Background: an optimization exercise with open tools, aiming at small area. Do not read the settings as production practice. At most, simulation tests tie the RTL to the original design; equivalence was not proved. Not every run is shown, and edits may drop behaviour that the tests do not exercise. The RTL of runs 2, 3, 5 and 6 was laid out without a check of its function. No activity file was given, so power comes from the tool's default toggle rates.

==> flow/design.v <==
`timescale 1ns/1ns
module domaze_logic(iResetn, iClock, switch_up_down, skip_to_hardest,
                    mv_left, mv_vert, mv_right,
                    oX, oY, oColour, oPlot,
                    hundreds, tens, ones, percent,
                    address_title_1, q_title_1,
                    address_title_2, q_title_2,
                    address_frame_1, q_frame_1,
                    address_frame_2, q_frame_2,
                    address_frame_3, q_frame_3,
                    address_frame_4, q_frame_4,
                    address_frame_5, q_frame_5,
                    address_frame_6, q_frame_6,
                    address_frame_7, q_frame_7,
                    address_frame_8, q_frame_8,
                    address_frame_9, q_frame_9,
                    address_frame_10, q_frame_10,
                    address_frame_11, q_frame_11,
                    address_frame_12, q_frame_12,
                    address_frame_13, q_frame_13,
                    address_frame_14, q_frame_14,
                    address_frame_15, q_frame_15,
                    address_frame_16, q_frame_16,
                    address_over, q_over,
                    address_end, q_end,
                    key_data, key_en);
   input wire iResetn;
   input wire iClock;
   input wire switch_up_down, mv_left, mv_vert, mv_right;
   input wire [1:0] skip_to_hardest;
   input wire [7:0] key_data;
   input wire key_en;
   input wire [2:0] q_title_1, q_title_2;
   input wire [2:0] q_frame_1, q_frame_2, q_frame_3, q_frame_4, q_frame_5, q_frame_6,
                    q_frame_7, q_frame_8, q_frame_9, q_frame_10, q_frame_11, q_frame_12,
                    q_frame_13, q_frame_14, q_frame_15, q_frame_16;
   input wire [2:0] q_over, q_end;
   output reg [8:0] oX;
   output reg [7:0] oY;
   output reg [2:0] oColour;
   output wire oPlot;
   output reg [3:0] tens, ones;
   output wire [3:0] hundreds;
   output reg [9:0] percent;
   output wire [14:0] address_title_1, address_title_2;
   output wire [14:0] address_frame_1, address_frame_2, address_frame_3, address_frame_4,
                      address_frame_5, address_frame_6, address_frame_7, address_frame_8,
                      address_frame_9, address_frame_10, address_frame_11, address_frame_12,
                      address_frame_13, address_frame_14, address_frame_15, address_frame_16;
   output wire [14:0] address_over, address_end;
   localparam [4:0]
      S_PIC   = 5'd0,  S_POST  = 5'd1,  S_SKIP  = 5'd2,  S_DWAIT = 5'd3,
      S_CLEAR = 5'd4,  S_MAZE  = 5'd5,  S_DEST  = 5'd6,  S_CHAR  = 5'd7,
      S_INPUT = 5'd8,  S_LW    = 5'd9,  S_UW    = 5'd10, S_RW    = 5'd11,
      S_DW    = 5'd12, S_ML    = 5'd13, S_MU    = 5'd14, S_MR    = 5'd15,
      S_MD    = 5'd16, S_CHECK = 5'd17, S_VPRE  = 5'd18, S_VDRAW = 5'd19,
      S_VPOST = 5'd20;
   reg [4:0] st;
   reg [4:0] pic;
   reg [1:0] olevel;
   reg [15:0] dcnt;         
   reg [8:0] c9;
   reg [7:0] c8;
   reg [5:0] cu;
   reg [5:0] mx, my;        
   reg [5:0] px, py;        
   reg [15:0] tcnt;
   reg [2:0] hund;
   reg [14:0] slot [0:11];  
   assign hundreds = {1'b0, hund};
   wire rst = iResetn;
   wire in_pic   = (st == S_PIC);
   wire in_post  = (st == S_POST);
   wire in_dwait = (st == S_DWAIT);
   wire in_clear = (st == S_CLEAR);
   wire in_maze  = (st == S_MAZE);
   wire in_dest  = (st == S_DEST);
   wire in_char  = (st == S_CHAR);
   wire in_vdraw = (st == S_VDRAW);
   wire in_vwait = (st == S_VPRE) | (st == S_VPOST);
   wire in_move  = (st == S_ML) | (st == S_MU) | (st == S_MR) | (st == S_MD);
   wire drawing  = in_maze | in_dest | in_char;
   wire sweep    = in_clear | in_vdraw;
   wire en_timer = drawing | (st == S_INPUT) | (st == S_LW) | (st == S_UW) | (st == S_RW) |
                   (st == S_DW) | in_move | (st == S_CHECK);
   assign oPlot = in_pic | sweep | drawing;
   wire [1:0] lvl_of_pic = (pic == 5'd5) ? 2'd1 : (pic == 5'd10) ? 2'd2 : 2'd3;
   wire lvl1_init = in_dwait & (pic == 5'd5);
   wire lvl_init  = in_dwait;
   wire l1 = (olevel == 2'd1);
   wire l2 = (olevel == 2'd2);
   wire [5:0] nmax = l1 ? 6'd24 : l2 ? 6'd36 : 6'd48;    
   wire timeout = (hund == 3'd0) & (tens == 4'd0) & (ones == 4'd0);
   wire victory = (px == nmax) & (py == nmax - 6'd1);
   wire sweep_end = (c8 == 8'd239) & (c9 == 9'd81);
   wire [15:0] draw_lim = in_maze ? (l1 ? 16'd40000 : l2 ? 16'd21904 : 16'd38416)
                                  : (l1 ? 16'd64 : 16'd16);
   wire draw_end = (dcnt == draw_lim);
   wire vwait_end = (dcnt == 16'd50000);
   wire pic_last = (pic == 5'd5) | (pic == 5'd10) | (pic == 5'd16);
   wire pic_stay = (pic == 5'd17) | (pic == 5'd18);
   wire k1C = (key_data == 8'h1C), k1D = (key_data == 8'h1D);
   wire k1B = (key_data == 8'h1B), k23 = (key_data == 8'h23);
   always @(posedge iClock) begin
      if (rst) begin
         st  <= (skip_to_hardest == 2'd1 | skip_to_hardest == 2'd2) ? S_SKIP : S_PIC;
         pic <= 5'd0;
      end else begin
         case (st)
            S_PIC:   if (mv_left & ~pic_stay) st <= S_POST;
            S_POST:  if (~mv_left) begin
                        if (pic_last) st <= S_DWAIT;
                        else begin st <= S_PIC; pic <= pic + 5'd1; end
                     end
            S_SKIP:  if (skip_to_hardest == 2'd1) begin st <= S_VPOST; pic <= 5'd5; end
                     else if (skip_to_hardest == 2'd2) begin st <= S_VPOST; pic <= 5'd10; end
                     else begin st <= S_PIC; pic <= 5'd18; end
            S_DWAIT: st <= S_CLEAR;
            S_CLEAR: if (sweep_end) st <= S_MAZE;
            S_MAZE:  if (draw_end) st <= S_DEST;
            S_DEST:  if (draw_end) st <= S_CHAR;
            S_CHAR:  if (draw_end) st <= victory ? S_VPRE : S_INPUT;
            S_INPUT: begin
                        if (timeout) begin st <= S_PIC; pic <= 5'd18; end
                        else if (mv_left | (k1C & key_en)) st <= S_LW;
                        else if (mv_vert) st <= switch_up_down ? S_UW : S_DW;
                        else if (k1D & key_en) st <= S_UW;
                        else if (k1B & key_en) st <= S_DW;
                        else if (mv_right | (k23 & key_en)) st <= S_RW;
                     end
            S_LW:    if (~(mv_left  | (k1C & ~key_en))) st <= S_ML;
            S_UW:    if (~(mv_vert  | (k1D & ~key_en))) st <= S_MU;
            S_RW:    if (~(mv_right | (k1B & ~key_en))) st <= S_MR;
            S_DW:    if (~(mv_vert  | (k23 & ~key_en))) st <= S_MD;
            S_ML, S_MU, S_MR, S_MD: st <= S_CHECK;
            S_CHECK: st <= S_MAZE;
            S_VPRE:  if (vwait_end) st <= S_VDRAW;
            S_VDRAW: if (sweep_end) st <= S_VPOST;
            S_VPOST: if (vwait_end) begin st <= S_PIC; pic <= pic + 5'd1; end
            default: st <= st;
         endcase
      end
   end
   wire row_end = (c9 == 9'd319);
   wire frame_end = row_end & (c8 == 8'd239);
   wire [14:0] a_inc = dcnt[14:0] + 15'd1;
   wire [14:0] a_back = dcnt[14:0] - 15'd159;
   wire [14:0] a_next = frame_end ? 15'd0 :
                        row_end ? (c8[0] ? a_inc : a_back) :
                        (c9[0] ? a_inc : dcnt[14:0]);
   always @(posedge iClock) begin
      if (rst) dcnt <= 16'd0;
      else if (in_pic) dcnt <= {1'b0, a_next};
      else if (in_post) dcnt <= 16'd0;
      else if (drawing) dcnt <= draw_end ? 16'd0 : dcnt + 16'd1;
      else if (in_vwait) dcnt <= vwait_end ? 16'd0 : dcnt + 16'd1;
   end
   wire [3:0] slot_of_pic = (pic < 5'd6) ? pic[3:0] :
                            (pic >= 5'd17) ? 4'd11 : (pic[3:0] - 4'd6);
   wire slot_clr = rst | lvl1_init;
   wire [14:0] slot_d = slot_clr ? 15'h7fff : ~a_next;
   integer k;
   always @(posedge iClock) begin
      for (k = 0; k < 12; k = k + 1)
         if (slot_clr | (in_pic & (slot_of_pic == k))) slot[k] <= slot_d;
   end
   wire ph_a = (pic < 5'd6);
   wire is_over = (pic == 5'd18);
   assign address_title_1  = ph_a ? ~slot[0] : 15'd0;
   assign address_frame_1  = ph_a ? ~slot[1] : 15'd0;
   assign address_frame_2  = ph_a ? ~slot[2] : 15'd0;
   assign address_frame_3  = ph_a ? ~slot[3] : 15'd0;
   assign address_frame_4  = ph_a ? ~slot[4] : 15'd0;
   assign address_frame_5  = ph_a ? ~slot[5] : 15'd0;
   assign address_frame_6  = ph_a ? 15'd0 : ~slot[0];
   assign address_frame_7  = ph_a ? 15'd0 : ~slot[1];
   assign address_frame_8  = ph_a ? 15'd0 : ~slot[2];
   assign address_frame_9  = ph_a ? 15'd0 : ~slot[3];
   assign address_frame_10 = ph_a ? 15'd0 : ~slot[4];
   assign address_frame_11 = ph_a ? 15'd0 : ~slot[5];
   assign address_frame_12 = ~slot[6];
   assign address_frame_13 = ~slot[7];
   assign address_frame_14 = ~slot[8];
   assign address_frame_15 = ~slot[9];
   assign address_frame_16 = ~slot[10];
   assign address_over = is_over ? ~slot[11] : 15'd0;
   assign address_end  = is_over ? 15'd0 : ~slot[11];
   assign address_title_2 = 15'd0;
   reg [2:0] qsel;
   always @(*) begin
      case (pic)
         5'd0:  qsel = q_title_1;
         5'd1:  qsel = q_frame_1;
         5'd2:  qsel = q_frame_2;
         5'd3:  qsel = q_frame_3;
         5'd4:  qsel = q_frame_4;
         5'd5:  qsel = q_frame_5;
         5'd6:  qsel = q_frame_6;
         5'd7:  qsel = q_frame_7;
         5'd8:  qsel = q_frame_8;
         5'd9:  qsel = q_frame_9;
         5'd10: qsel = q_frame_10;
         5'd11: qsel = q_frame_11;
         5'd12: qsel = q_frame_12;
         5'd13: qsel = q_frame_13;
         5'd14: qsel = q_frame_14;
         5'd15: qsel = q_frame_15;
         5'd16: qsel = q_frame_16;
         5'd17: qsel = q_end;
         default: qsel = q_over;
      endcase
   end
   wire [5:0] nbx = (st == S_ML) ? px - 6'd1 : (st == S_MR) ? px + 6'd1 : px;
   wire [5:0] nby = (st == S_MU) ? py - 6'd1 : (st == S_MD) ? py + 6'd1 : py;
   wire [5:0] rx = in_maze ? mx : nbx;
   wire [5:0] ry = in_maze ? my : nby;
   wire wall;
   maze_rom rom0(.lv(olevel), .x(rx), .y(ry), .w(wall));
   wire [5:0] gx = in_maze ? mx : in_dest ? nmax : px;
   wire [5:0] gy = in_maze ? my : in_dest ? nmax - 6'd1 : py;
   wire [8:0] cx = l1 ? ({gx, cu[2:0]} + 9'd60) : l2 ? ({1'b0, gx, cu[1:0]} + 9'd86) : ({1'b0, gx, cu[1:0]} + 9'd62);
   wire [7:0] cy = l1 ? ({gy[4:0], cu[5:3]} + 8'd20) : l2 ? ({gy, cu[3:2]} + 8'd46) : ({gy, cu[3:2]} + 8'd22);
   wire cu_wrap = l1 ? (cu == 6'd63) : (cu[3:0] == 4'd15);
   wire sw_x_end = in_pic ? row_end : (c9 == 9'd320);
   wire sw_y_end = in_pic ? (c8 == 8'd239) : (c8 == 8'd240);
   always @(posedge iClock) begin
      if (rst | lvl_init) begin
         oX <= 9'd0; oY <= 8'd0; oColour <= 3'd0;
         c9 <= 9'd0; c8 <= 8'd0;
         mx <= 6'd0; my <= 6'd0;
         px <= 6'd1; py <= 6'd1;
         olevel <= rst ? 2'd1 : lvl_of_pic;
      end else if (in_pic | sweep) begin
         if (sw_x_end) begin
            c9 <= 9'd0;
            c8 <= sw_y_end ? 8'd0 : c8 + 8'd1;
         end else c9 <= c9 + 9'd1;
         oX <= c9; oY <= c8;
         oColour <= in_pic ? qsel : in_vdraw ? 3'b010 : l1 ? 3'b011 : l2 ? 3'b100 : 3'b001;
      end else if (drawing) begin
         c9 <= 9'd0; c8 <= 8'd0;
         oX <= cx; oY <= cy;
         if (in_maze) begin
            oColour <= l1 ? (wall ? 3'b100 : 3'b110) : l2 ? (wall ? 3'b001 : 3'b011) : (wall ? 3'b000 : 3'b100);
            if (cu_wrap) begin
               if (mx == nmax) begin
                  mx <= 6'd0;
                  my <= (my == nmax) ? 6'd0 : my + 6'd1;
               end else mx <= mx + 6'd1;
            end
         end else oColour <= in_dest ? 3'b111 : 3'b101;
      end else if (in_move) begin
         if (~wall) begin px <= nbx; py <= nby; end
      end
   end
   always @(posedge iClock) begin
      if (rst | (lvl_init & ~pic[4])) cu <= 6'd0;    
      else if (drawing) cu <= cu + 6'd1;
   end
   always @(posedge iClock) begin
      if (rst) begin
         tcnt <= 16'd49999;
         hund <= 3'd0; tens <= 4'd0; ones <= 4'd0;
         percent <= 10'd0;
      end else if (lvl_init) begin
         tcnt <= 16'd49999;
         hund <= (pic == 5'd5) ? 3'd0 : (pic == 5'd10) ? 3'd3 : 3'd5;
         tens <= (pic == 5'd5) ? 4'd7 : (pic == 5'd10) ? 4'd6 : 4'd0;
         ones <= 4'd0;
         percent <= 10'h3ff;
      end else if (en_timer) begin
         if (tcnt == 16'd0) begin
            tcnt <= 16'd49999;
            if (ones != 4'd0) ones <= ones - 4'd1;
            else if (tens != 4'd0) begin tens <= tens - 4'd1; ones <= 4'd9; end
            else if (hund != 3'd0) begin hund <= hund - 3'd1; tens <= 4'd9; ones <= 4'd9; end
         end else tcnt <= tcnt - 16'd1;
         if (l1) begin
            if      (tens == 4'd6 & ones == 4'd3) percent[9] <= 1'b0;
            else if (tens == 4'd5 & ones == 4'd6) percent[8] <= 1'b0;
            else if (tens == 4'd4 & ones == 4'd9) percent[7] <= 1'b0;
            else if (tens == 4'd4 & ones == 4'd2) percent[6] <= 1'b0;
            else if (tens == 4'd3 & ones == 4'd5) percent[5] <= 1'b0;
            else if (tens == 4'd2 & ones == 4'd8) percent[4] <= 1'b0;
            else if (tens == 4'd2 & ones == 4'd1) percent[3] <= 1'b0;
            else if (tens == 4'd1 & ones == 4'd4) percent[2] <= 1'b0;
            else if (tens == 4'd0 & ones == 4'd7) percent[1] <= 1'b0;
            else if (tens == 4'd0 & ones == 4'd0) percent[0] <= 1'b0;
         end else if (l2) begin
            if      (hund == 3'd3 & tens == 4'd2 & ones == 4'd4) percent[9] <= 1'b0;
            else if (hund == 3'd2 & tens == 4'd8 & ones == 4'd8) percent[8] <= 1'b0;
            else if (hund == 3'd2 & tens == 4'd5 & ones == 4'd2) percent[7] <= 1'b0;
            else if (hund == 3'd2 & tens == 4'd1 & ones == 4'd6) percent[6] <= 1'b0;
            else if (hund == 3'd1 & tens == 4'd8 & ones == 4'd0) percent[5] <= 1'b0;
            else if (hund == 3'd1 & tens == 4'd4 & ones == 4'd4) percent[4] <= 1'b0;
            else if (hund == 3'd1 & tens == 4'd0 & ones == 4'd8) percent[3] <= 1'b0;
            else if (hund == 3'd0 & tens == 4'd7 & ones == 4'd2) percent[2] <= 1'b0;
            else if (hund == 3'd0 & tens == 4'd3 & ones == 4'd6) percent[1] <= 1'b0;
            else if (hund == 3'd0 & tens == 4'd0 & ones == 4'd0) percent[0] <= 1'b0;
         end else begin
            if      (hund == 3'd4 & tens == 4'd5 & ones == 4'd0) percent[9] <= 1'b0;
            else if (hund == 3'd4 & tens == 4'd0 & ones == 4'd0) percent[8] <= 1'b0;
            else if (hund == 3'd3 & tens == 4'd5 & ones == 4'd0) percent[7] <= 1'b0;
            else if (hund == 3'd3 & tens == 4'd0 & ones == 4'd0) percent[6] <= 1'b0;
            else if (hund == 3'd2 & tens == 4'd5 & ones == 4'd0) percent[5] <= 1'b0;
            else if (hund == 3'd2 & tens == 4'd0 & ones == 4'd0) percent[4] <= 1'b0;
            else if (hund == 3'd1 & tens == 4'd5 & ones == 4'd0) percent[3] <= 1'b0;
            else if (hund == 3'd1 & tens == 4'd0 & ones == 4'd0) percent[2] <= 1'b0;
            else if (hund == 3'd0 & tens == 4'd5 & ones == 4'd0) percent[1] <= 1'b0;
            else if (hund == 3'd0 & tens == 4'd0 & ones == 4'd0) percent[0] <= 1'b0;
         end
      end
   end
endmodule
module maze_rom(input [1:0] lv, input [5:0] x, input [5:0] y, output w);
   reg t;
   always @(*) begin
      t = 1'b0;
      case ({lv, y[5:1], x[5:1], y[0]})
         13'd2048: t = 1'b1;
         13'd2050: t = 1'b1;
         13'd2052: t = 1'b1;
         13'd2054: t = 1'b1;
         13'd2056: t = 1'b1;
         13'd2058: t = 1'b1;
         13'd2060: t = 1'b1;
         13'd2062: t = 1'b1;
         13'd2064: t = 1'b1;
         13'd2066: t = 1'b1;
         13'd2068: t = 1'b1;
         13'd2070: t = 1'b1;
         13'd2049: t = 1'b1;
         13'd2059: t = 1'b1;
         13'd2065: t = 1'b1;
         13'd2073: t = 1'b1;
         13'd2116: t = 1'b1;
         13'd2118: t = 1'b1;
         13'd2124: t = 1'b1;
         13'd2130: t = 1'b1;
         13'd2132: t = 1'b1;
         13'd2113: t = 1'b1;
         13'd2115: t = 1'b1;
         13'd2119: t = 1'b1;
         13'd2121: t = 1'b1;
         13'd2123: t = 1'b1;
         13'd2125: t = 1'b1;
         13'd2129: t = 1'b1;
         13'd2131: t = 1'b1;
         13'd2135: t = 1'b1;
         13'd2137: t = 1'b1;
         13'd2178: t = 1'b1;
         13'd2190: t = 1'b1;
         13'd2194: t = 1'b1;
         13'd2177: t = 1'b1;
         13'd2181: t = 1'b1;
         13'd2183: t = 1'b1;
         13'd2187: t = 1'b1;
         13'd2189: t = 1'b1;
         13'd2195: t = 1'b1;
         13'd2199: t = 1'b1;
         13'd2201: t = 1'b1;
         13'd2240: t = 1'b1;
         13'd2246: t = 1'b1;
         13'd2252: t = 1'b1;
         13'd2254: t = 1'b1;
         13'd2256: t = 1'b1;
         13'd2260: t = 1'b1;
         13'd2241: t = 1'b1;
         13'd2245: t = 1'b1;
         13'd2249: t = 1'b1;
         13'd2253: t = 1'b1;
         13'd2257: t = 1'b1;
         13'd2263: t = 1'b1;
         13'd2265: t = 1'b1;
         13'd2306: t = 1'b1;
         13'd2308: t = 1'b1;
         13'd2314: t = 1'b1;
         13'd2320: t = 1'b1;
         13'd2305: t = 1'b1;
         13'd2307: t = 1'b1;
         13'd2311: t = 1'b1;
         13'd2313: t = 1'b1;
         13'd2315: t = 1'b1;
         13'd2319: t = 1'b1;
         13'd2323: t = 1'b1;
         13'd2325: t = 1'b1;
         13'd2329: t = 1'b1;
         13'd2372: t = 1'b1;
         13'd2380: t = 1'b1;
         13'd2382: t = 1'b1;
         13'd2388: t = 1'b1;
         13'd2390: t = 1'b1;
         13'd2369: t = 1'b1;
         13'd2373: t = 1'b1;
         13'd2377: t = 1'b1;
         13'd2379: t = 1'b1;
         13'd2381: t = 1'b1;
         13'd2383: t = 1'b1;
         13'd2387: t = 1'b1;
         13'd2391: t = 1'b1;
         13'd2393: t = 1'b1;
         13'd2432: t = 1'b1;
         13'd2438: t = 1'b1;
         13'd2448: t = 1'b1;
         13'd2450: t = 1'b1;
         13'd2433: t = 1'b1;
         13'd2435: t = 1'b1;
         13'd2437: t = 1'b1;
         13'd2439: t = 1'b1;
         13'd2443: t = 1'b1;
         13'd2445: t = 1'b1;
         13'd2447: t = 1'b1;
         13'd2453: t = 1'b1;
         13'd2457: t = 1'b1;
         13'd2502: t = 1'b1;
         13'd2504: t = 1'b1;
         13'd2510: t = 1'b1;
         13'd2512: t = 1'b1;
         13'd2516: t = 1'b1;
         13'd2518: t = 1'b1;
         13'd2497: t = 1'b1;
         13'd2499: t = 1'b1;
         13'd2501: t = 1'b1;
         13'd2503: t = 1'b1;
         13'd2507: t = 1'b1;
         13'd2515: t = 1'b1;
         13'd2517: t = 1'b1;
         13'd2521: t = 1'b1;
         13'd2570: t = 1'b1;
         13'd2572: t = 1'b1;
         13'd2574: t = 1'b1;
         13'd2580: t = 1'b1;
         13'd2561: t = 1'b1;
         13'd2565: t = 1'b1;
         13'd2567: t = 1'b1;
         13'd2569: t = 1'b1;
         13'd2577: t = 1'b1;
         13'd2579: t = 1'b1;
         13'd2581: t = 1'b1;
         13'd2585: t = 1'b1;
         13'd2626: t = 1'b1;
         13'd2632: t = 1'b1;
         13'd2634: t = 1'b1;
         13'd2638: t = 1'b1;
         13'd2646: t = 1'b1;
         13'd2625: t = 1'b1;
         13'd2629: t = 1'b1;
         13'd2631: t = 1'b1;
         13'd2633: t = 1'b1;
         13'd2637: t = 1'b1;
         13'd2641: t = 1'b1;
         13'd2643: t = 1'b1;
         13'd2647: t = 1'b1;
         13'd2649: t = 1'b1;
         13'd2690: t = 1'b1;
         13'd2700: t = 1'b1;
         13'd2706: t = 1'b1;
         13'd2708: t = 1'b1;
         13'd2689: t = 1'b1;
         13'd2691: t = 1'b1;
         13'd2695: t = 1'b1;
         13'd2697: t = 1'b1;
         13'd2699: t = 1'b1;
         13'd2703: t = 1'b1;
         13'd2707: t = 1'b1;
         13'd2713: t = 1'b1;
         13'd2756: t = 1'b1;
         13'd2762: t = 1'b1;
         13'd2766: t = 1'b1;
         13'd2768: t = 1'b1;
         13'd2770: t = 1'b1;
         13'd2753: t = 1'b1;
         13'd2755: t = 1'b1;
         13'd2763: t = 1'b1;
         13'd2775: t = 1'b1;
         13'd2816: t = 1'b1;
         13'd2818: t = 1'b1;
         13'd2820: t = 1'b1;
         13'd2822: t = 1'b1;
         13'd2824: t = 1'b1;
         13'd2826: t = 1'b1;
         13'd2828: t = 1'b1;
         13'd2830: t = 1'b1;
         13'd2832: t = 1'b1;
         13'd2834: t = 1'b1;
         13'd2836: t = 1'b1;
         13'd2838: t = 1'b1;
         13'd4096: t = 1'b1;
         13'd4098: t = 1'b1;
         13'd4100: t = 1'b1;
         13'd4102: t = 1'b1;
         13'd4104: t = 1'b1;
         13'd4106: t = 1'b1;
         13'd4108: t = 1'b1;
         13'd4110: t = 1'b1;
         13'd4112: t = 1'b1;
         13'd4114: t = 1'b1;
         13'd4116: t = 1'b1;
         13'd4118: t = 1'b1;
         13'd4120: t = 1'b1;
         13'd4122: t = 1'b1;
         13'd4124: t = 1'b1;
         13'd4126: t = 1'b1;
         13'd4128: t = 1'b1;
         13'd4130: t = 1'b1;
         13'd4097: t = 1'b1;
         13'd4101: t = 1'b1;
         13'd4105: t = 1'b1;
         13'd4115: t = 1'b1;
         13'd4123: t = 1'b1;
         13'd4133: t = 1'b1;
         13'd4162: t = 1'b1;
         13'd4170: t = 1'b1;
         13'd4172: t = 1'b1;
         13'd4176: t = 1'b1;
         13'd4180: t = 1'b1;
         13'd4182: t = 1'b1;
         13'd4188: t = 1'b1;
         13'd4190: t = 1'b1;
         13'd4192: t = 1'b1;
         13'd4161: t = 1'b1;
         13'd4165: t = 1'b1;
         13'd4167: t = 1'b1;
         13'd4169: t = 1'b1;
         13'd4175: t = 1'b1;
         13'd4177: t = 1'b1;
         13'd4181: t = 1'b1;
         13'd4185: t = 1'b1;
         13'd4191: t = 1'b1;
         13'd4195: t = 1'b1;
         13'd4197: t = 1'b1;
         13'd4224: t = 1'b1;
         13'd4232: t = 1'b1;
         13'd4236: t = 1'b1;
         13'd4242: t = 1'b1;
         13'd4248: t = 1'b1;
         13'd4250: t = 1'b1;
         13'd4254: t = 1'b1;
         13'd4225: t = 1'b1;
         13'd4229: t = 1'b1;
         13'd4231: t = 1'b1;
         13'd4237: t = 1'b1;
         13'd4241: t = 1'b1;
         13'd4243: t = 1'b1;
         13'd4245: t = 1'b1;
         13'd4247: t = 1'b1;
         13'd4253: t = 1'b1;
         13'd4259: t = 1'b1;
         13'd4261: t = 1'b1;
         13'd4290: t = 1'b1;
         13'd4294: t = 1'b1;
         13'd4296: t = 1'b1;
         13'd4298: t = 1'b1;
         13'd4302: t = 1'b1;
         13'd4310: t = 1'b1;
         13'd4312: t = 1'b1;
         13'd4316: t = 1'b1;
         13'd4318: t = 1'b1;
         13'd4320: t = 1'b1;
         13'd4289: t = 1'b1;
         13'd4291: t = 1'b1;
         13'd4301: t = 1'b1;
         13'd4303: t = 1'b1;
         13'd4307: t = 1'b1;
         13'd4309: t = 1'b1;
         13'd4311: t = 1'b1;
         13'd4323: t = 1'b1;
         13'd4325: t = 1'b1;
         13'd4356: t = 1'b1;
         13'd4358: t = 1'b1;
         13'd4360: t = 1'b1;
         13'd4368: t = 1'b1;
         13'd4374: t = 1'b1;
         13'd4376: t = 1'b1;
         13'd4378: t = 1'b1;
         13'd4380: t = 1'b1;
         13'd4382: t = 1'b1;
         13'd4353: t = 1'b1;
         13'd4359: t = 1'b1;
         13'd4363: t = 1'b1;
         13'd4365: t = 1'b1;
         13'd4373: t = 1'b1;
         13'd4379: t = 1'b1;
         13'd4385: t = 1'b1;
         13'd4389: t = 1'b1;
         13'd4418: t = 1'b1;
         13'd4420: t = 1'b1;
         13'd4426: t = 1'b1;
         13'd4428: t = 1'b1;
         13'd4430: t = 1'b1;
         13'd4432: t = 1'b1;
         13'd4434: t = 1'b1;
         13'd4436: t = 1'b1;
         13'd4438: t = 1'b1;
         13'd4442: t = 1'b1;
         13'd4444: t = 1'b1;
         13'd4448: t = 1'b1;
         13'd4417: t = 1'b1;
         13'd4419: t = 1'b1;
         13'd4425: t = 1'b1;
         13'd4429: t = 1'b1;
         13'd4441: t = 1'b1;
         13'd4447: t = 1'b1;
         13'd4453: t = 1'b1;
         13'd4484: t = 1'b1;
         13'd4486: t = 1'b1;
         13'd4488: t = 1'b1;
         13'd4494: t = 1'b1;
         13'd4496: t = 1'b1;
         13'd4498: t = 1'b1;
         13'd4500: t = 1'b1;
         13'd4504: t = 1'b1;
         13'd4506: t = 1'b1;
         13'd4512: t = 1'b1;
         13'd4514: t = 1'b1;
         13'd4481: t = 1'b1;
         13'd4483: t = 1'b1;
         13'd4485: t = 1'b1;
         13'd4495: t = 1'b1;
         13'd4501: t = 1'b1;
         13'd4503: t = 1'b1;
         13'd4511: t = 1'b1;
         13'd4517: t = 1'b1;
         13'd4548: t = 1'b1;
         13'd4552: t = 1'b1;
         13'd4554: t = 1'b1;
         13'd4560: t = 1'b1;
         13'd4566: t = 1'b1;
         13'd4570: t = 1'b1;
         13'd4572: t = 1'b1;
         13'd4574: t = 1'b1;
         13'd4576: t = 1'b1;
         13'd4578: t = 1'b1;
         13'd4545: t = 1'b1;
         13'd4547: t = 1'b1;
         13'd4551: t = 1'b1;
         13'd4553: t = 1'b1;
         13'd4557: t = 1'b1;
         13'd4559: t = 1'b1;
         13'd4561: t = 1'b1;
         13'd4563: t = 1'b1;
         13'd4565: t = 1'b1;
         13'd4571: t = 1'b1;
         13'd4575: t = 1'b1;
         13'd4581: t = 1'b1;
         13'd4610: t = 1'b1;
         13'd4614: t = 1'b1;
         13'd4620: t = 1'b1;
         13'd4628: t = 1'b1;
         13'd4630: t = 1'b1;
         13'd4632: t = 1'b1;
         13'd4640: t = 1'b1;
         13'd4609: t = 1'b1;
         13'd4611: t = 1'b1;
         13'd4613: t = 1'b1;
         13'd4617: t = 1'b1;
         13'd4619: t = 1'b1;
         13'd4625: t = 1'b1;
         13'd4627: t = 1'b1;
         13'd4631: t = 1'b1;
         13'd4637: t = 1'b1;
         13'd4639: t = 1'b1;
         13'd4641: t = 1'b1;
         13'd4643: t = 1'b1;
         13'd4645: t = 1'b1;
         13'd4676: t = 1'b1;
         13'd4682: t = 1'b1;
         13'd4684: t = 1'b1;
         13'd4686: t = 1'b1;
         13'd4690: t = 1'b1;
         13'd4696: t = 1'b1;
         13'd4698: t = 1'b1;
         13'd4673: t = 1'b1;
         13'd4675: t = 1'b1;
         13'd4679: t = 1'b1;
         13'd4683: t = 1'b1;
         13'd4691: t = 1'b1;
         13'd4695: t = 1'b1;
         13'd4697: t = 1'b1;
         13'd4703: t = 1'b1;
         13'd4707: t = 1'b1;
         13'd4709: t = 1'b1;
         13'd4742: t = 1'b1;
         13'd4744: t = 1'b1;
         13'd4746: t = 1'b1;
         13'd4748: t = 1'b1;
         13'd4756: t = 1'b1;
         13'd4762: t = 1'b1;
         13'd4764: t = 1'b1;
         13'd4766: t = 1'b1;
         13'd4737: t = 1'b1;
         13'd4741: t = 1'b1;
         13'd4743: t = 1'b1;
         13'd4753: t = 1'b1;
         13'd4755: t = 1'b1;
         13'd4759: t = 1'b1;
         13'd4761: t = 1'b1;
         13'd4763: t = 1'b1;
         13'd4771: t = 1'b1;
         13'd4773: t = 1'b1;
         13'd4800: t = 1'b1;
         13'd4802: t = 1'b1;
         13'd4808: t = 1'b1;
         13'd4810: t = 1'b1;
         13'd4814: t = 1'b1;
         13'd4816: t = 1'b1;
         13'd4818: t = 1'b1;
         13'd4828: t = 1'b1;
         13'd4830: t = 1'b1;
         13'd4832: t = 1'b1;
         13'd4801: t = 1'b1;
         13'd4805: t = 1'b1;
         13'd4809: t = 1'b1;
         13'd4811: t = 1'b1;
         13'd4815: t = 1'b1;
         13'd4821: t = 1'b1;
         13'd4825: t = 1'b1;
         13'd4827: t = 1'b1;
         13'd4835: t = 1'b1;
         13'd4837: t = 1'b1;
         13'd4866: t = 1'b1;
         13'd4868: t = 1'b1;
         13'd4870: t = 1'b1;
         13'd4876: t = 1'b1;
         13'd4880: t = 1'b1;
         13'd4884: t = 1'b1;
         13'd4886: t = 1'b1;
         13'd4892: t = 1'b1;
         13'd4894: t = 1'b1;
         13'd4896: t = 1'b1;
         13'd4865: t = 1'b1;
         13'd4875: t = 1'b1;
         13'd4877: t = 1'b1;
         13'd4879: t = 1'b1;
         13'd4881: t = 1'b1;
         13'd4883: t = 1'b1;
         13'd4891: t = 1'b1;
         13'd4893: t = 1'b1;
         13'd4897: t = 1'b1;
         13'd4901: t = 1'b1;
         13'd4928: t = 1'b1;
         13'd4932: t = 1'b1;
         13'd4946: t = 1'b1;
         13'd4948: t = 1'b1;
         13'd4952: t = 1'b1;
         13'd4929: t = 1'b1;
         13'd4931: t = 1'b1;
         13'd4933: t = 1'b1;
         13'd4937: t = 1'b1;
         13'd4939: t = 1'b1;
         13'd4943: t = 1'b1;
         13'd4945: t = 1'b1;
         13'd4947: t = 1'b1;
         13'd4953: t = 1'b1;
         13'd4957: t = 1'b1;
         13'd4959: t = 1'b1;
         13'd4963: t = 1'b1;
         13'd4965: t = 1'b1;
         13'd4994: t = 1'b1;
         13'd4998: t = 1'b1;
         13'd5002: t = 1'b1;
         13'd5012: t = 1'b1;
         13'd5014: t = 1'b1;
         13'd5018: t = 1'b1;
         13'd5022: t = 1'b1;
         13'd5024: t = 1'b1;
         13'd4993: t = 1'b1;
         13'd4997: t = 1'b1;
         13'd5001: t = 1'b1;
         13'd5005: t = 1'b1;
         13'd5007: t = 1'b1;
         13'd5009: t = 1'b1;
         13'd5013: t = 1'b1;
         13'd5017: t = 1'b1;
         13'd5021: t = 1'b1;
         13'd5027: t = 1'b1;
         13'd5029: t = 1'b1;
         13'd5056: t = 1'b1;
         13'd5060: t = 1'b1;
         13'd5064: t = 1'b1;
         13'd5066: t = 1'b1;
         13'd5072: t = 1'b1;
         13'd5074: t = 1'b1;
         13'd5082: t = 1'b1;
         13'd5084: t = 1'b1;
         13'd5086: t = 1'b1;
         13'd5057: t = 1'b1;
         13'd5061: t = 1'b1;
         13'd5065: t = 1'b1;
         13'd5071: t = 1'b1;
         13'd5079: t = 1'b1;
         13'd5081: t = 1'b1;
         13'd5083: t = 1'b1;
         13'd5091: t = 1'b1;
         13'd5093: t = 1'b1;
         13'd5122: t = 1'b1;
         13'd5126: t = 1'b1;
         13'd5130: t = 1'b1;
         13'd5132: t = 1'b1;
         13'd5134: t = 1'b1;
         13'd5136: t = 1'b1;
         13'd5138: t = 1'b1;
         13'd5140: t = 1'b1;
         13'd5148: t = 1'b1;
         13'd5150: t = 1'b1;
         13'd5152: t = 1'b1;
         13'd5121: t = 1'b1;
         13'd5125: t = 1'b1;
         13'd5137: t = 1'b1;
         13'd5143: t = 1'b1;
         13'd5147: t = 1'b1;
         13'd5149: t = 1'b1;
         13'd5155: t = 1'b1;
         13'd5157: t = 1'b1;
         13'd5184: t = 1'b1;
         13'd5188: t = 1'b1;
         13'd5190: t = 1'b1;
         13'd5192: t = 1'b1;
         13'd5194: t = 1'b1;
         13'd5196: t = 1'b1;
         13'd5198: t = 1'b1;
         13'd5202: t = 1'b1;
         13'd5206: t = 1'b1;
         13'd5208: t = 1'b1;
         13'd5214: t = 1'b1;
         13'd5216: t = 1'b1;
         13'd5185: t = 1'b1;
         13'd5203: t = 1'b1;
         13'd5213: t = 1'b1;
         13'd5248: t = 1'b1;
         13'd5250: t = 1'b1;
         13'd5252: t = 1'b1;
         13'd5254: t = 1'b1;
         13'd5256: t = 1'b1;
         13'd5258: t = 1'b1;
         13'd5260: t = 1'b1;
         13'd5262: t = 1'b1;
         13'd5264: t = 1'b1;
         13'd5266: t = 1'b1;
         13'd5268: t = 1'b1;
         13'd5270: t = 1'b1;
         13'd5272: t = 1'b1;
         13'd5274: t = 1'b1;
         13'd5276: t = 1'b1;
         13'd5278: t = 1'b1;
         13'd5280: t = 1'b1;
         13'd5282: t = 1'b1;
         13'd6144: t = 1'b1;
         13'd6146: t = 1'b1;
         13'd6148: t = 1'b1;
         13'd6150: t = 1'b1;
         13'd6152: t = 1'b1;
         13'd6154: t = 1'b1;
         13'd6156: t = 1'b1;
         13'd6158: t = 1'b1;
         13'd6160: t = 1'b1;
         13'd6162: t = 1'b1;
         13'd6164: t = 1'b1;
         13'd6166: t = 1'b1;
         13'd6168: t = 1'b1;
         13'd6170: t = 1'b1;
         13'd6172: t = 1'b1;
         13'd6174: t = 1'b1;
         13'd6176: t = 1'b1;
         13'd6178: t = 1'b1;
         13'd6180: t = 1'b1;
         13'd6182: t = 1'b1;
         13'd6184: t = 1'b1;
         13'd6186: t = 1'b1;
         13'd6188: t = 1'b1;
         13'd6190: t = 1'b1;
         13'd6145: t = 1'b1;
         13'd6149: t = 1'b1;
         13'd6163: t = 1'b1;
         13'd6171: t = 1'b1;
         13'd6177: t = 1'b1;
         13'd6193: t = 1'b1;
         13'd6210: t = 1'b1;
         13'd6216: t = 1'b1;
         13'd6218: t = 1'b1;
         13'd6220: t = 1'b1;
         13'd6222: t = 1'b1;
         13'd6230: t = 1'b1;
         13'd6232: t = 1'b1;
         13'd6236: t = 1'b1;
         13'd6242: t = 1'b1;
         13'd6246: t = 1'b1;
         13'd6250: t = 1'b1;
         13'd6252: t = 1'b1;
         13'd6209: t = 1'b1;
         13'd6215: t = 1'b1;
         13'd6219: t = 1'b1;
         13'd6225: t = 1'b1;
         13'd6227: t = 1'b1;
         13'd6229: t = 1'b1;
         13'd6235: t = 1'b1;
         13'd6239: t = 1'b1;
         13'd6245: t = 1'b1;
         13'd6249: t = 1'b1;
         13'd6251: t = 1'b1;
         13'd6255: t = 1'b1;
         13'd6257: t = 1'b1;
         13'd6274: t = 1'b1;
         13'd6276: t = 1'b1;
         13'd6278: t = 1'b1;
         13'd6284: t = 1'b1;
         13'd6292: t = 1'b1;
         13'd6294: t = 1'b1;
         13'd6298: t = 1'b1;
         13'd6302: t = 1'b1;
         13'd6304: t = 1'b1;
         13'd6306: t = 1'b1;
         13'd6273: t = 1'b1;
         13'd6275: t = 1'b1;
         13'd6281: t = 1'b1;
         13'd6283: t = 1'b1;
         13'd6287: t = 1'b1;
         13'd6289: t = 1'b1;
         13'd6291: t = 1'b1;
         13'd6293: t = 1'b1;
         13'd6297: t = 1'b1;
         13'd6299: t = 1'b1;
         13'd6303: t = 1'b1;
         13'd6305: t = 1'b1;
         13'd6309: t = 1'b1;
         13'd6311: t = 1'b1;
         13'd6313: t = 1'b1;
         13'd6315: t = 1'b1;
         13'd6317: t = 1'b1;
         13'd6319: t = 1'b1;
         13'd6321: t = 1'b1;
         13'd6340: t = 1'b1;
         13'd6346: t = 1'b1;
         13'd6364: t = 1'b1;
         13'd6382: t = 1'b1;
         13'd6337: t = 1'b1;
         13'd6339: t = 1'b1;
         13'd6341: t = 1'b1;
         13'd6347: t = 1'b1;
         13'd6351: t = 1'b1;
         13'd6355: t = 1'b1;
         13'd6357: t = 1'b1;
         13'd6359: t = 1'b1;
         13'd6361: t = 1'b1;
         13'd6363: t = 1'b1;
         13'd6367: t = 1'b1;
         13'd6369: t = 1'b1;
         13'd6371: t = 1'b1;
         13'd6373: t = 1'b1;
         13'd6375: t = 1'b1;
         13'd6377: t = 1'b1;
         13'd6379: t = 1'b1;
         13'd6381: t = 1'b1;
         13'd6385: t = 1'b1;
         13'd6404: t = 1'b1;
         13'd6406: t = 1'b1;
         13'd6408: t = 1'b1;
         13'd6412: t = 1'b1;
         13'd6414: t = 1'b1;
         13'd6426: t = 1'b1;
         13'd6444: t = 1'b1;
         13'd6401: t = 1'b1;
         13'd6403: t = 1'b1;
         13'd6409: t = 1'b1;
         13'd6413: t = 1'b1;
         13'd6417: t = 1'b1;
         13'd6419: t = 1'b1;
         13'd6421: t = 1'b1;
         13'd6423: t = 1'b1;
         13'd6425: t = 1'b1;
         13'd6429: t = 1'b1;
         13'd6433: t = 1'b1;
         13'd6435: t = 1'b1;
         13'd6437: t = 1'b1;
         13'd6439: t = 1'b1;
         13'd6441: t = 1'b1;
         13'd6443: t = 1'b1;
         13'd6445: t = 1'b1;
         13'd6449: t = 1'b1;
         13'd6466: t = 1'b1;
         13'd6468: t = 1'b1;
         13'd6472: t = 1'b1;
         13'd6474: t = 1'b1;
         13'd6486: t = 1'b1;
         13'd6490: t = 1'b1;
         13'd6492: t = 1'b1;
         13'd6500: t = 1'b1;
         13'd6504: t = 1'b1;
         13'd6465: t = 1'b1;
         13'd6469: t = 1'b1;
         13'd6473: t = 1'b1;
         13'd6479: t = 1'b1;
         13'd6481: t = 1'b1;
         13'd6483: t = 1'b1;
         13'd6485: t = 1'b1;
         13'd6489: t = 1'b1;
         13'd6497: t = 1'b1;
         13'd6499: t = 1'b1;
         13'd6503: t = 1'b1;
         13'd6509: t = 1'b1;
         13'd6511: t = 1'b1;
         13'd6513: t = 1'b1;
         13'd6528: t = 1'b1;
         13'd6530: t = 1'b1;
         13'd6538: t = 1'b1;
         13'd6540: t = 1'b1;
         13'd6544: t = 1'b1;
         13'd6548: t = 1'b1;
         13'd6552: t = 1'b1;
         13'd6554: t = 1'b1;
         13'd6556: t = 1'b1;
         13'd6558: t = 1'b1;
         13'd6562: t = 1'b1;
         13'd6566: t = 1'b1;
         13'd6568: t = 1'b1;
         13'd6529: t = 1'b1;
         13'd6535: t = 1'b1;
         13'd6537: t = 1'b1;
         13'd6539: t = 1'b1;
         13'd6543: t = 1'b1;
         13'd6555: t = 1'b1;
         13'd6561: t = 1'b1;
         13'd6563: t = 1'b1;
         13'd6565: t = 1'b1;
         13'd6571: t = 1'b1;
         13'd6573: t = 1'b1;
         13'd6575: t = 1'b1;
         13'd6577: t = 1'b1;
         13'd6594: t = 1'b1;
         13'd6596: t = 1'b1;
         13'd6598: t = 1'b1;
         13'd6602: t = 1'b1;
         13'd6606: t = 1'b1;
         13'd6608: t = 1'b1;
         13'd6610: t = 1'b1;
         13'd6612: t = 1'b1;
         13'd6614: t = 1'b1;
         13'd6622: t = 1'b1;
         13'd6628: t = 1'b1;
         13'd6630: t = 1'b1;
         13'd6634: t = 1'b1;
         13'd6638: t = 1'b1;
         13'd6593: t = 1'b1;
         13'd6595: t = 1'b1;
         13'd6601: t = 1'b1;
         13'd6605: t = 1'b1;
         13'd6607: t = 1'b1;
         13'd6611: t = 1'b1;
         13'd6617: t = 1'b1;
         13'd6621: t = 1'b1;
         13'd6623: t = 1'b1;
         13'd6627: t = 1'b1;
         13'd6633: t = 1'b1;
         13'd6637: t = 1'b1;
         13'd6641: t = 1'b1;
         13'd6660: t = 1'b1;
         13'd6664: t = 1'b1;
         13'd6674: t = 1'b1;
         13'd6676: t = 1'b1;
         13'd6682: t = 1'b1;
         13'd6684: t = 1'b1;
         13'd6688: t = 1'b1;
         13'd6692: t = 1'b1;
         13'd6696: t = 1'b1;
         13'd6700: t = 1'b1;
         13'd6657: t = 1'b1;
         13'd6663: t = 1'b1;
         13'd6671: t = 1'b1;
         13'd6673: t = 1'b1;
         13'd6679: t = 1'b1;
         13'd6683: t = 1'b1;
         13'd6689: t = 1'b1;
         13'd6693: t = 1'b1;
         13'd6699: t = 1'b1;
         13'd6703: t = 1'b1;
         13'd6705: t = 1'b1;
         13'd6722: t = 1'b1;
         13'd6724: t = 1'b1;
         13'd6726: t = 1'b1;
         13'd6728: t = 1'b1;
         13'd6730: t = 1'b1;
         13'd6732: t = 1'b1;
         13'd6736: t = 1'b1;
         13'd6738: t = 1'b1;
         13'd6742: t = 1'b1;
         13'd6748: t = 1'b1;
         13'd6750: t = 1'b1;
         13'd6754: t = 1'b1;
         13'd6756: t = 1'b1;
         13'd6758: t = 1'b1;
         13'd6760: t = 1'b1;
         13'd6762: t = 1'b1;
         13'd6721: t = 1'b1;
         13'd6725: t = 1'b1;
         13'd6729: t = 1'b1;
         13'd6737: t = 1'b1;
         13'd6741: t = 1'b1;
         13'd6745: t = 1'b1;
         13'd6747: t = 1'b1;
         13'd6749: t = 1'b1;
         13'd6751: t = 1'b1;
         13'd6765: t = 1'b1;
         13'd6769: t = 1'b1;
         13'd6784: t = 1'b1;
         13'd6786: t = 1'b1;
         13'd6794: t = 1'b1;
         13'd6796: t = 1'b1;
         13'd6798: t = 1'b1;
         13'd6802: t = 1'b1;
         13'd6804: t = 1'b1;
         13'd6808: t = 1'b1;
         13'd6816: t = 1'b1;
         13'd6818: t = 1'b1;
         13'd6820: t = 1'b1;
         13'd6822: t = 1'b1;
         13'd6826: t = 1'b1;
         13'd6828: t = 1'b1;
         13'd6785: t = 1'b1;
         13'd6791: t = 1'b1;
         13'd6795: t = 1'b1;
         13'd6803: t = 1'b1;
         13'd6809: t = 1'b1;
         13'd6813: t = 1'b1;
         13'd6825: t = 1'b1;
         13'd6827: t = 1'b1;
         13'd6833: t = 1'b1;
         13'd6850: t = 1'b1;
         13'd6852: t = 1'b1;
         13'd6856: t = 1'b1;
         13'd6858: t = 1'b1;
         13'd6860: t = 1'b1;
         13'd6864: t = 1'b1;
         13'd6868: t = 1'b1;
         13'd6870: t = 1'b1;
         13'd6874: t = 1'b1;
         13'd6876: t = 1'b1;
         13'd6878: t = 1'b1;
         13'd6880: t = 1'b1;
         13'd6882: t = 1'b1;
         13'd6886: t = 1'b1;
         13'd6892: t = 1'b1;
         13'd6894: t = 1'b1;
         13'd6849: t = 1'b1;
         13'd6851: t = 1'b1;
         13'd6853: t = 1'b1;
         13'd6857: t = 1'b1;
         13'd6863: t = 1'b1;
         13'd6867: t = 1'b1;
         13'd6869: t = 1'b1;
         13'd6875: t = 1'b1;
         13'd6883: t = 1'b1;
         13'd6885: t = 1'b1;
         13'd6887: t = 1'b1;
         13'd6891: t = 1'b1;
         13'd6897: t = 1'b1;
         13'd6918: t = 1'b1;
         13'd6922: t = 1'b1;
         13'd6926: t = 1'b1;
         13'd6940: t = 1'b1;
         13'd6942: t = 1'b1;
         13'd6952: t = 1'b1;
         13'd6954: t = 1'b1;
         13'd6956: t = 1'b1;
         13'd6913: t = 1'b1;
         13'd6915: t = 1'b1;
         13'd6921: t = 1'b1;
         13'd6923: t = 1'b1;
         13'd6925: t = 1'b1;
         13'd6927: t = 1'b1;
         13'd6931: t = 1'b1;
         13'd6933: t = 1'b1;
         13'd6935: t = 1'b1;
         13'd6937: t = 1'b1;
         13'd6939: t = 1'b1;
         13'd6941: t = 1'b1;
         13'd6947: t = 1'b1;
         13'd6949: t = 1'b1;
         13'd6951: t = 1'b1;
         13'd6959: t = 1'b1;
         13'd6961: t = 1'b1;
         13'd6978: t = 1'b1;
         13'd6980: t = 1'b1;
         13'd6982: t = 1'b1;
         13'd6992: t = 1'b1;
         13'd6996: t = 1'b1;
         13'd7000: t = 1'b1;
         13'd7006: t = 1'b1;
         13'd7008: t = 1'b1;
         13'd7014: t = 1'b1;
         13'd7016: t = 1'b1;
         13'd7018: t = 1'b1;
         13'd6977: t = 1'b1;
         13'd6979: t = 1'b1;
         13'd6987: t = 1'b1;
         13'd6989: t = 1'b1;
         13'd6991: t = 1'b1;
         13'd6995: t = 1'b1;
         13'd6997: t = 1'b1;
         13'd7001: t = 1'b1;
         13'd7005: t = 1'b1;
         13'd7011: t = 1'b1;
         13'd7015: t = 1'b1;
         13'd7021: t = 1'b1;
         13'd7025: t = 1'b1;
         13'd7044: t = 1'b1;
         13'd7046: t = 1'b1;
         13'd7048: t = 1'b1;
         13'd7054: t = 1'b1;
         13'd7066: t = 1'b1;
         13'd7068: t = 1'b1;
         13'd7070: t = 1'b1;
         13'd7074: t = 1'b1;
         13'd7078: t = 1'b1;
         13'd7084: t = 1'b1;
         13'd7086: t = 1'b1;
         13'd7041: t = 1'b1;
         13'd7043: t = 1'b1;
         13'd7047: t = 1'b1;
         13'd7053: t = 1'b1;
         13'd7057: t = 1'b1;
         13'd7061: t = 1'b1;
         13'd7063: t = 1'b1;
         13'd7065: t = 1'b1;
         13'd7067: t = 1'b1;
         13'd7073: t = 1'b1;
         13'd7075: t = 1'b1;
         13'd7077: t = 1'b1;
         13'd7081: t = 1'b1;
         13'd7083: t = 1'b1;
         13'd7089: t = 1'b1;
         13'd7106: t = 1'b1;
         13'd7114: t = 1'b1;
         13'd7116: t = 1'b1;
         13'd7120: t = 1'b1;
         13'd7126: t = 1'b1;
         13'd7132: t = 1'b1;
         13'd7140: t = 1'b1;
         13'd7146: t = 1'b1;
         13'd7148: t = 1'b1;
         13'd7105: t = 1'b1;
         13'd7109: t = 1'b1;
         13'd7111: t = 1'b1;
         13'd7113: t = 1'b1;
         13'd7119: t = 1'b1;
         13'd7123: t = 1'b1;
         13'd7127: t = 1'b1;
         13'd7131: t = 1'b1;
         13'd7135: t = 1'b1;
         13'd7137: t = 1'b1;
         13'd7141: t = 1'b1;
         13'd7143: t = 1'b1;
         13'd7147: t = 1'b1;
         13'd7153: t = 1'b1;
         13'd7168: t = 1'b1;
         13'd7174: t = 1'b1;
         13'd7176: t = 1'b1;
         13'd7178: t = 1'b1;
         13'd7182: t = 1'b1;
         13'd7186: t = 1'b1;
         13'd7188: t = 1'b1;
         13'd7192: t = 1'b1;
         13'd7194: t = 1'b1;
         13'd7200: t = 1'b1;
         13'd7202: t = 1'b1;
         13'd7206: t = 1'b1;
         13'd7208: t = 1'b1;
         13'd7212: t = 1'b1;
         13'd7214: t = 1'b1;
         13'd7169: t = 1'b1;
         13'd7171: t = 1'b1;
         13'd7175: t = 1'b1;
         13'd7179: t = 1'b1;
         13'd7183: t = 1'b1;
         13'd7185: t = 1'b1;
         13'd7193: t = 1'b1;
         13'd7199: t = 1'b1;
         13'd7201: t = 1'b1;
         13'd7205: t = 1'b1;
         13'd7211: t = 1'b1;
         13'd7213: t = 1'b1;
         13'd7217: t = 1'b1;
         13'd7234: t = 1'b1;
         13'd7236: t = 1'b1;
         13'd7248: t = 1'b1;
         13'd7250: t = 1'b1;
         13'd7252: t = 1'b1;
         13'd7254: t = 1'b1;
         13'd7256: t = 1'b1;
         13'd7260: t = 1'b1;
         13'd7268: t = 1'b1;
         13'd7272: t = 1'b1;
         13'd7233: t = 1'b1;
         13'd7241: t = 1'b1;
         13'd7245: t = 1'b1;
         13'd7249: t = 1'b1;
         13'd7255: t = 1'b1;
         13'd7261: t = 1'b1;
         13'd7267: t = 1'b1;
         13'd7273: t = 1'b1;
         13'd7277: t = 1'b1;
         13'd7279: t = 1'b1;
         13'd7281: t = 1'b1;
         13'd7298: t = 1'b1;
         13'd7302: t = 1'b1;
         13'd7304: t = 1'b1;
         13'd7306: t = 1'b1;
         13'd7308: t = 1'b1;
         13'd7312: t = 1'b1;
         13'd7322: t = 1'b1;
         13'd7324: t = 1'b1;
         13'd7326: t = 1'b1;
         13'd7328: t = 1'b1;
         13'd7330: t = 1'b1;
         13'd7332: t = 1'b1;
         13'd7338: t = 1'b1;
         13'd7297: t = 1'b1;
         13'd7299: t = 1'b1;
         13'd7303: t = 1'b1;
         13'd7307: t = 1'b1;
         13'd7311: t = 1'b1;
         13'd7317: t = 1'b1;
         13'd7321: t = 1'b1;
         13'd7323: t = 1'b1;
         13'd7327: t = 1'b1;
         13'd7337: t = 1'b1;
         13'd7341: t = 1'b1;
         13'd7343: t = 1'b1;
         13'd7345: t = 1'b1;
         13'd7362: t = 1'b1;
         13'd7364: t = 1'b1;
         13'd7374: t = 1'b1;
         13'd7376: t = 1'b1;
         13'd7378: t = 1'b1;
         13'd7380: t = 1'b1;
         13'd7382: t = 1'b1;
         13'd7390: t = 1'b1;
         13'd7392: t = 1'b1;
         13'd7396: t = 1'b1;
         13'd7398: t = 1'b1;
         13'd7400: t = 1'b1;
         13'd7404: t = 1'b1;
         13'd7361: t = 1'b1;
         13'd7363: t = 1'b1;
         13'd7369: t = 1'b1;
         13'd7371: t = 1'b1;
         13'd7373: t = 1'b1;
         13'd7375: t = 1'b1;
         13'd7379: t = 1'b1;
         13'd7385: t = 1'b1;
         13'd7387: t = 1'b1;
         13'd7389: t = 1'b1;
         13'd7395: t = 1'b1;
         13'd7399: t = 1'b1;
         13'd7403: t = 1'b1;
         13'd7405: t = 1'b1;
         13'd7409: t = 1'b1;
         13'd7428: t = 1'b1;
         13'd7430: t = 1'b1;
         13'd7442: t = 1'b1;
         13'd7446: t = 1'b1;
         13'd7452: t = 1'b1;
         13'd7454: t = 1'b1;
         13'd7458: t = 1'b1;
         13'd7470: t = 1'b1;
         13'd7425: t = 1'b1;
         13'd7427: t = 1'b1;
         13'd7429: t = 1'b1;
         13'd7433: t = 1'b1;
         13'd7437: t = 1'b1;
         13'd7441: t = 1'b1;
         13'd7445: t = 1'b1;
         13'd7451: t = 1'b1;
         13'd7455: t = 1'b1;
         13'd7457: t = 1'b1;
         13'd7461: t = 1'b1;
         13'd7463: t = 1'b1;
         13'd7465: t = 1'b1;
         13'd7467: t = 1'b1;
         13'd7469: t = 1'b1;
         13'd7473: t = 1'b1;
         13'd7496: t = 1'b1;
         13'd7498: t = 1'b1;
         13'd7500: t = 1'b1;
         13'd7502: t = 1'b1;
         13'd7504: t = 1'b1;
         13'd7508: t = 1'b1;
         13'd7510: t = 1'b1;
         13'd7514: t = 1'b1;
         13'd7520: t = 1'b1;
         13'd7489: t = 1'b1;
         13'd7491: t = 1'b1;
         13'd7495: t = 1'b1;
         13'd7497: t = 1'b1;
         13'd7509: t = 1'b1;
         13'd7513: t = 1'b1;
         13'd7515: t = 1'b1;
         13'd7519: t = 1'b1;
         13'd7523: t = 1'b1;
         13'd7525: t = 1'b1;
         13'd7527: t = 1'b1;
         13'd7529: t = 1'b1;
         13'd7531: t = 1'b1;
         13'd7533: t = 1'b1;
         13'd7535: t = 1'b1;
         13'd7537: t = 1'b1;
         13'd7554: t = 1'b1;
         13'd7556: t = 1'b1;
         13'd7562: t = 1'b1;
         13'd7566: t = 1'b1;
         13'd7568: t = 1'b1;
         13'd7570: t = 1'b1;
         13'd7576: t = 1'b1;
         13'd7580: t = 1'b1;
         13'd7582: t = 1'b1;
         13'd7588: t = 1'b1;
         13'd7553: t = 1'b1;
         13'd7555: t = 1'b1;
         13'd7561: t = 1'b1;
         13'd7565: t = 1'b1;
         13'd7567: t = 1'b1;
         13'd7575: t = 1'b1;
         13'd7579: t = 1'b1;
         13'd7585: t = 1'b1;
         13'd7587: t = 1'b1;
         13'd7593: t = 1'b1;
         13'd7595: t = 1'b1;
         13'd7597: t = 1'b1;
         13'd7599: t = 1'b1;
         13'd7601: t = 1'b1;
         13'd7620: t = 1'b1;
         13'd7622: t = 1'b1;
         13'd7624: t = 1'b1;
         13'd7628: t = 1'b1;
         13'd7632: t = 1'b1;
         13'd7634: t = 1'b1;
         13'd7636: t = 1'b1;
         13'd7638: t = 1'b1;
         13'd7642: t = 1'b1;
         13'd7644: t = 1'b1;
         13'd7650: t = 1'b1;
         13'd7652: t = 1'b1;
         13'd7654: t = 1'b1;
         13'd7660: t = 1'b1;
         13'd7617: t = 1'b1;
         13'd7627: t = 1'b1;
         13'd7641: t = 1'b1;
         13'd7657: t = 1'b1;
         13'd7680: t = 1'b1;
         13'd7682: t = 1'b1;
         13'd7684: t = 1'b1;
         13'd7686: t = 1'b1;
         13'd7688: t = 1'b1;
         13'd7690: t = 1'b1;
         13'd7692: t = 1'b1;
         13'd7694: t = 1'b1;
         13'd7696: t = 1'b1;
         13'd7698: t = 1'b1;
         13'd7700: t = 1'b1;
         13'd7702: t = 1'b1;
         13'd7704: t = 1'b1;
         13'd7706: t = 1'b1;
         13'd7708: t = 1'b1;
         13'd7710: t = 1'b1;
         13'd7712: t = 1'b1;
         13'd7714: t = 1'b1;
         13'd7716: t = 1'b1;
         13'd7718: t = 1'b1;
         13'd7720: t = 1'b1;
         13'd7722: t = 1'b1;
         13'd7724: t = 1'b1;
         13'd7726: t = 1'b1;
         default: t = 1'b0;
      endcase
   end
   assign w = (x[0] == y[0]) ? ~y[0] : t;
endmodule
==> flow/run.sh <==
#!/bin/bash
# synth_recipe.tcl (not shown) runs the flow's synth.tcl, then flattens the netlist and writes it again
# the make line also repeats each setting of config.mk as NAME=value (left out here)
make -C /OpenROAD-flow-scripts/flow DESIGN_CONFIG=/design/flow/config.mk WORK_HOME=/design/flow/orfs CLKGATE_MAP_FILE= SYNTH_SCRIPT=/design/flow/synth_recipe.tcl finish
==> flow/config.mk <==
export PLATFORM = sky130hd
export DESIGN_NAME = domaze_logic
export DESIGN_NICKNAME = domaze_logic
export VERILOG_FILES = /design/flow/design.v
export SDC_FILE = /design/flow/constraint.sdc
export NUM_CORES = 4
export LEC_CHECK = 0
export ABC_AREA = 1
export CAP_MARGIN = 20
export CORE_MARGIN = 2
export CORE_UTILIZATION = 40
export SLEW_MARGIN = 20
==> flow/constraint.sdc <==
create_clock -name core_clock -period 20.0 [get_ports {iClock}]
set_input_delay 4.0000 -clock core_clock [delete_from_list [all_inputs] [get_ports {iClock}]]
set_output_delay 4.0000 -clock core_clock [all_outputs]
set_load 0.01 [all_outputs]
**Run 1: layout detail**

Scale bar: 10 µm. Window x 170 to 200, y 47 to 77 µm. Cells in gray, sequential cells in the stronger gray; small squares are vias.
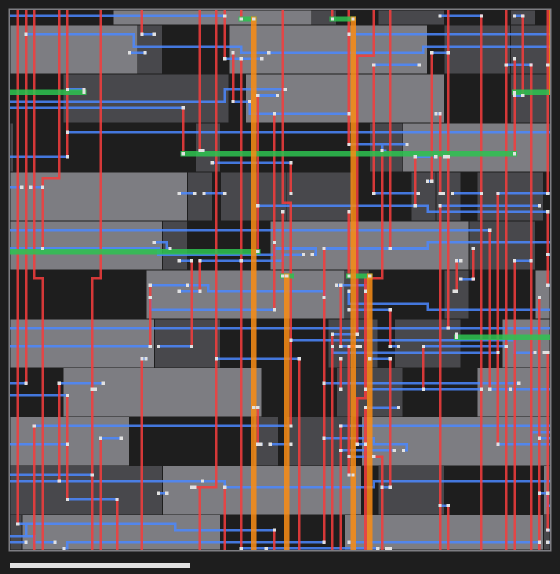
- met3: green
- met2: red
- met1: blue
- met4: orange
- netlist names of flops here include: slot (15)
- most frequent: edfxtp_1 (15), clkdlybuf4s50_1 (11), inv_1 (9)
- cells with their middle in the window: 40
- sequential cells in the window: 15

**Run 1: cells by drive strength**

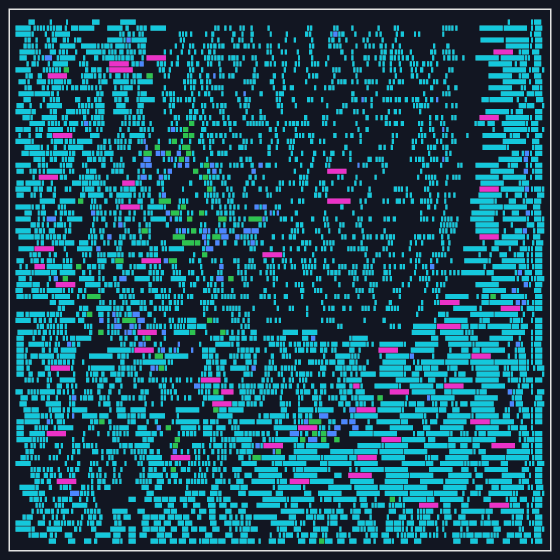
- drive 3 to 4: green (cells 66; share 1.6%)
- drive 2: blue (cells 122; share 3.0%)
- drive 1 or less: cyan (cells 3801; share 94%)
- drive 6 and up: magenta (cells 47; share 1.2%)

**Run 1: signal metal coverage by tile**

25 x 25 tiles, from dark purple (low) to yellow (high), scaled to the fullest tile. Values are wire area over tile area, all layers added.
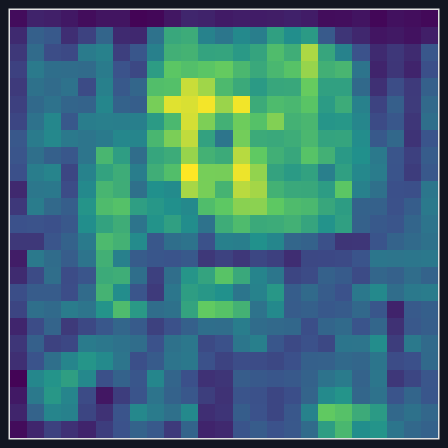
- densest ninth of the die: north
- nearly empty tiles: 0.60%
- fullest tile: 0.78

run 1: area by class of cell:
cell class	instances	area, µm²	share of cell area, %
Multi-Input combinational cell	2783	13100	44.6
Sequential cell	312	8120	27.6
Timing Repair Buffer	446	4350	14.8
Inverter	429	1610	5.48
Clock buffer	45	987	3.36
Tap cell	765	957	3.25
Clock inverter	21	260	0.885
run 1: synth_stat cells, types with 4 or more instances:
cell,instances
o221ai_1,12
nand2_4,4
nor3b_1,6
nand2_2,20
edfxtp_1,187
inv_2,26
a211oi_1,14
a22oi_1,6
ha_1,46
or2_2,23
a31oi_1,32
nand2_1,860
a22o_1,7
nand3_1,178
o2111ai_1,6
dfxtp_1,125
buf_2,40
buf_4,32
nor2_4,4
nor3_1,77
nor4_1,23
clkinv_1,12
o21ai_0,138
nor2_1,894
o31ai_1,12
a221oi_1,28
o21ai_1,22
nand3_2,9
nor2_2,13
nand4_1,49
a221o_1,4
o22ai_1,10
nand3b_1,5
o211ai_1,20
a21oi_1,179
inv_1,390
buf_6,7
xor2_1,22
clkbuf_1,71
==> flow_summary.ini, run 1 <==
[worst_setup_path]
crit_start = st[4]
critPathLaunchType = flip-flop
critical_path.top_delay_family = buffers and inverters
r2r_start = st[4]
critical_path_class = reg2out
r2r_setup_slack_ns = 13.46
max_stage_delay_ns = 0.59
critPathMaxFanout = 29
crit_cells = 11
worst-path-buf-inv = 6
worstSetupEndpoint = oPlot
path_cells = inv_2 > nand3_1 > nor2_1 > nor2_1 > inv_1 > nor2_2 > inv_2 > nor2_2 > buf_4 > inv_1 > clkdlybuf4s50_1
r2r_cells = 24
arrival_ns = 4.15

[sta]
worst_pin_slew_ns = 1.06
timing.fmax_mhz = 123
relSlewSlack_pct = 29.4
drv_slew = 0
timing.final.crit_period_ns = 8.15
skew_ns = 0.0192
hold_viol = 0
worst_slack_ns = 11.85

[global_routing]
grt_overflow = 0
grt_first_pass_wirelength_um = 160000
gr-usage-met2_pct = 58.7
grt_use_met1_pct = 45.1
use_met3_pct = 6.39
grt-busiest-layer = met2
antenna_found_initial = 1
first_global_vias = 24300
grt_max_degree = 91

[routing]
top_layer = met5
firstDrtPassIters = 6
via_per_inst = 5.57
wirelength_um = 111000
met3_length_um = 9690
postRouteAntennaNets = 0
route.detailed.drc = 0
wl_met1_um = 44700
drtIter0Drc = 3095

[clocking]
clk_transition_reported_paths_ns = 0.06
cts.sinks = 312
cts_tree = built
cts_resized = 0
post_cts_buffers = 0
h-tree-depth = 2
ctsHoldBuffers = 0
cts_root_buf = clkbuf_16

[floorplanning]
fp.coreArea_um2 = 57800
die_height_um = 246
die_area_um2 = 60600
placementRows = 88

[placement]
detailed_place.area_um2 = 28200
gp_congestion = 1.04
dp_cells = 4735
dpl_worst_slack_ns = 12.47
port_buffers = 400

[final_layout]
fin_util_pct = 50.9
drive_gt1_share_pct = 5.82
final_cell_mix = 883 x nor2_1, 860 x nand2_1, 400 x clkdlybuf4s50_1
instances_no_fill = 4801
final_nets = 4132
fin_area_um2 = 29400
largest_reg_flops = 180
final_common_cell = nor2_1
fillers = 6047
reg_top3 = slot (180), dcnt (16), tcnt (16)

[worst_hold_path]
hold_path.class = reg2reg
hold_path_depth = 2
whs_endpoint = percent[3]
hp-start = percent[3]

[power_and_ir_drop]
swShare_pct = 51.0
p_leak_uw = 0.0128
pwr-share-clk_pct = 18.3
combPwrFrac_pct = 57.5
internal_power_uw = 1880
clk-power_uw = 701
power_density_nw_per_um2 = 130
p_seq_share_pct = 24.2
powerComb_uw = 2210
largestPowerGroup = combinational cells
vdd_ir_drop_max_mv = 0.0975

[yosys]
synthFlopType = edfxtp_1
yosys.area.top_type_share_pct = 23.9
synthMuxAreaShare_pct = 0
synthCells = 3659
ys_async_sr_fraction_pct = 0
yosys_warnings = 3
yosys.area.top_type = edfxtp_1
synthAdderAreaFrac_pct = 2.45
synth-simple-area-share_pct = 38.6
synth-xor-area-share_pct = 0.933
syn_area_um2 = 23500
synth-compound-area-share_pct = 13.3
synth_top_family_by_area = simple AND/OR/NAND/NOR gates

[job]
cap_viol_max_count = 0

[outcome]
status = no timing/DRC/antenna violations
**Run 1: M1 wires**

Scale bar: 50 µm.
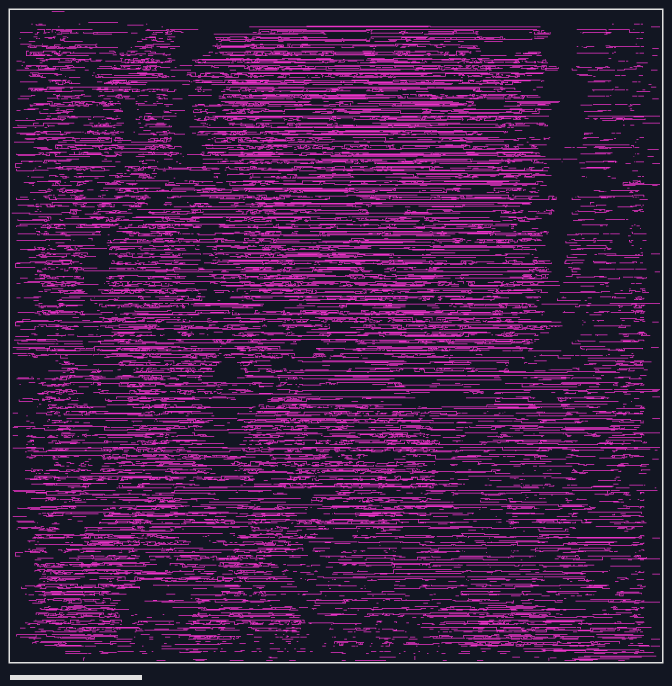

## Run 2: what changed since run 1
--- a/flow/design.v
+++ b/flow/design.v
@@ -257,58 +257,51 @@
       if (rst | (lvl_init & ~pic[4])) cu <= 6'd0;    
       else if (drawing) cu <= cu + 6'd1;
    end
+   wire t_end = (tcnt == 16'h487D);
+   wire [15:0] t_step = {tcnt[14:0], tcnt[15] ^ tcnt[13] ^ tcnt[12] ^ tcnt[10]};
+   reg pend;
+   reg [2:0] hund_n;
+   reg [3:0] tens_n, ones_n;
+   always @(*) begin
+      hund_n = hund; tens_n = tens; ones_n = ones;
+      if (ones != 4'd0) ones_n = ones - 4'd1;
+      else if (tens != 4'd0) begin tens_n = tens - 4'd1; ones_n = 4'd9; end
+      else if (hund != 3'd0) begin hund_n = hund - 3'd1; tens_n = 4'd9; ones_n = 4'd9; end
+   end
+   wire [10:0] dn = {hund_n, tens_n, ones_n};
+   wire thr1 = (dn == {3'd0, 4'd6, 4'd3}) | (dn == {3'd0, 4'd5, 4'd6}) | (dn == {3'd0, 4'd4, 4'd9}) |
+               (dn == {3'd0, 4'd4, 4'd2}) | (dn == {3'd0, 4'd3, 4'd5}) | (dn == {3'd0, 4'd2, 4'd8}) |
+               (dn == {3'd0, 4'd2, 4'd1}) | (dn == {3'd0, 4'd1, 4'd4}) | (dn == {3'd0, 4'd0, 4'd7}) |
+               (dn == 11'd0);
+   wire thr2 = (dn == {3'd3, 4'd2, 4'd4}) | (dn == {3'd2, 4'd8, 4'd8}) | (dn == {3'd2, 4'd5, 4'd2}) |
+               (dn == {3'd2, 4'd1, 4'd6}) | (dn == {3'd1, 4'd8, 4'd0}) | (dn == {3'd1, 4'd4, 4'd4}) |
+               (dn == {3'd1, 4'd0, 4'd8}) | (dn == {3'd0, 4'd7, 4'd2}) | (dn == {3'd0, 4'd3, 4'd6}) |
+               (dn == 11'd0);
+   wire thr3 = (ones_n == 4'd0) & ((tens_n == 4'd0) | (tens_n == 4'd5));
+   wire thr = l1 ? thr1 : l2 ? thr2 : thr3;
    always @(posedge iClock) begin
       if (rst) begin
-         tcnt <= 16'd49999;
+         tcnt <= 16'hFFFF;
          hund <= 3'd0; tens <= 4'd0; ones <= 4'd0;
          percent <= 10'd0;
+         pend <= 1'b0;
       end else if (lvl_init) begin
-         tcnt <= 16'd49999;
+         tcnt <= 16'hFFFF;
          hund <= (pic == 5'd5) ? 3'd0 : (pic == 5'd10) ? 3'd3 : 3'd5;
          tens <= (pic == 5'd5) ? 4'd7 : (pic == 5'd10) ? 4'd6 : 4'd0;
          ones <= 4'd0;
          percent <= 10'h3ff;
+         pend <= 1'b0;
       end else if (en_timer) begin
-         if (tcnt == 16'd0) begin
-            tcnt <= 16'd49999;
-            if (ones != 4'd0) ones <= ones - 4'd1;
-            else if (tens != 4'd0) begin tens <= tens - 4'd1; ones <= 4'd9; end
-            else if (hund != 3'd0) begin hund <= hund - 3'd1; tens <= 4'd9; ones <= 4'd9; end
-         end else tcnt <= tcnt - 16'd1;
-         if (l1) begin
-            if      (tens == 4'd6 & ones == 4'd3) percent[9] <= 1'b0;
-            else if (tens == 4'd5 & ones == 4'd6) percent[8] <= 1'b0;
-            else if (tens == 4'd4 & ones == 4'd9) percent[7] <= 1'b0;
-            else if (tens == 4'd4 & ones == 4'd2) percent[6] <= 1'b0;
-            else if (tens == 4'd3 & ones == 4'd5) percent[5] <= 1'b0;
-            else if (tens == 4'd2 & ones == 4'd8) percent[4] <= 1'b0;
-            else if (tens == 4'd2 & ones == 4'd1) percent[3] <= 1'b0;
-            else if (tens == 4'd1 & ones == 4'd4) percent[2] <= 1'b0;
-            else if (tens == 4'd0 & ones == 4'd7) percent[1] <= 1'b0;
-            else if (tens == 4'd0 & ones == 4'd0) percent[0] <= 1'b0;
-         end else if (l2) begin
-            if      (hund == 3'd3 & tens == 4'd2 & ones == 4'd4) percent[9] <= 1'b0;
-            else if (hund == 3'd2 & tens == 4'd8 & ones == 4'd8) percent[8] <= 1'b0;
-            else if (hund == 3'd2 & tens == 4'd5 & ones == 4'd2) percent[7] <= 1'b0;
-            else if (hund == 3'd2 & tens == 4'd1 & ones == 4'd6) percent[6] <= 1'b0;
-            else if (hund == 3'd1 & tens == 4'd8 & ones == 4'd0) percent[5] <= 1'b0;
-            else if (hund == 3'd1 & tens == 4'd4 & ones == 4'd4) percent[4] <= 1'b0;
-            else if (hund == 3'd1 & tens == 4'd0 & ones == 4'd8) percent[3] <= 1'b0;
-            else if (hund == 3'd0 & tens == 4'd7 & ones == 4'd2) percent[2] <= 1'b0;
-            else if (hund == 3'd0 & tens == 4'd3 & ones == 4'd6) percent[1] <= 1'b0;
-            else if (hund == 3'd0 & tens == 4'd0 & ones == 4'd0) percent[0] <= 1'b0;
+         if (t_end) begin
+            tcnt <= 16'hFFFF;
+            hund <= hund_n; tens <= tens_n; ones <= ones_n;
+            pend <= thr;
          end else begin
-            if      (hund == 3'd4 & tens == 4'd5 & ones == 4'd0) percent[9] <= 1'b0;
-            else if (hund == 3'd4 & tens == 4'd0 & ones == 4'd0) percent[8] <= 1'b0;
-            else if (hund == 3'd3 & tens == 4'd5 & ones == 4'd0) percent[7] <= 1'b0;
-            else if (hund == 3'd3 & tens == 4'd0 & ones == 4'd0) percent[6] <= 1'b0;
-            else if (hund == 3'd2 & tens == 4'd5 & ones == 4'd0) percent[5] <= 1'b0;
-            else if (hund == 3'd2 & tens == 4'd0 & ones == 4'd0) percent[4] <= 1'b0;
-            else if (hund == 3'd1 & tens == 4'd5 & ones == 4'd0) percent[3] <= 1'b0;
-            else if (hund == 3'd1 & tens == 4'd0 & ones == 4'd0) percent[2] <= 1'b0;
-            else if (hund == 3'd0 & tens == 4'd5 & ones == 4'd0) percent[1] <= 1'b0;
-            else if (hund == 3'd0 & tens == 4'd0 & ones == 4'd0) percent[0] <= 1'b0;
+            tcnt <= t_step;
+            pend <= 1'b0;
          end
+         if (pend) percent <= {1'b0, percent[9:1]};
       end
    end
 endmodule
==> flow/flow/run.sh (new file) <==
#!/bin/bash
# Layout flow: the standard ORFS flow, with the port buffers made of the
# smallest buffer cell and a clock tree built from small clock buffers.
set -euo pipefail
export BUFFER_PORTS_ARGS="-buffer_cell sky130_fd_sc_hd__buf_1"
export CTS_ARGS="-sink_clustering_enable -repair_clock_nets -dont_use_dummy_load -buf_list sky130_fd_sc_hd__clkbuf_8 -root_buf sky130_fd_sc_hd__clkbuf_8 -sink_clustering_size 16 -sink_clustering_max_diameter 50"
bash standard.sh finish > standard_flow.log 2>&1
==> flow/standard.sh (new file) <==
#!/bin/bash
# synth_recipe.tcl (not shown) runs the flow's synth.tcl, then flattens the netlist and writes it again
# the make line also repeats each setting of config.mk as NAME=value (left out here)
make -C /OpenROAD-flow-scripts/flow DESIGN_CONFIG=/design/flow/config.mk WORK_HOME=/design/flow/orfs CLKGATE_MAP_FILE= SYNTH_SCRIPT=/design/flow/synth_recipe.tcl "${@:-finish}"
--- a/flow/config.mk
+++ b/flow/config.mk
@@ -5,7 +5,6 @@
 export SDC_FILE = /design/flow/constraint.sdc
 export NUM_CORES = 4
 export LEC_CHECK = 0
-export ABC_AREA = 1
 export CAP_MARGIN = 20
 export CORE_MARGIN = 2
 export CORE_UTILIZATION = 40
removed: flow/run.sh
**Run 2: M1 wires**

Scale bar: 50 µm.
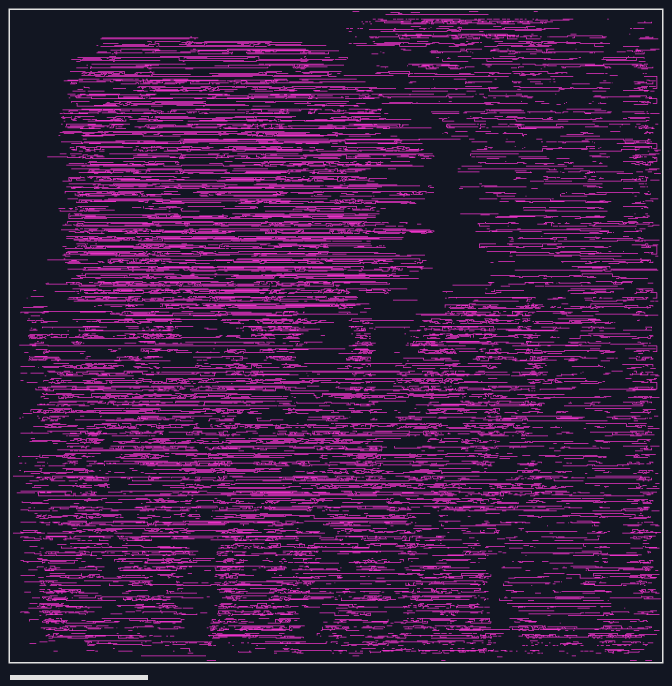
- longest straight run: 89.0 µm
- wire length on this layer: 39.9 mm
- share of all routed wire: 38%
- nets with wire on the layer: 2899
- main direction: horizontal

**Run 2: clock wiring as the flow saved it**

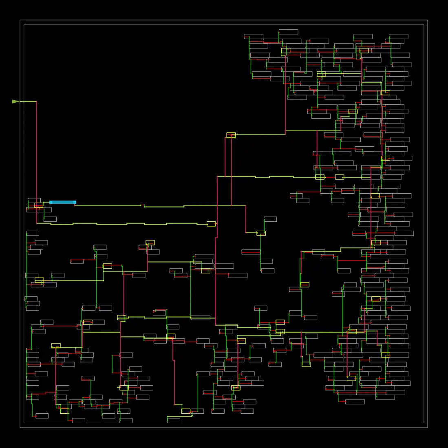
FF+latch count: 313
Power Clock: 380 µW

**Run 2: cells by drive strength**

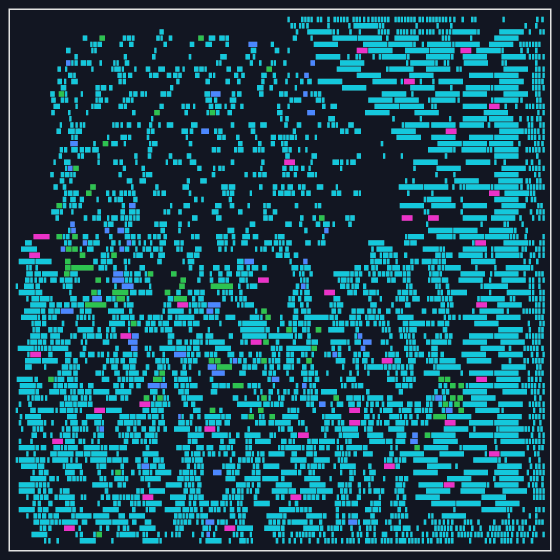
Design Area, Final: 24200 µm²
Repair and plain buffers: 462

**Run 2: layout detail**

Scale bar: 10 µm. Window x 163 to 193, y 44 to 74 µm. Cells in gray, sequential cells in the stronger gray; small squares are vias.
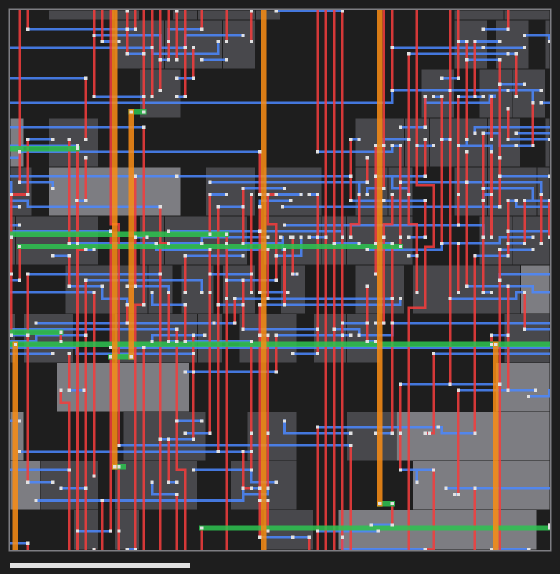
- met4: orange
- met1: blue
- met2: red
- met3: green
- cells with their middle in the window: 58
- sequential cells in the window: 5
- netlist names of flops here include: slot (3), pic (2)
- most frequent: o21ai_1 (8), ha_1 (6)

==> flow_summary.ini, run 2 <==
[clocking]
cts_buffers = 35
clk_transition_reported_paths_ns = 0.09
cts_tree = built
post_cts_buffers = 0
cts_resized = 0
cts.sinks = 313
cts_root_buf = clkbuf_8
h-tree-depth = 2

[worst_setup_path]
worstSetupEndpoint = oPlot
max_stage_delay_ns = 0.90
r2r_cells = 16
crit_start = st[4]
critical_path.top_delay_family = buffers and inverters
r2r_start = st[0]
path_cells = inv_1 > nor2_1 > nand3_1 > a21oi_1 > buf_4 > nor2_1 > buf_4 > inv_1 > buf_1
r2r_setup_slack_ns = 12.90
crit_cells = 9
crit_path_top_delay_cell = edfxtp_1
reg2reg_to = py[5]
arrival_ns = 3.71
worst-path-buf-inv = 5
end_kind = primary output
critPathLaunchType = flip-flop
critical_path_class = reg2out

[routing]
drtIter0Drc = 2990
top_layer = met5
wl_met1_um = 39900
postRouteAntennaNets = 0
firstDrtPassIters = 6
wirelength_um = 104000
met3_length_um = 10500
via_per_inst = 6.43
via_count = 24300

[sta]
holdWs_ns = 0.458
relSlewSlack_pct = 25.0
worst_pin_slew_ns = 1.11
hold_viol = 0
drv_slew = 0
skew_ns = 0.114
setup_viol = 0
timing.final.crit_period_ns = 7.71

[final_layout]
drive_gt1_share_pct = 5.38
final_common_cell = nor2_1
fin_util_pct = 45.1
reg_top3 = slot (180), dcnt (16), tcnt (16)
final_nets = 3191
final_cell_mix = 458 x nor2_1, 399 x buf_1, 262 x nand2_1
largest_reg_flops = 180
fillers = 5494

[yosys]
ys_async_sr_fraction_pct = 0
yosys_warnings = 3
synth_seq_cells = 313
synth_top_cells_by_count = 464 x nor2_1, 263 x nand2_1, 216 x a21oi_1
yosys.area.top_type = edfxtp_1
syn_area_um2 = 21700
yosys.area.top_type_share_pct = 25.9
synthFlopType = edfxtp_1
synthCells = 2772
yosysMostFrequentCell = nor2_1

[global_routing]
first_global_vias = 22300
grt_use_met1_pct = 44.2
grt_first_pass_wirelength_um = 149000
grt_overflow = 0
gr-usage-met2_pct = 55.4
grt_max_degree = 94
grt-busiest-layer = met2
use_met3_pct = 8.37

[placement]
gp_congestion = 1.03
port_buffers = 400

[outcome]
status = no timing/DRC/antenna violations

[floorplanning]
placementRows = 85
fp.coreArea_um2 = 53700
die_height_um = 237
die_w_um = 237
die_area_um2 = 56000
boundaryPins = 420

[worst_hold_path]
hold_path_depth = 2
hold_path.class = reg2reg
hp-start = oY[2]

[power_and_ir_drop]
power_density_nw_per_um2 = 100
powerComb_uw = 1250
swShare_pct = 49.1
largestPowerGroup = combinational cells
p_seq_share_pct = 32.9
p_leak_uw = 0.00820
combPwrFrac_pct = 51.4
pwr-share-clk_pct = 15.6
internal_power_uw = 1240
vdd_ir_drop_max_mv = 0.0618

[job]
cap_viol_max_count = 0
==> run 2: changes by cell type after synthesis, sizes merged, moves of 34 or more <==
| cell | delta |
|---|---|
| a21oi | +38 |
| a22oi | +36 |
| and3 | +34 |
| clkbuf | +81 |
| inv | -286 |
| nand2 | -616 |
| nand3 | -71 |
| nor2 | -446 |
| o22ai | +43 |
| xnor2 | +34 |
==> run 2: kinds of logic after synthesis <==
family | after synthesis | share of synthesized area (%)
flops | 313 | 37.6
buf+inv | 347 | 6.58
xor+xnor | 64 | 2.59
compound gates | 786 | 23.7
fa+ha+maj | 44 | 2.54
simple gates | 1194 | 26.0
mux | 23 | 1.09
other cells | 1 | 0.0173
==> run 2: through the flow <==
step	setup WS (ns)	area (µm²)	cells	total power [µW]
after floorplan	14.09	21700	2787	1580
after global placement	13.03	23700	3729	2000
after detailed placement	13.06	23700	3729	2010
after CTS	12.34	24200	3764	2390
after global routing	12.08	24200	3773	2530
final	12.29	24200	3775	2430
==> run 2: final cells by class <==
class	count	area (µm²)	area share, %
timing repair buffer	462	1970	8.13
tap	696	871	3.60
antenna	11	27.5	0.114
inverter	131	492	2.03
multi-input combinational	2127	12200	50.5
clock buffer	35	482	1.99
sequential	313	8140	33.6
**Run 2: signal metal coverage by tile**

24 x 24 tiles, from dark purple (low) to yellow (high), scaled to the fullest tile. Values are wire area over tile area, all layers added.
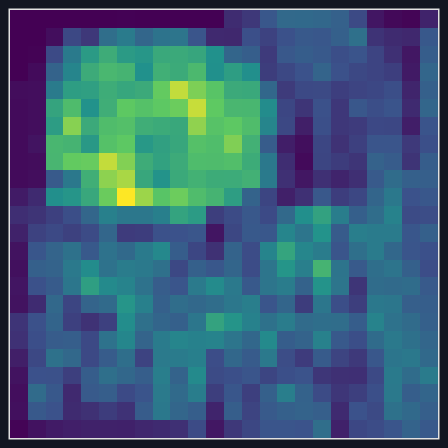

## Run 3: what changed since run 2
==> flow/flow/run.sh (replaced) <==
#!/bin/bash
# Layout flow: the standard ORFS flow, with the port buffers made of the
# smallest buffer cell and a clock tree built from small clock buffers.
set -euo pipefail
export BUFFER_PORTS_ARGS="-buffer_cell sky130_fd_sc_hd__buf_1"
export CTS_ARGS="-sink_clustering_enable -repair_clock_nets -dont_use_dummy_load -buf_list sky130_fd_sc_hd__clkbuf_4 -root_buf sky130_fd_sc_hd__clkbuf_8 -sink_clustering_size 10 -sink_clustering_max_diameter 40"
bash standard.sh finish > standard_flow.log 2>&1
**Run 3: signal metal coverage by tile**

24 x 24 tiles, from dark purple (low) to yellow (high), scaled to the fullest tile. Values are wire area over tile area, all layers added.
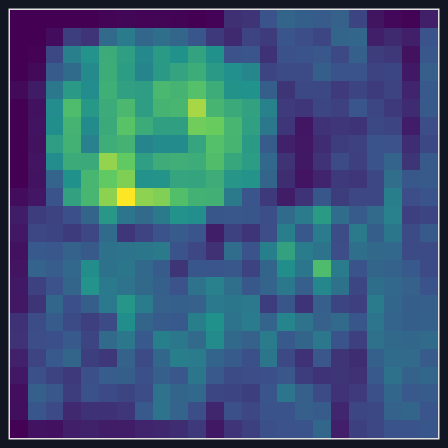
wire per inst: 27.5 µm
vias: 24300
GRT Total Usage: 35.6%
drt total wl: 104000 µm

**Run 3: clock wiring as the flow saved it**

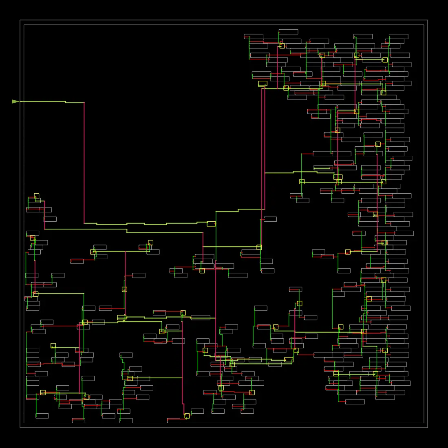
Layout Skew: 0.111 ns
Power Clock: 351 µW
# clk buffers: 51

==> flow_summary.ini, run 3 <==
[clocking]
post_cts_buffers = 0
ctsHoldBuffers = 0
cts_root_buf = clkbuf_8
cts_resized = 0
h-tree-depth = 2
cts_buffers = 51
cts.sinks = 313
clk_transition_reported_paths_ns = 0.10
worstSkewPairLatency_ns = 0.67
cts_tree = built
clk_path_buf_depth = 3

[worst_setup_path]
worstSetupEndpoint = oPlot
r2r_cells = 16
critPathLaunchType = flip-flop
critical_path_class = reg2out
r2r_start = st[0]
r2r_setup_slack_ns = 12.89
end_kind = primary output
arrival_ns = 3.65
crit_required_ns = 16.00
crit_start = st[4]
reg2reg_to = py[5]

[floorplanning]
die_area_um2 = 56000
boundaryPins = 420
die_w_um = 237
placementRows = 85
die_height_um = 237
fp.coreArea_um2 = 53700

[sta]
setup_viol = 0
hold_viol = 0
worst_pin_slew_ns = 1.13
worst_slack_ns = 12.35
drv_slew = 0
timing.final.crit_period_ns = 7.65
relSlewSlack_pct = 23.6
fin_tns_setup_ns = 0

[power_and_ir_drop]
power_density_nw_per_um2 = 99.3
vdd_ir_drop_max_mv = 0.0768
design_power_total_uw = 2400
p_leak_uw = 0.00819

[final_layout]
seqCellArea_um2 = 8140
multi_input_area_um2 = 12200
fin_area_um2 = 24100
final_common_cell = nor2_1
final_nets = 3207
reg_top3 = slot (180), dcnt (16), tcnt (16)
drive_gt1_share_pct = 5.87
fillers = 5524
instances_no_fill = 3790
largest_reg_flops = 180
final_cell_mix = 458 x nor2_1, 399 x buf_1, 262 x nand2_1

[global_routing]
grt-busiest-layer = met2
grt_overflow = 0
gr-usage-met2_pct = 55.8
first_global_vias = 22500
grt_max_degree = 94
grt_use_met1_pct = 44.6
grt_first_pass_wirelength_um = 150000
use_met3_pct = 8.00

[yosys]
synth-simple-area-share_pct = 26.0
yosys.area.top_type = edfxtp_1
yosys_warnings = 3
synth-xor-area-share_pct = 2.59
synth_top_family_by_area = simple AND/OR/NAND/NOR gates
yosys.area.top_type_share_pct = 25.9
synthCells = 2772
synthMuxAreaShare_pct = 1.09
synthAdderAreaFrac_pct = 2.54
ys_async_sr_fraction_pct = 0
synth_seq_cells = 313
yosysMostFrequentCell = nor2_1
synth_edf_count = 187
synthFlopType = edfxtp_1
syn_area_um2 = 21700
synth-compound-area-share_pct = 23.7
synth_top_cells_by_count = 464 x nor2_1, 263 x nand2_1, 216 x a21oi_1

[routing]
top_layer = met5
drtIter0Drc = 2862
via_per_inst = 6.42
postRouteAntennaNets = 0
met3_length_um = 10400
firstDrtPassIters = 6
wl_met1_um = 40200

[outcome]
status = no timing/DRC/antenna violations

[worst_hold_path]
hold_path_depth = 2
hp-start = tcnt[11]
hold_path.class = reg2reg

[placement]
gp_congestion = 1.03
detailed_place.area_um2 = 23700
port_buffers = 400
dp_cells = 3729
dpl_worst_slack_ns = 13.06

[job]
cap_viol_max_count = 0
**Run 3: cells by drive strength**

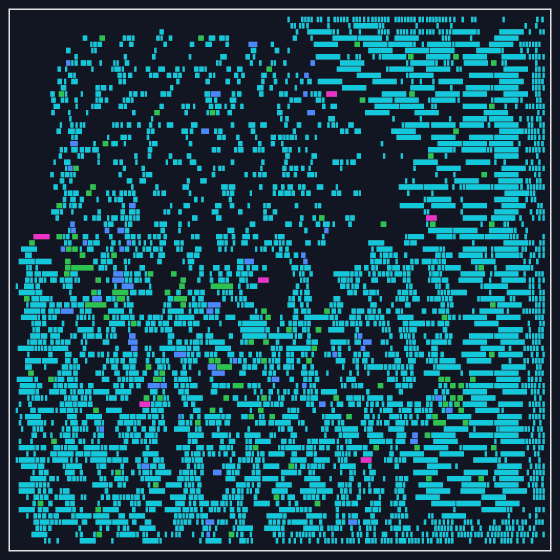
- drive 2: blue (cells 57; share 1.8%)
- drive 3 to 4: green (cells 118; share 3.8%)
- drive 6 and up: magenta (cells 6; share 0.19%)
- drive 1 or less: cyan (cells 2903; share 94%)

**Run 3: M1 wires**

Scale bar: 50 µm.
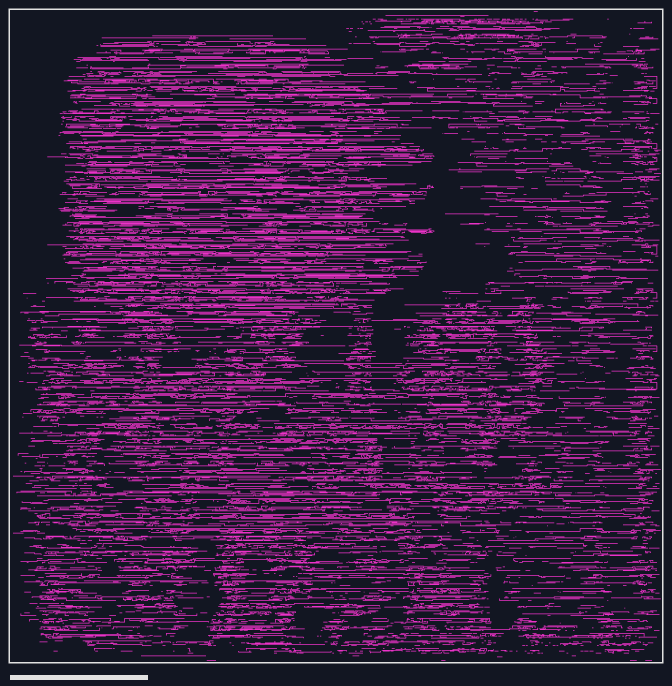
- main direction: horizontal
- share of all routed wire: 39%

-- run 3: cell counts after synthesis --
Identical to the previous run, type by type.
-- run 3: critical path: stages, from the launching register on --
cell	delay, ns
edfxtp_1	0.89
inv_1	0.32
nor2_1	0.23
nand3_1	0.22
a21oi_1	0.20
buf_4	0.29
nor2_1	0.08
buf_4	0.21
inv_1	0.37
buf_1	0.20
-- run 3: area by class of cell --
| type | count | share of cell area, % |
|---|---|---|
| multi-input combinational | 2127 | 50.7 |
| sequential | 313 | 33.7 |
| timing repair buffer | 462 | 8.15 |
| tap | 696 | 3.61 |
| inverter | 131 | 2.04 |
| clock buffer | 51 | 1.72 |
| antenna | 10 | 0.104 |
-- run 3: stage by stage --
stage,util (%),hold slack [ns]
floorplan,-,0.455
detailed placement,44.1,0.448
global route,45.0,0.479
CTS,44.9,0.442
finish,45.0,0.444
global placement,44.1,0.446
-- run 3: power breakdown --
| group | switching [µW] | internal, µW |
|---|---|---|
| registers | 54.5 | 746 |
| clock network | 223 | 128 |
| logic | 913 | 335 |
**Run 3: layout detail**

Scale bar: 10 µm. Window x 163 to 193, y 44 to 74 µm. Cells in gray, sequential cells in the stronger gray; small squares are vias.
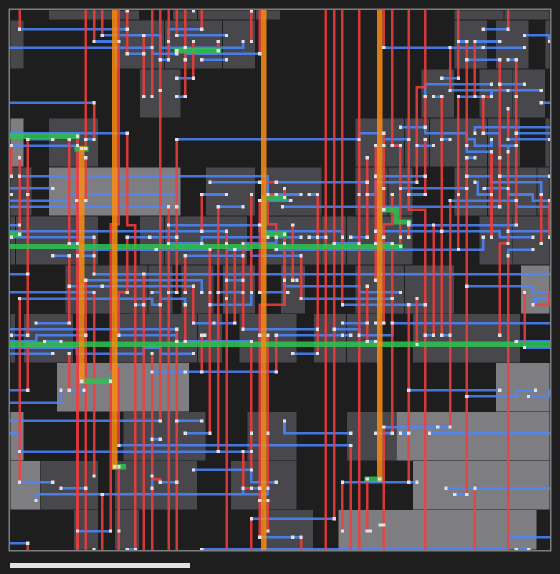

--- run 4: outline of the changes from run 3 ---
flow/design.v: 1469 -> 1327 lines; modules unchanged: 0
  domaze_logic: edited, 306 -> 304 lines
  maze_rom: edited, 1162 -> 1022 lines
==> flow/flow/run.sh (replaced) <==
#!/bin/bash
# Layout flow: the standard synthesis, then ABC re-maps the combinational
# logic for area (flip-flops untouched), then the standard ORFS flow from
# the floorplan on, with port buffers of the smallest buffer cell and a clock
# tree of small clock buffers. Each tool's output goes to a log file here.
set -euo pipefail
W=$(pwd)
R=$W/orfs/results/$FLOW_PLATFORM/domaze_logic/base
export BUFFER_PORTS_ARGS="-buffer_cell sky130_fd_sc_hd__buf_1"
export CTS_ARGS="-sink_clustering_enable -repair_clock_nets -dont_use_dummy_load -buf_list sky130_fd_sc_hd__clkbuf_4 -root_buf sky130_fd_sc_hd__clkbuf_8 -sink_clustering_size 10 -sink_clustering_max_diameter 40"

bash standard.sh synth > log_1_standard_synth.log 2>&1
cp $R/1_2_yosys.v $W/standard_synth.v

export RESYN_LIB=$FLOW_HOME/platforms/$FLOW_PLATFORM/lib/sky130_fd_sc_hd__tt_025C_1v80.lib
export RESYN_IN=$W/standard_synth.v
export RESYN_OUT=$W/resyn.v
export RESYN_SCRIPT=$W/flow/resyn.abc
export RESYN_KEEP="$(grep -o 'sky130_fd_sc_hd__[a-z0-9_]*' standard_synth.v | sort -u | grep -E '__(df|edf|sdf|sedf|dl)' | tr '\n' ' ')"
export RESYN_DONT_USE="$(grep -o 'cell *( *"\?sky130_fd_sc_hd__[a-z0-9_]*' $RESYN_LIB | grep -oE 'sky130_fd_sc_hd__(lpflow|probe)[a-z0-9_]*' | sort -u | tr '\n' ' ')"
yosys -c flow/resyn.tcl > log_2_resyn.log 2>&1

cp $W/resyn.v $R/1_2_yosys.v
rm -f $R/1_synth.odb $R/1_synth.sdc
bash standard.sh finish > log_3_standard_finish.log 2>&1
==> flow/flow/resyn.abc (new file) <==
strash
&get -n
&deepsyn -T 300
&put
dch -f
amap
topo
==> flow/flow/resyn.tcl (new file) <==
# Re-maps the combinational logic of the standard synthesis netlist for area.
# The flip-flops stay as they are (same instances, names and cell types).
yosys -import
set lib $::env(RESYN_LIB)
read_liberty -ignore_miss_func $lib
read_verilog $::env(RESYN_IN)
hierarchy -top $::env(FLOW_TOP)
foreach c $::env(RESYN_KEEP) { setattr -mod -set keep_hierarchy 1 $c }
flatten
yosys cd $::env(FLOW_TOP)
opt_clean
set dont [list]
foreach c $::env(RESYN_DONT_USE) { lappend dont -dont_use $c }
abc -liberty $lib {*}$dont -script $::env(RESYN_SCRIPT)
opt_clean -purge
hilomap -singleton -hicell sky130_fd_sc_hd__conb_1 HI -locell sky130_fd_sc_hd__conb_1 LO
splitnets
opt_clean -purge
insbuf -buf sky130_fd_sc_hd__buf_1 A X
check
stat -liberty $lib
yosys cd
select $::env(FLOW_TOP)
write_verilog -noattr -noexpr -nohex -nodec -selected $::env(RESYN_OUT)
**Run 4: layout detail**

Scale bar: 10 µm. Window x 143 to 173, y 38 to 68 µm. Cells in gray, sequential cells in the stronger gray; small squares are vias.
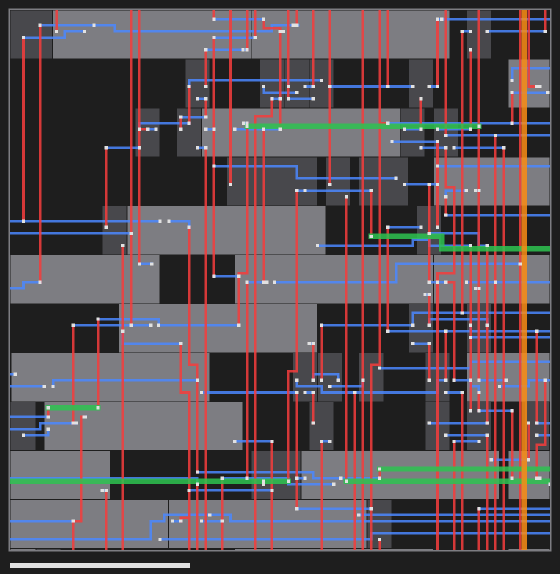
- met1: blue
- met2: red
- met3: green
- met4: orange
- sequential cells in the window: 15
- most frequent: edfxtp_1 (15), nor2_1 (10), buf_1 (10)
- cells with their middle in the window: 44
- netlist names of flops here include: slot (15)

**Run 4: clock wiring as the flow saved it**

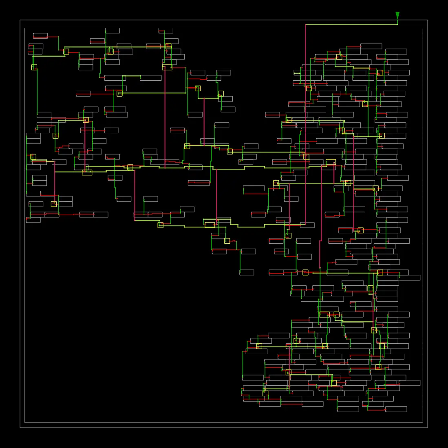
CTS sink count: 297
FF+latch count: 297

**Run 4: cells by drive strength**

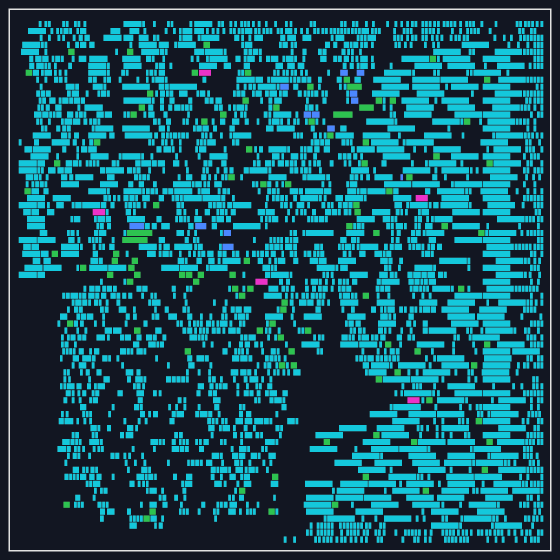
- drive 1 or less: cyan (cells 2537; share 96%)
- drive 2: blue (cells 13; share 0.49%)
- drive 6 and up: magenta (cells 5; share 0.19%)
- drive 3 to 4: green (cells 101; share 3.8%)

**Run 4: signal metal coverage by tile**

21 x 21 tiles, from dark purple (low) to yellow (high), scaled to the fullest tile. Values are wire area over tile area, all layers added.
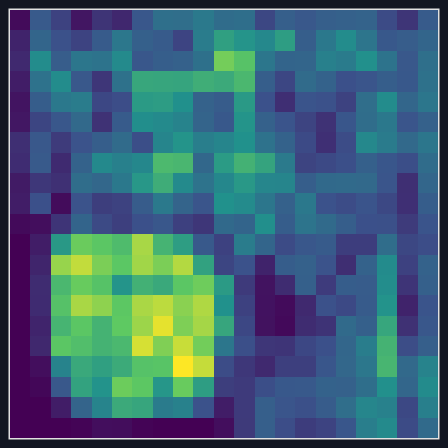
wire per inst: 23.4 µm
GRT Total Usage: 32.5%
vias: 19300
drt total wl: 74700 µm

==> flow_summary.ini, run 4 <==
[outcome]
status = no timing/DRC/antenna violations

[final_layout]
instances_no_fill = 3195
fillers = 4330
final_common_cell = nor2_1
seqCellArea_um2 = 7820
final_nets = 2735
largest_reg_flops = 180
fin_util_pct = 47.7
drive_gt1_share_pct = 4.48
multi_input_area_um2 = 8130
final_cell_mix = 622 x nor2_1, 400 x buf_1, 304 x clkinv_1

[sta]
fin_tns_setup_ns = 0
relSlewSlack_pct = 24.4
skew_ns = 0.0814
drv_slew = 0
timing.final.crit_period_ns = 9.26
hold_viol = 0
worst_pin_slew_ns = 1.12
setup_viol = 0
finalCritPeriodShare_pct = 46.3

[routing]
wl_met1_um = 29400
via_per_inst = 6.06
firstDrtPassIters = 6
postRouteAntennaNets = 0
top_layer = met5
drtIter0Drc = 2079

[global_routing]
grt_use_met1_pct = 42.0
grt_overflow = 0
first_global_vias = 17800
gr-usage-met2_pct = 52.2

[clocking]
post_cts_buffers = 0
cts_tree = built
cts_resized = 0
clk_transition_reported_paths_ns = 0.10
cts_buffers = 47
ctsHoldBuffers = 0
worstSkewPairLatency_ns = 0.61
h-tree-depth = 2
cts_root_buf = clkbuf_8

[yosys]
syn_area_um2 = 17100
yosys_warnings = 2
synthCells = 2196

[floorplanning]
die_area_um2 = 44500
die_w_um = 211
boundaryPins = 420
fp.coreArea_um2 = 42000

[worst_setup_path]
r2r_start = st[1]
end_kind = primary output
worstSetupEndpoint = oPlot
r2r_setup_slack_ns = 11.65
reg2reg_to = oColour[1]
critical_path_class = reg2out
arrival_ns = 5.26
path_cells = clkinv_1 > nor2_1 > clkinv_1 > nor2_1 > clkinv_1 > o21ai_0 > a21oi_1 > nor3_1 > nor2_1 > nand2_1 > buf_1
critPathLaunchType = flip-flop
crit_start = st[0]
crit_required_ns = 16.00
crit_cells = 11
r2r_cells = 35
max_stage_delay_ns = 0.75
worst-path-buf-inv = 4
crit_path_top_delay_cell = edfxtp_1

[worst_hold_path]
hold_path.class = reg2reg

[power_and_ir_drop]
p_leak_uw = 0.00595
vdd_ir_drop_max_mv = 0.0830
power_density_nw_per_um2 = 111

[placement]
detailed_place.area_um2 = 19700
port_buffers = 400
[run 4: worst min path at each step]
stage | from | to | cells past startpoint
detailed placement | pend | pend | 2
global route | pend | pend | 2
global placement | pend | pend | 2
floorplan | pend | pend | 2
finish | pend | pend | 2
CTS | pend | pend | 2
[run 4: per-stage QoR]
| stage | power [µW] | setup slack [ns] | hold WS [ns] |
|---|---|---|---|
| floorplan | 1430 | 6.74 | 0.434 |
| global placement | 1880 | 11.42 | 0.440 |
| detailed placement | 1860 | 11.46 | 0.460 |
| CTS | 2190 | 10.77 | 0.475 |
| global route | 2330 | 10.44 | 0.495 |
| finish | 2220 | 10.74 | 0.473 |
[run 4: layout make-up]
cell class / instances / share of cell area, %
Multi-Input combinational cell: 1553 / 40.5
Timing Repair Buffer: 454 / 9.51
Tap cell: 539 / 3.36
Inverter: 305 / 5.71
Clock buffer: 47 / 1.92
Sequential cell: 297 / 39.0
[run 4: worst min-delay path, cell delays in order (launching register included)]
cell and delay, ns:
dfxtp_1 0.32, clkinv_1 0.05, o21bai_1 0.07
[run 4: where the power goes]
group / switching, µW / internal, µW
sequential: 49.4 / 715
clock: 204 / 120
combinational: 850 / 284
total: 1100 / 1120
**Run 4: M1 wires**

Scale bar: 50 µm.
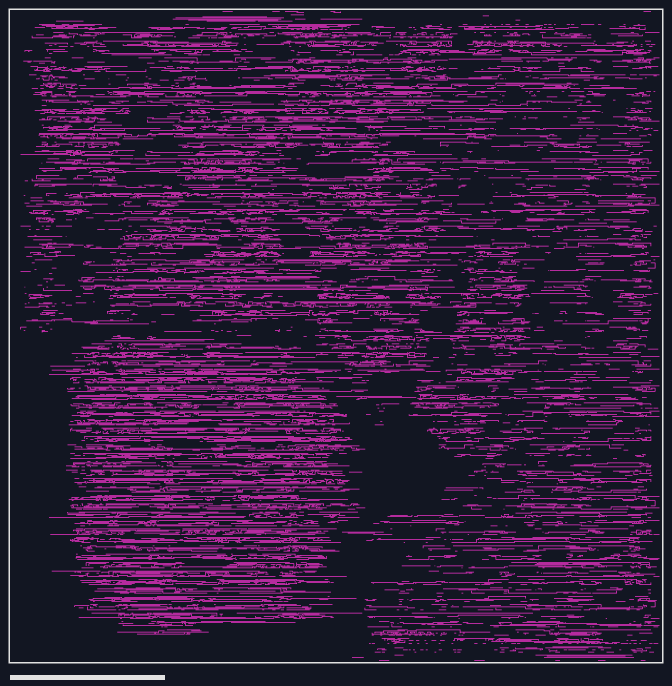

==> run 5: too many edits to list; what changed since run 4 <==
flow/design.v: 1327 -> 1256 lines; modules unchanged: 0
  domaze_logic: edited, 304 -> 305 lines
  maze_rom: edited, 1022 -> 950 lines
==> flow/flow/resyn.abc (replaced) <==
strash
&get -n
&deepsyn -T 900
&put
dch -f
amap
topo
--- a/flow/config.mk
+++ b/flow/config.mk
@@ -8,4 +8,4 @@
 export CAP_MARGIN = 20
 export CORE_MARGIN = 2
-export CORE_UTILIZATION = 40
+export CORE_UTILIZATION = 55
 export SLEW_MARGIN = 20
**Run 5: M1 wires**

Scale bar: 50 µm.
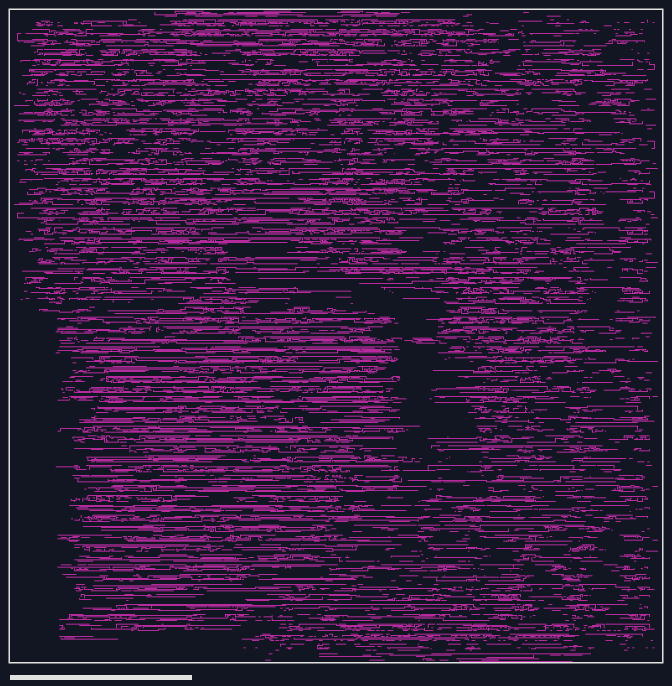
- wire length on this layer: 25.5 mm
- share of all routed wire: 35%
- longest straight run: 52.4 µm
- main direction: horizontal
- nets with wire on the layer: 2438

**Run 5: cells by drive strength**

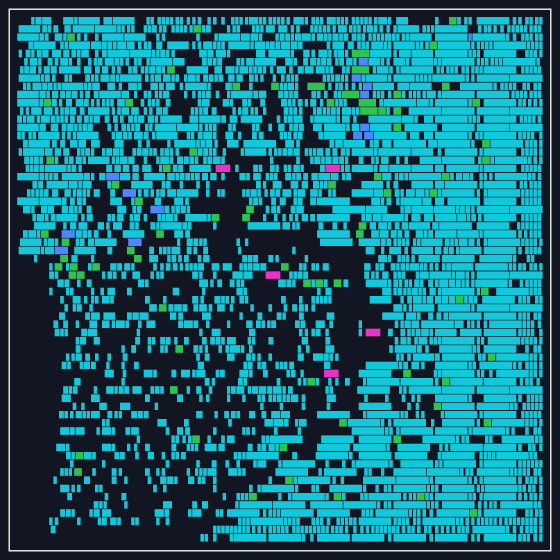
- drive 3 to 4: green (cells 76; share 2.9%)
- drive 6 and up: magenta (cells 5; share 0.19%)
- drive 1 or less: cyan (cells 2508; share 96%)
- drive 2: blue (cells 14; share 0.54%)

==> flow_summary.ini, run 5 <==
[global_routing]
antenna_found_initial = 3
grt_overflow = 0
grt_max_degree = 91
grt_usage_pct = 43.3
first_global_vias = 17800
grt_first_pass_wirelength_um = 104000

[sta]
finalCritPeriodShare_pct = 49.2
worst_slack_ns = 10.17
drv_slew = 0
timing.fmax_mhz = 102
hold_viol = 0
timing.final.crit_period_ns = 9.83
skew_ns = 0.0925
worst_pin_slew_ns = 1.22
fin_tns_setup_ns = 0
setup_viol = 0
relSlewSlack_pct = 18.9
rsz0062_at_grt = false

[final_layout]
fin_area_um2 = 19400
seqCellArea_um2 = 7820
instances_no_fill = 3000
num-nonclk-buffers = 434
design.seq.count = 297
fin_util_pct = 64.0
clockNetworkAreaShare_pct = 1.75
multi_input_area_um2 = 7890
largest_reg_flops = 180
antenna_cells = 1
multi_input_area_share_pct = 40.6
final_cell_mix = 610 x nor2_1, 400 x buf_1, 296 x clkinv_1
nNonClkInverters = 297
largest_class = multi-input gates
final_common_cell = nor2_1
multi_input_gates = 1534
synthToLayoutAreaGrowth_pct = 15.3
fillers = 2522
reg_top3 = slot (180), dcnt (16), tcnt (16)
final_nets = 2682
clock_buffers = 41
drive_gt1_share_pct = 3.65
top_register = slot
sh_seq_area_pct = 40.3
final-nonclk-buf-share_pct = 9.05

[worst_setup_path]
reg2reg_to = py[0]
max_stage_delay_ns = 0.72
end_kind = flip-flop
critPathLaunchType = flip-flop
crit_top_cell = clkinv_1
r2r_setup_slack_ns = 10.17
crit_path_top_delay_cell = a221oi_1
critPathMaxFanout = 33
arrival_ns = 10.27
r2r_start = st[0]
crit_required_ns = 20.44
critical_path_class = reg2reg
r2r_cells = 32

[clocking]
cts_tree = built
cts.sinks = 297
ctsHoldBuffers = 0
clk_path_buf_depth = 3
cts_buffers = 41
post_cts_buffers = 0
clk_transition_reported_paths_ns = 0.11
cts_root_buf = clkbuf_8
cts_resized = 0
h-tree-depth = 2
worstSkewPairLatency_ns = 0.57

[floorplanning]
taps = 396
die_area_um2 = 32000
fp.coreArea_um2 = 30300
die_w_um = 179
die_height_um = 179
start_util_pct = 55.5
placementRows = 64
boundaryPins = 420

[placement]
post-dp-hpwl_um = 53800
dpl_worst_slack_ns = 10.95
port_buffers = 400
gp_congestion = 1.05
dp_cells = 2958
detailed_place.area_um2 = 19000

[power_and_ir_drop]
p_leak_uw = 0.00588
power_density_nw_per_um2 = 124
vdd_ir_drop_max_mv = 0.132

[routing]
drtIter0Drc = 2865
postRouteAntennaNets = 0
wl_per_cell_um = 24.2
route.detailed.drc = 0
via_per_inst = 6.58
via_count = 19700
firstDrtPassIters = 6
wirelength_um = 72700

[worst_hold_path]
hold_path_depth = 2
whs_endpoint = pend
hold_path.class = reg2reg
hp-start = pend

[job]
cap_viol_max_count = 0

[yosys]
syn_avg_cell_area_um2 = 7.76
syn_area_um2 = 16800
synthCells = 2169
yosys_warnings = 2

[outcome]
status = no timing/DRC/antenna violations
**Run 5: signal metal coverage by tile**

36 x 36 tiles, from dark purple (low) to yellow (high), scaled to the fullest tile. Values are wire area over tile area, all layers added.
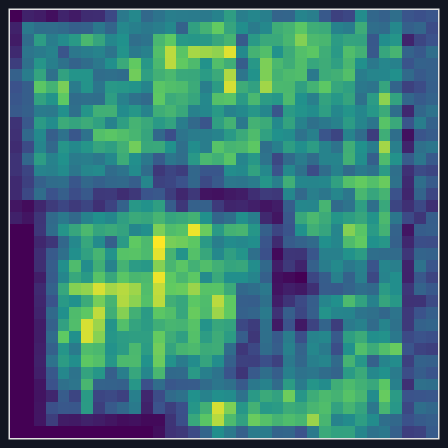
- densest ninth of the die: north
- mean over tiles: 0.41
- fullest tile: 0.96
- emptiest ninth of the die: south-west
- nearly empty tiles: 3.7%
- tiles over half the peak: 38%

**Run 5: layout detail**

Scale bar: 10 µm. Window x 119 to 149, y 30 to 60 µm. Cells in gray, sequential cells in the stronger gray; small squares are vias.
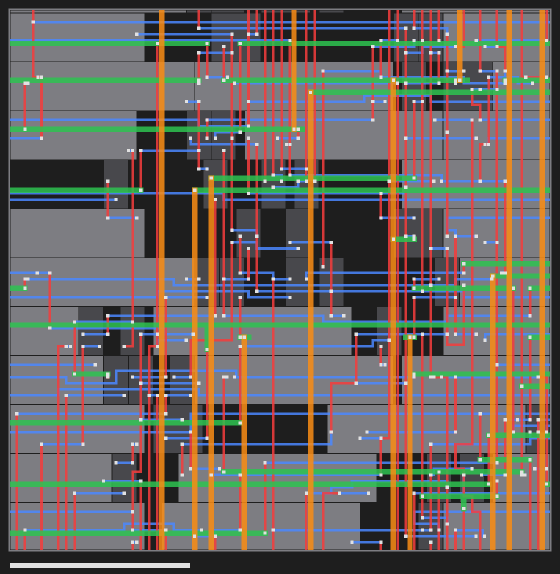
- met4: orange
- met2: red
- met1: blue
- met3: green
- most frequent: edfxtp_1 (22), nor2_1 (10)
- sequential cells in the window: 22
- cells with their middle in the window: 53
- netlist names of flops here include: slot (22)

==> run 5: critical path, delay by kind of cell (launching register included) <==
kind / cells / cell delay, ns
buffers and inverters: 9 / 2.77
AOI/OAI and AO/OA: 12 / 3.24
DFF: 1 / 0.63
and+or+nand+nor: 11 / 3.02
==> run 5: worst max path at each step <==
stage	from	to	slack, ns	cells past startpoint
4_1_cts	st[0]	py[0]	10.86	32
5_1_grt	st[0]	py[0]	9.95	32
2_1_floorplan	pic[1]	address_frame_10[0]	6.32	4
3_5_place_dp	st[0]	py[0]	10.95	32
6_report	st[0]	py[0]	10.17	32
3_3_place_gp	st[0]	py[0]	10.86	32
==> run 5: power breakdown <==
part	switching, µW	internal, µW
combinational	965	341
clock	200	106
sequential	63.6	726
total	1230	1170
==> run 5: routing by layer <==
metal	vias up	global-route usage [%]	wire length, µm
met1	9088	54.3	25500
li1	8536	-	-
met2	1703	65.3	31800
met4	6	26.4	5130
met3	408	13.6	10200
met5	-	0	37
==> run 5: through the flow <==
step | power, µW | hold WS, ns
final | 2400 | 0.478
after global routing | 2490 | 0.514
after global placement | 2030 | 0.453
after CTS | 2320 | 0.475
after floorplan | 1560 | 0.442
after detailed placement | 2030 | 0.459
**Run 5: clock wiring as the flow saved it**

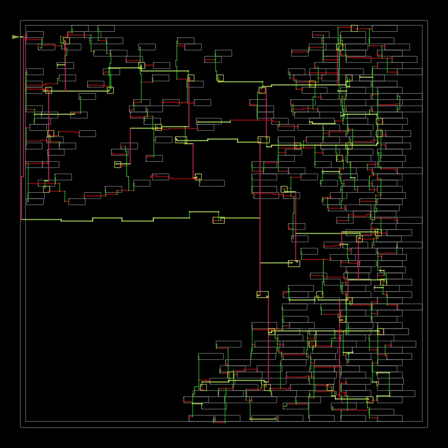

## Run 6: what changed since run 5
--- a/flow/config.mk
+++ b/flow/config.mk
@@ -8,4 +8,5 @@
 export CAP_MARGIN = 20
 export CORE_MARGIN = 2
 export CORE_UTILIZATION = 55
+export GPL_TIMING_DRIVEN = 0
 export SLEW_MARGIN = 20
**Run 6: clock wiring as the flow saved it**

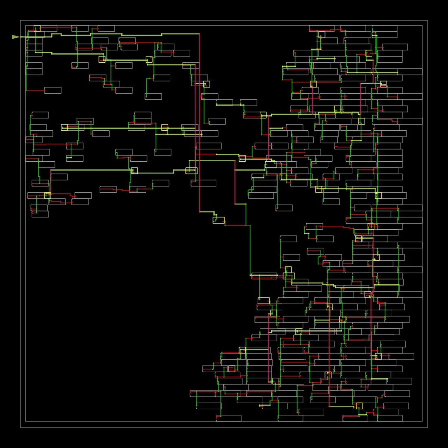
Num CTS Buffers: 39
clock latency on the worst-skew pair: 0.57 ns

**Run 6: layout detail**

Scale bar: 10 µm. Window x 119 to 149, y 30 to 60 µm. Cells in gray, sequential cells in the stronger gray; small squares are vias.
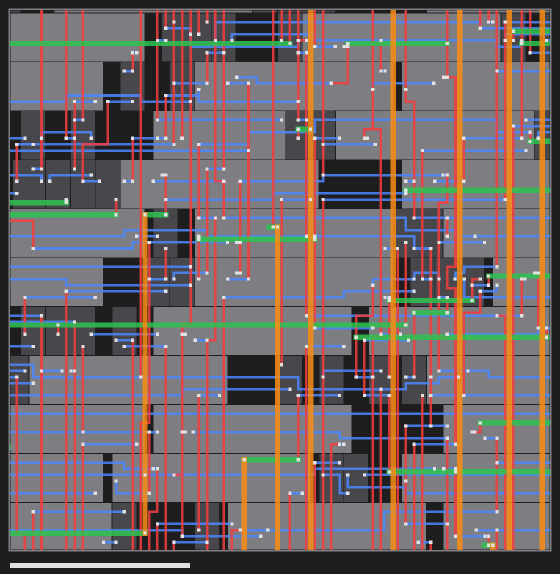
- met4: orange
- met3: green
- met2: red
- met1: blue
- sequential cells in the window: 24
- most frequent: edfxtp_1 (23)
- cells with their middle in the window: 57
- netlist names of flops here include: slot (23), dcnt (1)

==> flow_summary.ini, run 6 <==
[floorplanning]
die_area_um2 = 32000
die_w_um = 179
start_util_pct = 55.5
boundaryPins = 420
placementRows = 64
die_height_um = 179

[sta]
relSlewSlack_pct = 29.5
timing.final.crit_period_ns = 10.62
hold_viol = 0
finalCritPeriodShare_pct = 53.1
setup_viol = 0
rsz0062_at_grt = false
timing.fmax_mhz = 94.1
worst_pin_slew_ns = 1.04
holdWs_ns = 0.493
skew_ns = 0.116

[clocking]
clk_path_buf_depth = 3
ctsHoldBuffers = 0
cts_resized = 0
cts_root_buf = clkbuf_8
cts.sinks = 297
post_cts_buffers = 0
cts_tree = built
clk_transition_reported_paths_ns = 0.11
h-tree-depth = 2

[power_and_ir_drop]
vdd_ir_drop_max_mv = 0.0757
design_power_total_uw = 2420
power_density_nw_per_um2 = 123
pwr-share-clk_pct = 12.3
p_leak_uw = 0.00594
swShare_pct = 50.9
p_sw_uw = 1230
combPwrFrac_pct = 54.9
clk-power_uw = 297
seq-power_uw = 795
powerComb_uw = 1330
internal_power_uw = 1190

[placement]
port_buffers = 400
post-dp-hpwl_um = 53600
dp_cells = 3003
gp_congestion = 1.07

[global_routing]
grt_use_met1_pct = 54.0
grt-busiest-layer = met2
gr-usage-met2_pct = 63.5
first_global_vias = 17300
use_met3_pct = 12.1
grt_first_pass_wirelength_um = 102000
grt_max_degree = 91
antenna_found_initial = 3

[worst_setup_path]
critPathLaunchType = flip-flop
critPathMaxFanout = 23
end_kind = flip-flop
worst-path-buf-inv = 7
critical_path_class = reg2reg
crit_required_ns = 20.47
crit_start = st[1]
crit_path_top_delay_cell = nor2_1

[yosys]
syn_area_um2 = 16800
syn_avg_cell_area_um2 = 7.76

[routing]
route.detailed.drc = 0
via_per_inst = 6.46
drtIter0Drc = 2530

[final_layout]
reg_top3 = slot (180), dcnt (16), tcnt (16)
largest_reg_flops = 180
antenna_cells = 0
drive_gt1_share_pct = 3.44
final_cell_mix = 606 x nor2_1, 455 x buf_1, 295 x clkinv_1
fin_util_pct = 64.9
final_nets = 2726
top_register = slot
final_common_cell = nor2_1

[outcome]
status = no timing/DRC/antenna violations

[worst_hold_path]
hold_path.class = reg2reg
**Run 6: signal metal coverage by tile**

36 x 36 tiles, from dark purple (low) to yellow (high), scaled to the fullest tile. Values are wire area over tile area, all layers added.
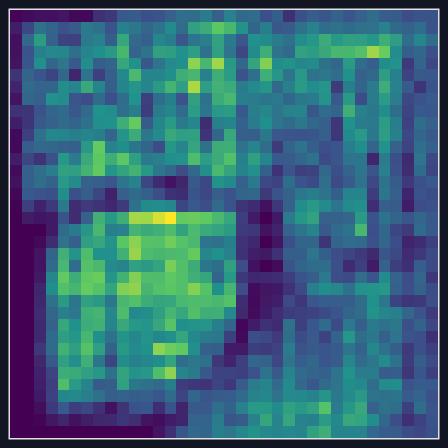
wire per inst: 23.2 µm
drt total wl: 70600 µm
vias: 19700
GRT Total Usage: 42.1%

**Run 6: M1 wires**

Scale bar: 50 µm.
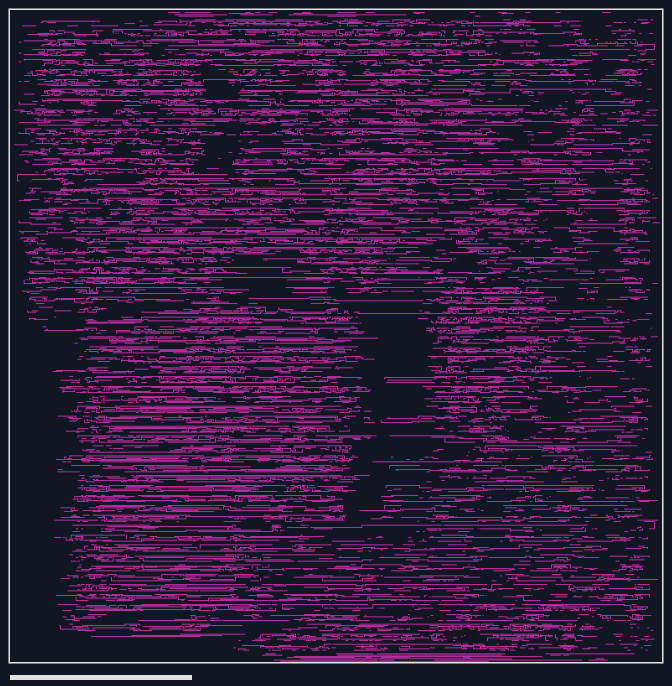
- main direction: horizontal
- wire length on this layer: 25.1 mm

## run 6: final timing paths
check,endpoint,slack (ns),cells after the start
max,py[0],9.38,30
max reg2reg,py[0],9.38,30
min,pend,0.49,2
min reg2reg,pend,0.49,2
## run 6: final cells by class
class / instances / area [µm²] / area share [%]
tap: 396 / 495 / 2.51
inverter: 297 / 1120 / 5.69
clock buffer: 39 / 324 / 1.64
multi-input combinational: 1534 / 7890 / 40.0
buffer: 56 / 210 / 1.07
sequential: 297 / 7820 / 39.7
timing repair buffer: 424 / 1850 / 9.39
## run 6: layer usage
metal | routed length [µm] | up-vias
met5 | 91 | -
met4 | 4770 | 8
met3 | 9560 | 364
met2 | 31100 | 1656
met1 | 25100 | 9012
li1 | - | 8623
## run 6: stage by stage
| step | instance area [µm²] | setup WS [ns] |
|---|---|---|
| after floorplan | 16900 | 6.32 |
| after global placement | 18900 | 1.98 |
| after detailed placement | 19400 | 10.17 |
| after CTS | 19700 | 10.16 |
| after global routing | 19700 | 8.78 |
| final | 19700 | 9.38 |

[re-timing with driven ports]
The results above use ideal ports. As a check the final layouts listed here were re-extracted and re-timed, cells and wires unchanged. Step 1: set_driving_cell puts a clkbuf_16 on iClock and a buf_2 on each other input, an assumption about the parent block. Step 2 moves the port delays by t, midway between the first and last clock arrival at a register: inputs arrive t later, outputs are due t later. That takes back most of the time a late clock gives input paths. Three values: ideal, step 1, step 2; two values: the first two.
| run | t (ns) | setup WS [ns] | pins driven straight from the clock port |
|---|---|---|---|
| run 1 | 0.630 | 11.846 / 11.785 / 12.415 | 1 |
| run 2 | 0.653 | 12.290 / 12.242 / 12.896 | 1 |
| run 3 | 0.666 | 12.345 / 12.295 / 12.895 | 1 |
| run 4 | 0.631 | 10.735 / 10.680 / 11.312 | 1 |
| run 5 | 0.575 | 10.167 / 10.167 / 10.167 | 1 |
| run 6 | 0.561 | 9.375 / 9.375 / 9.375 | 1 |
After both steps every run listed still meets setup and hold.
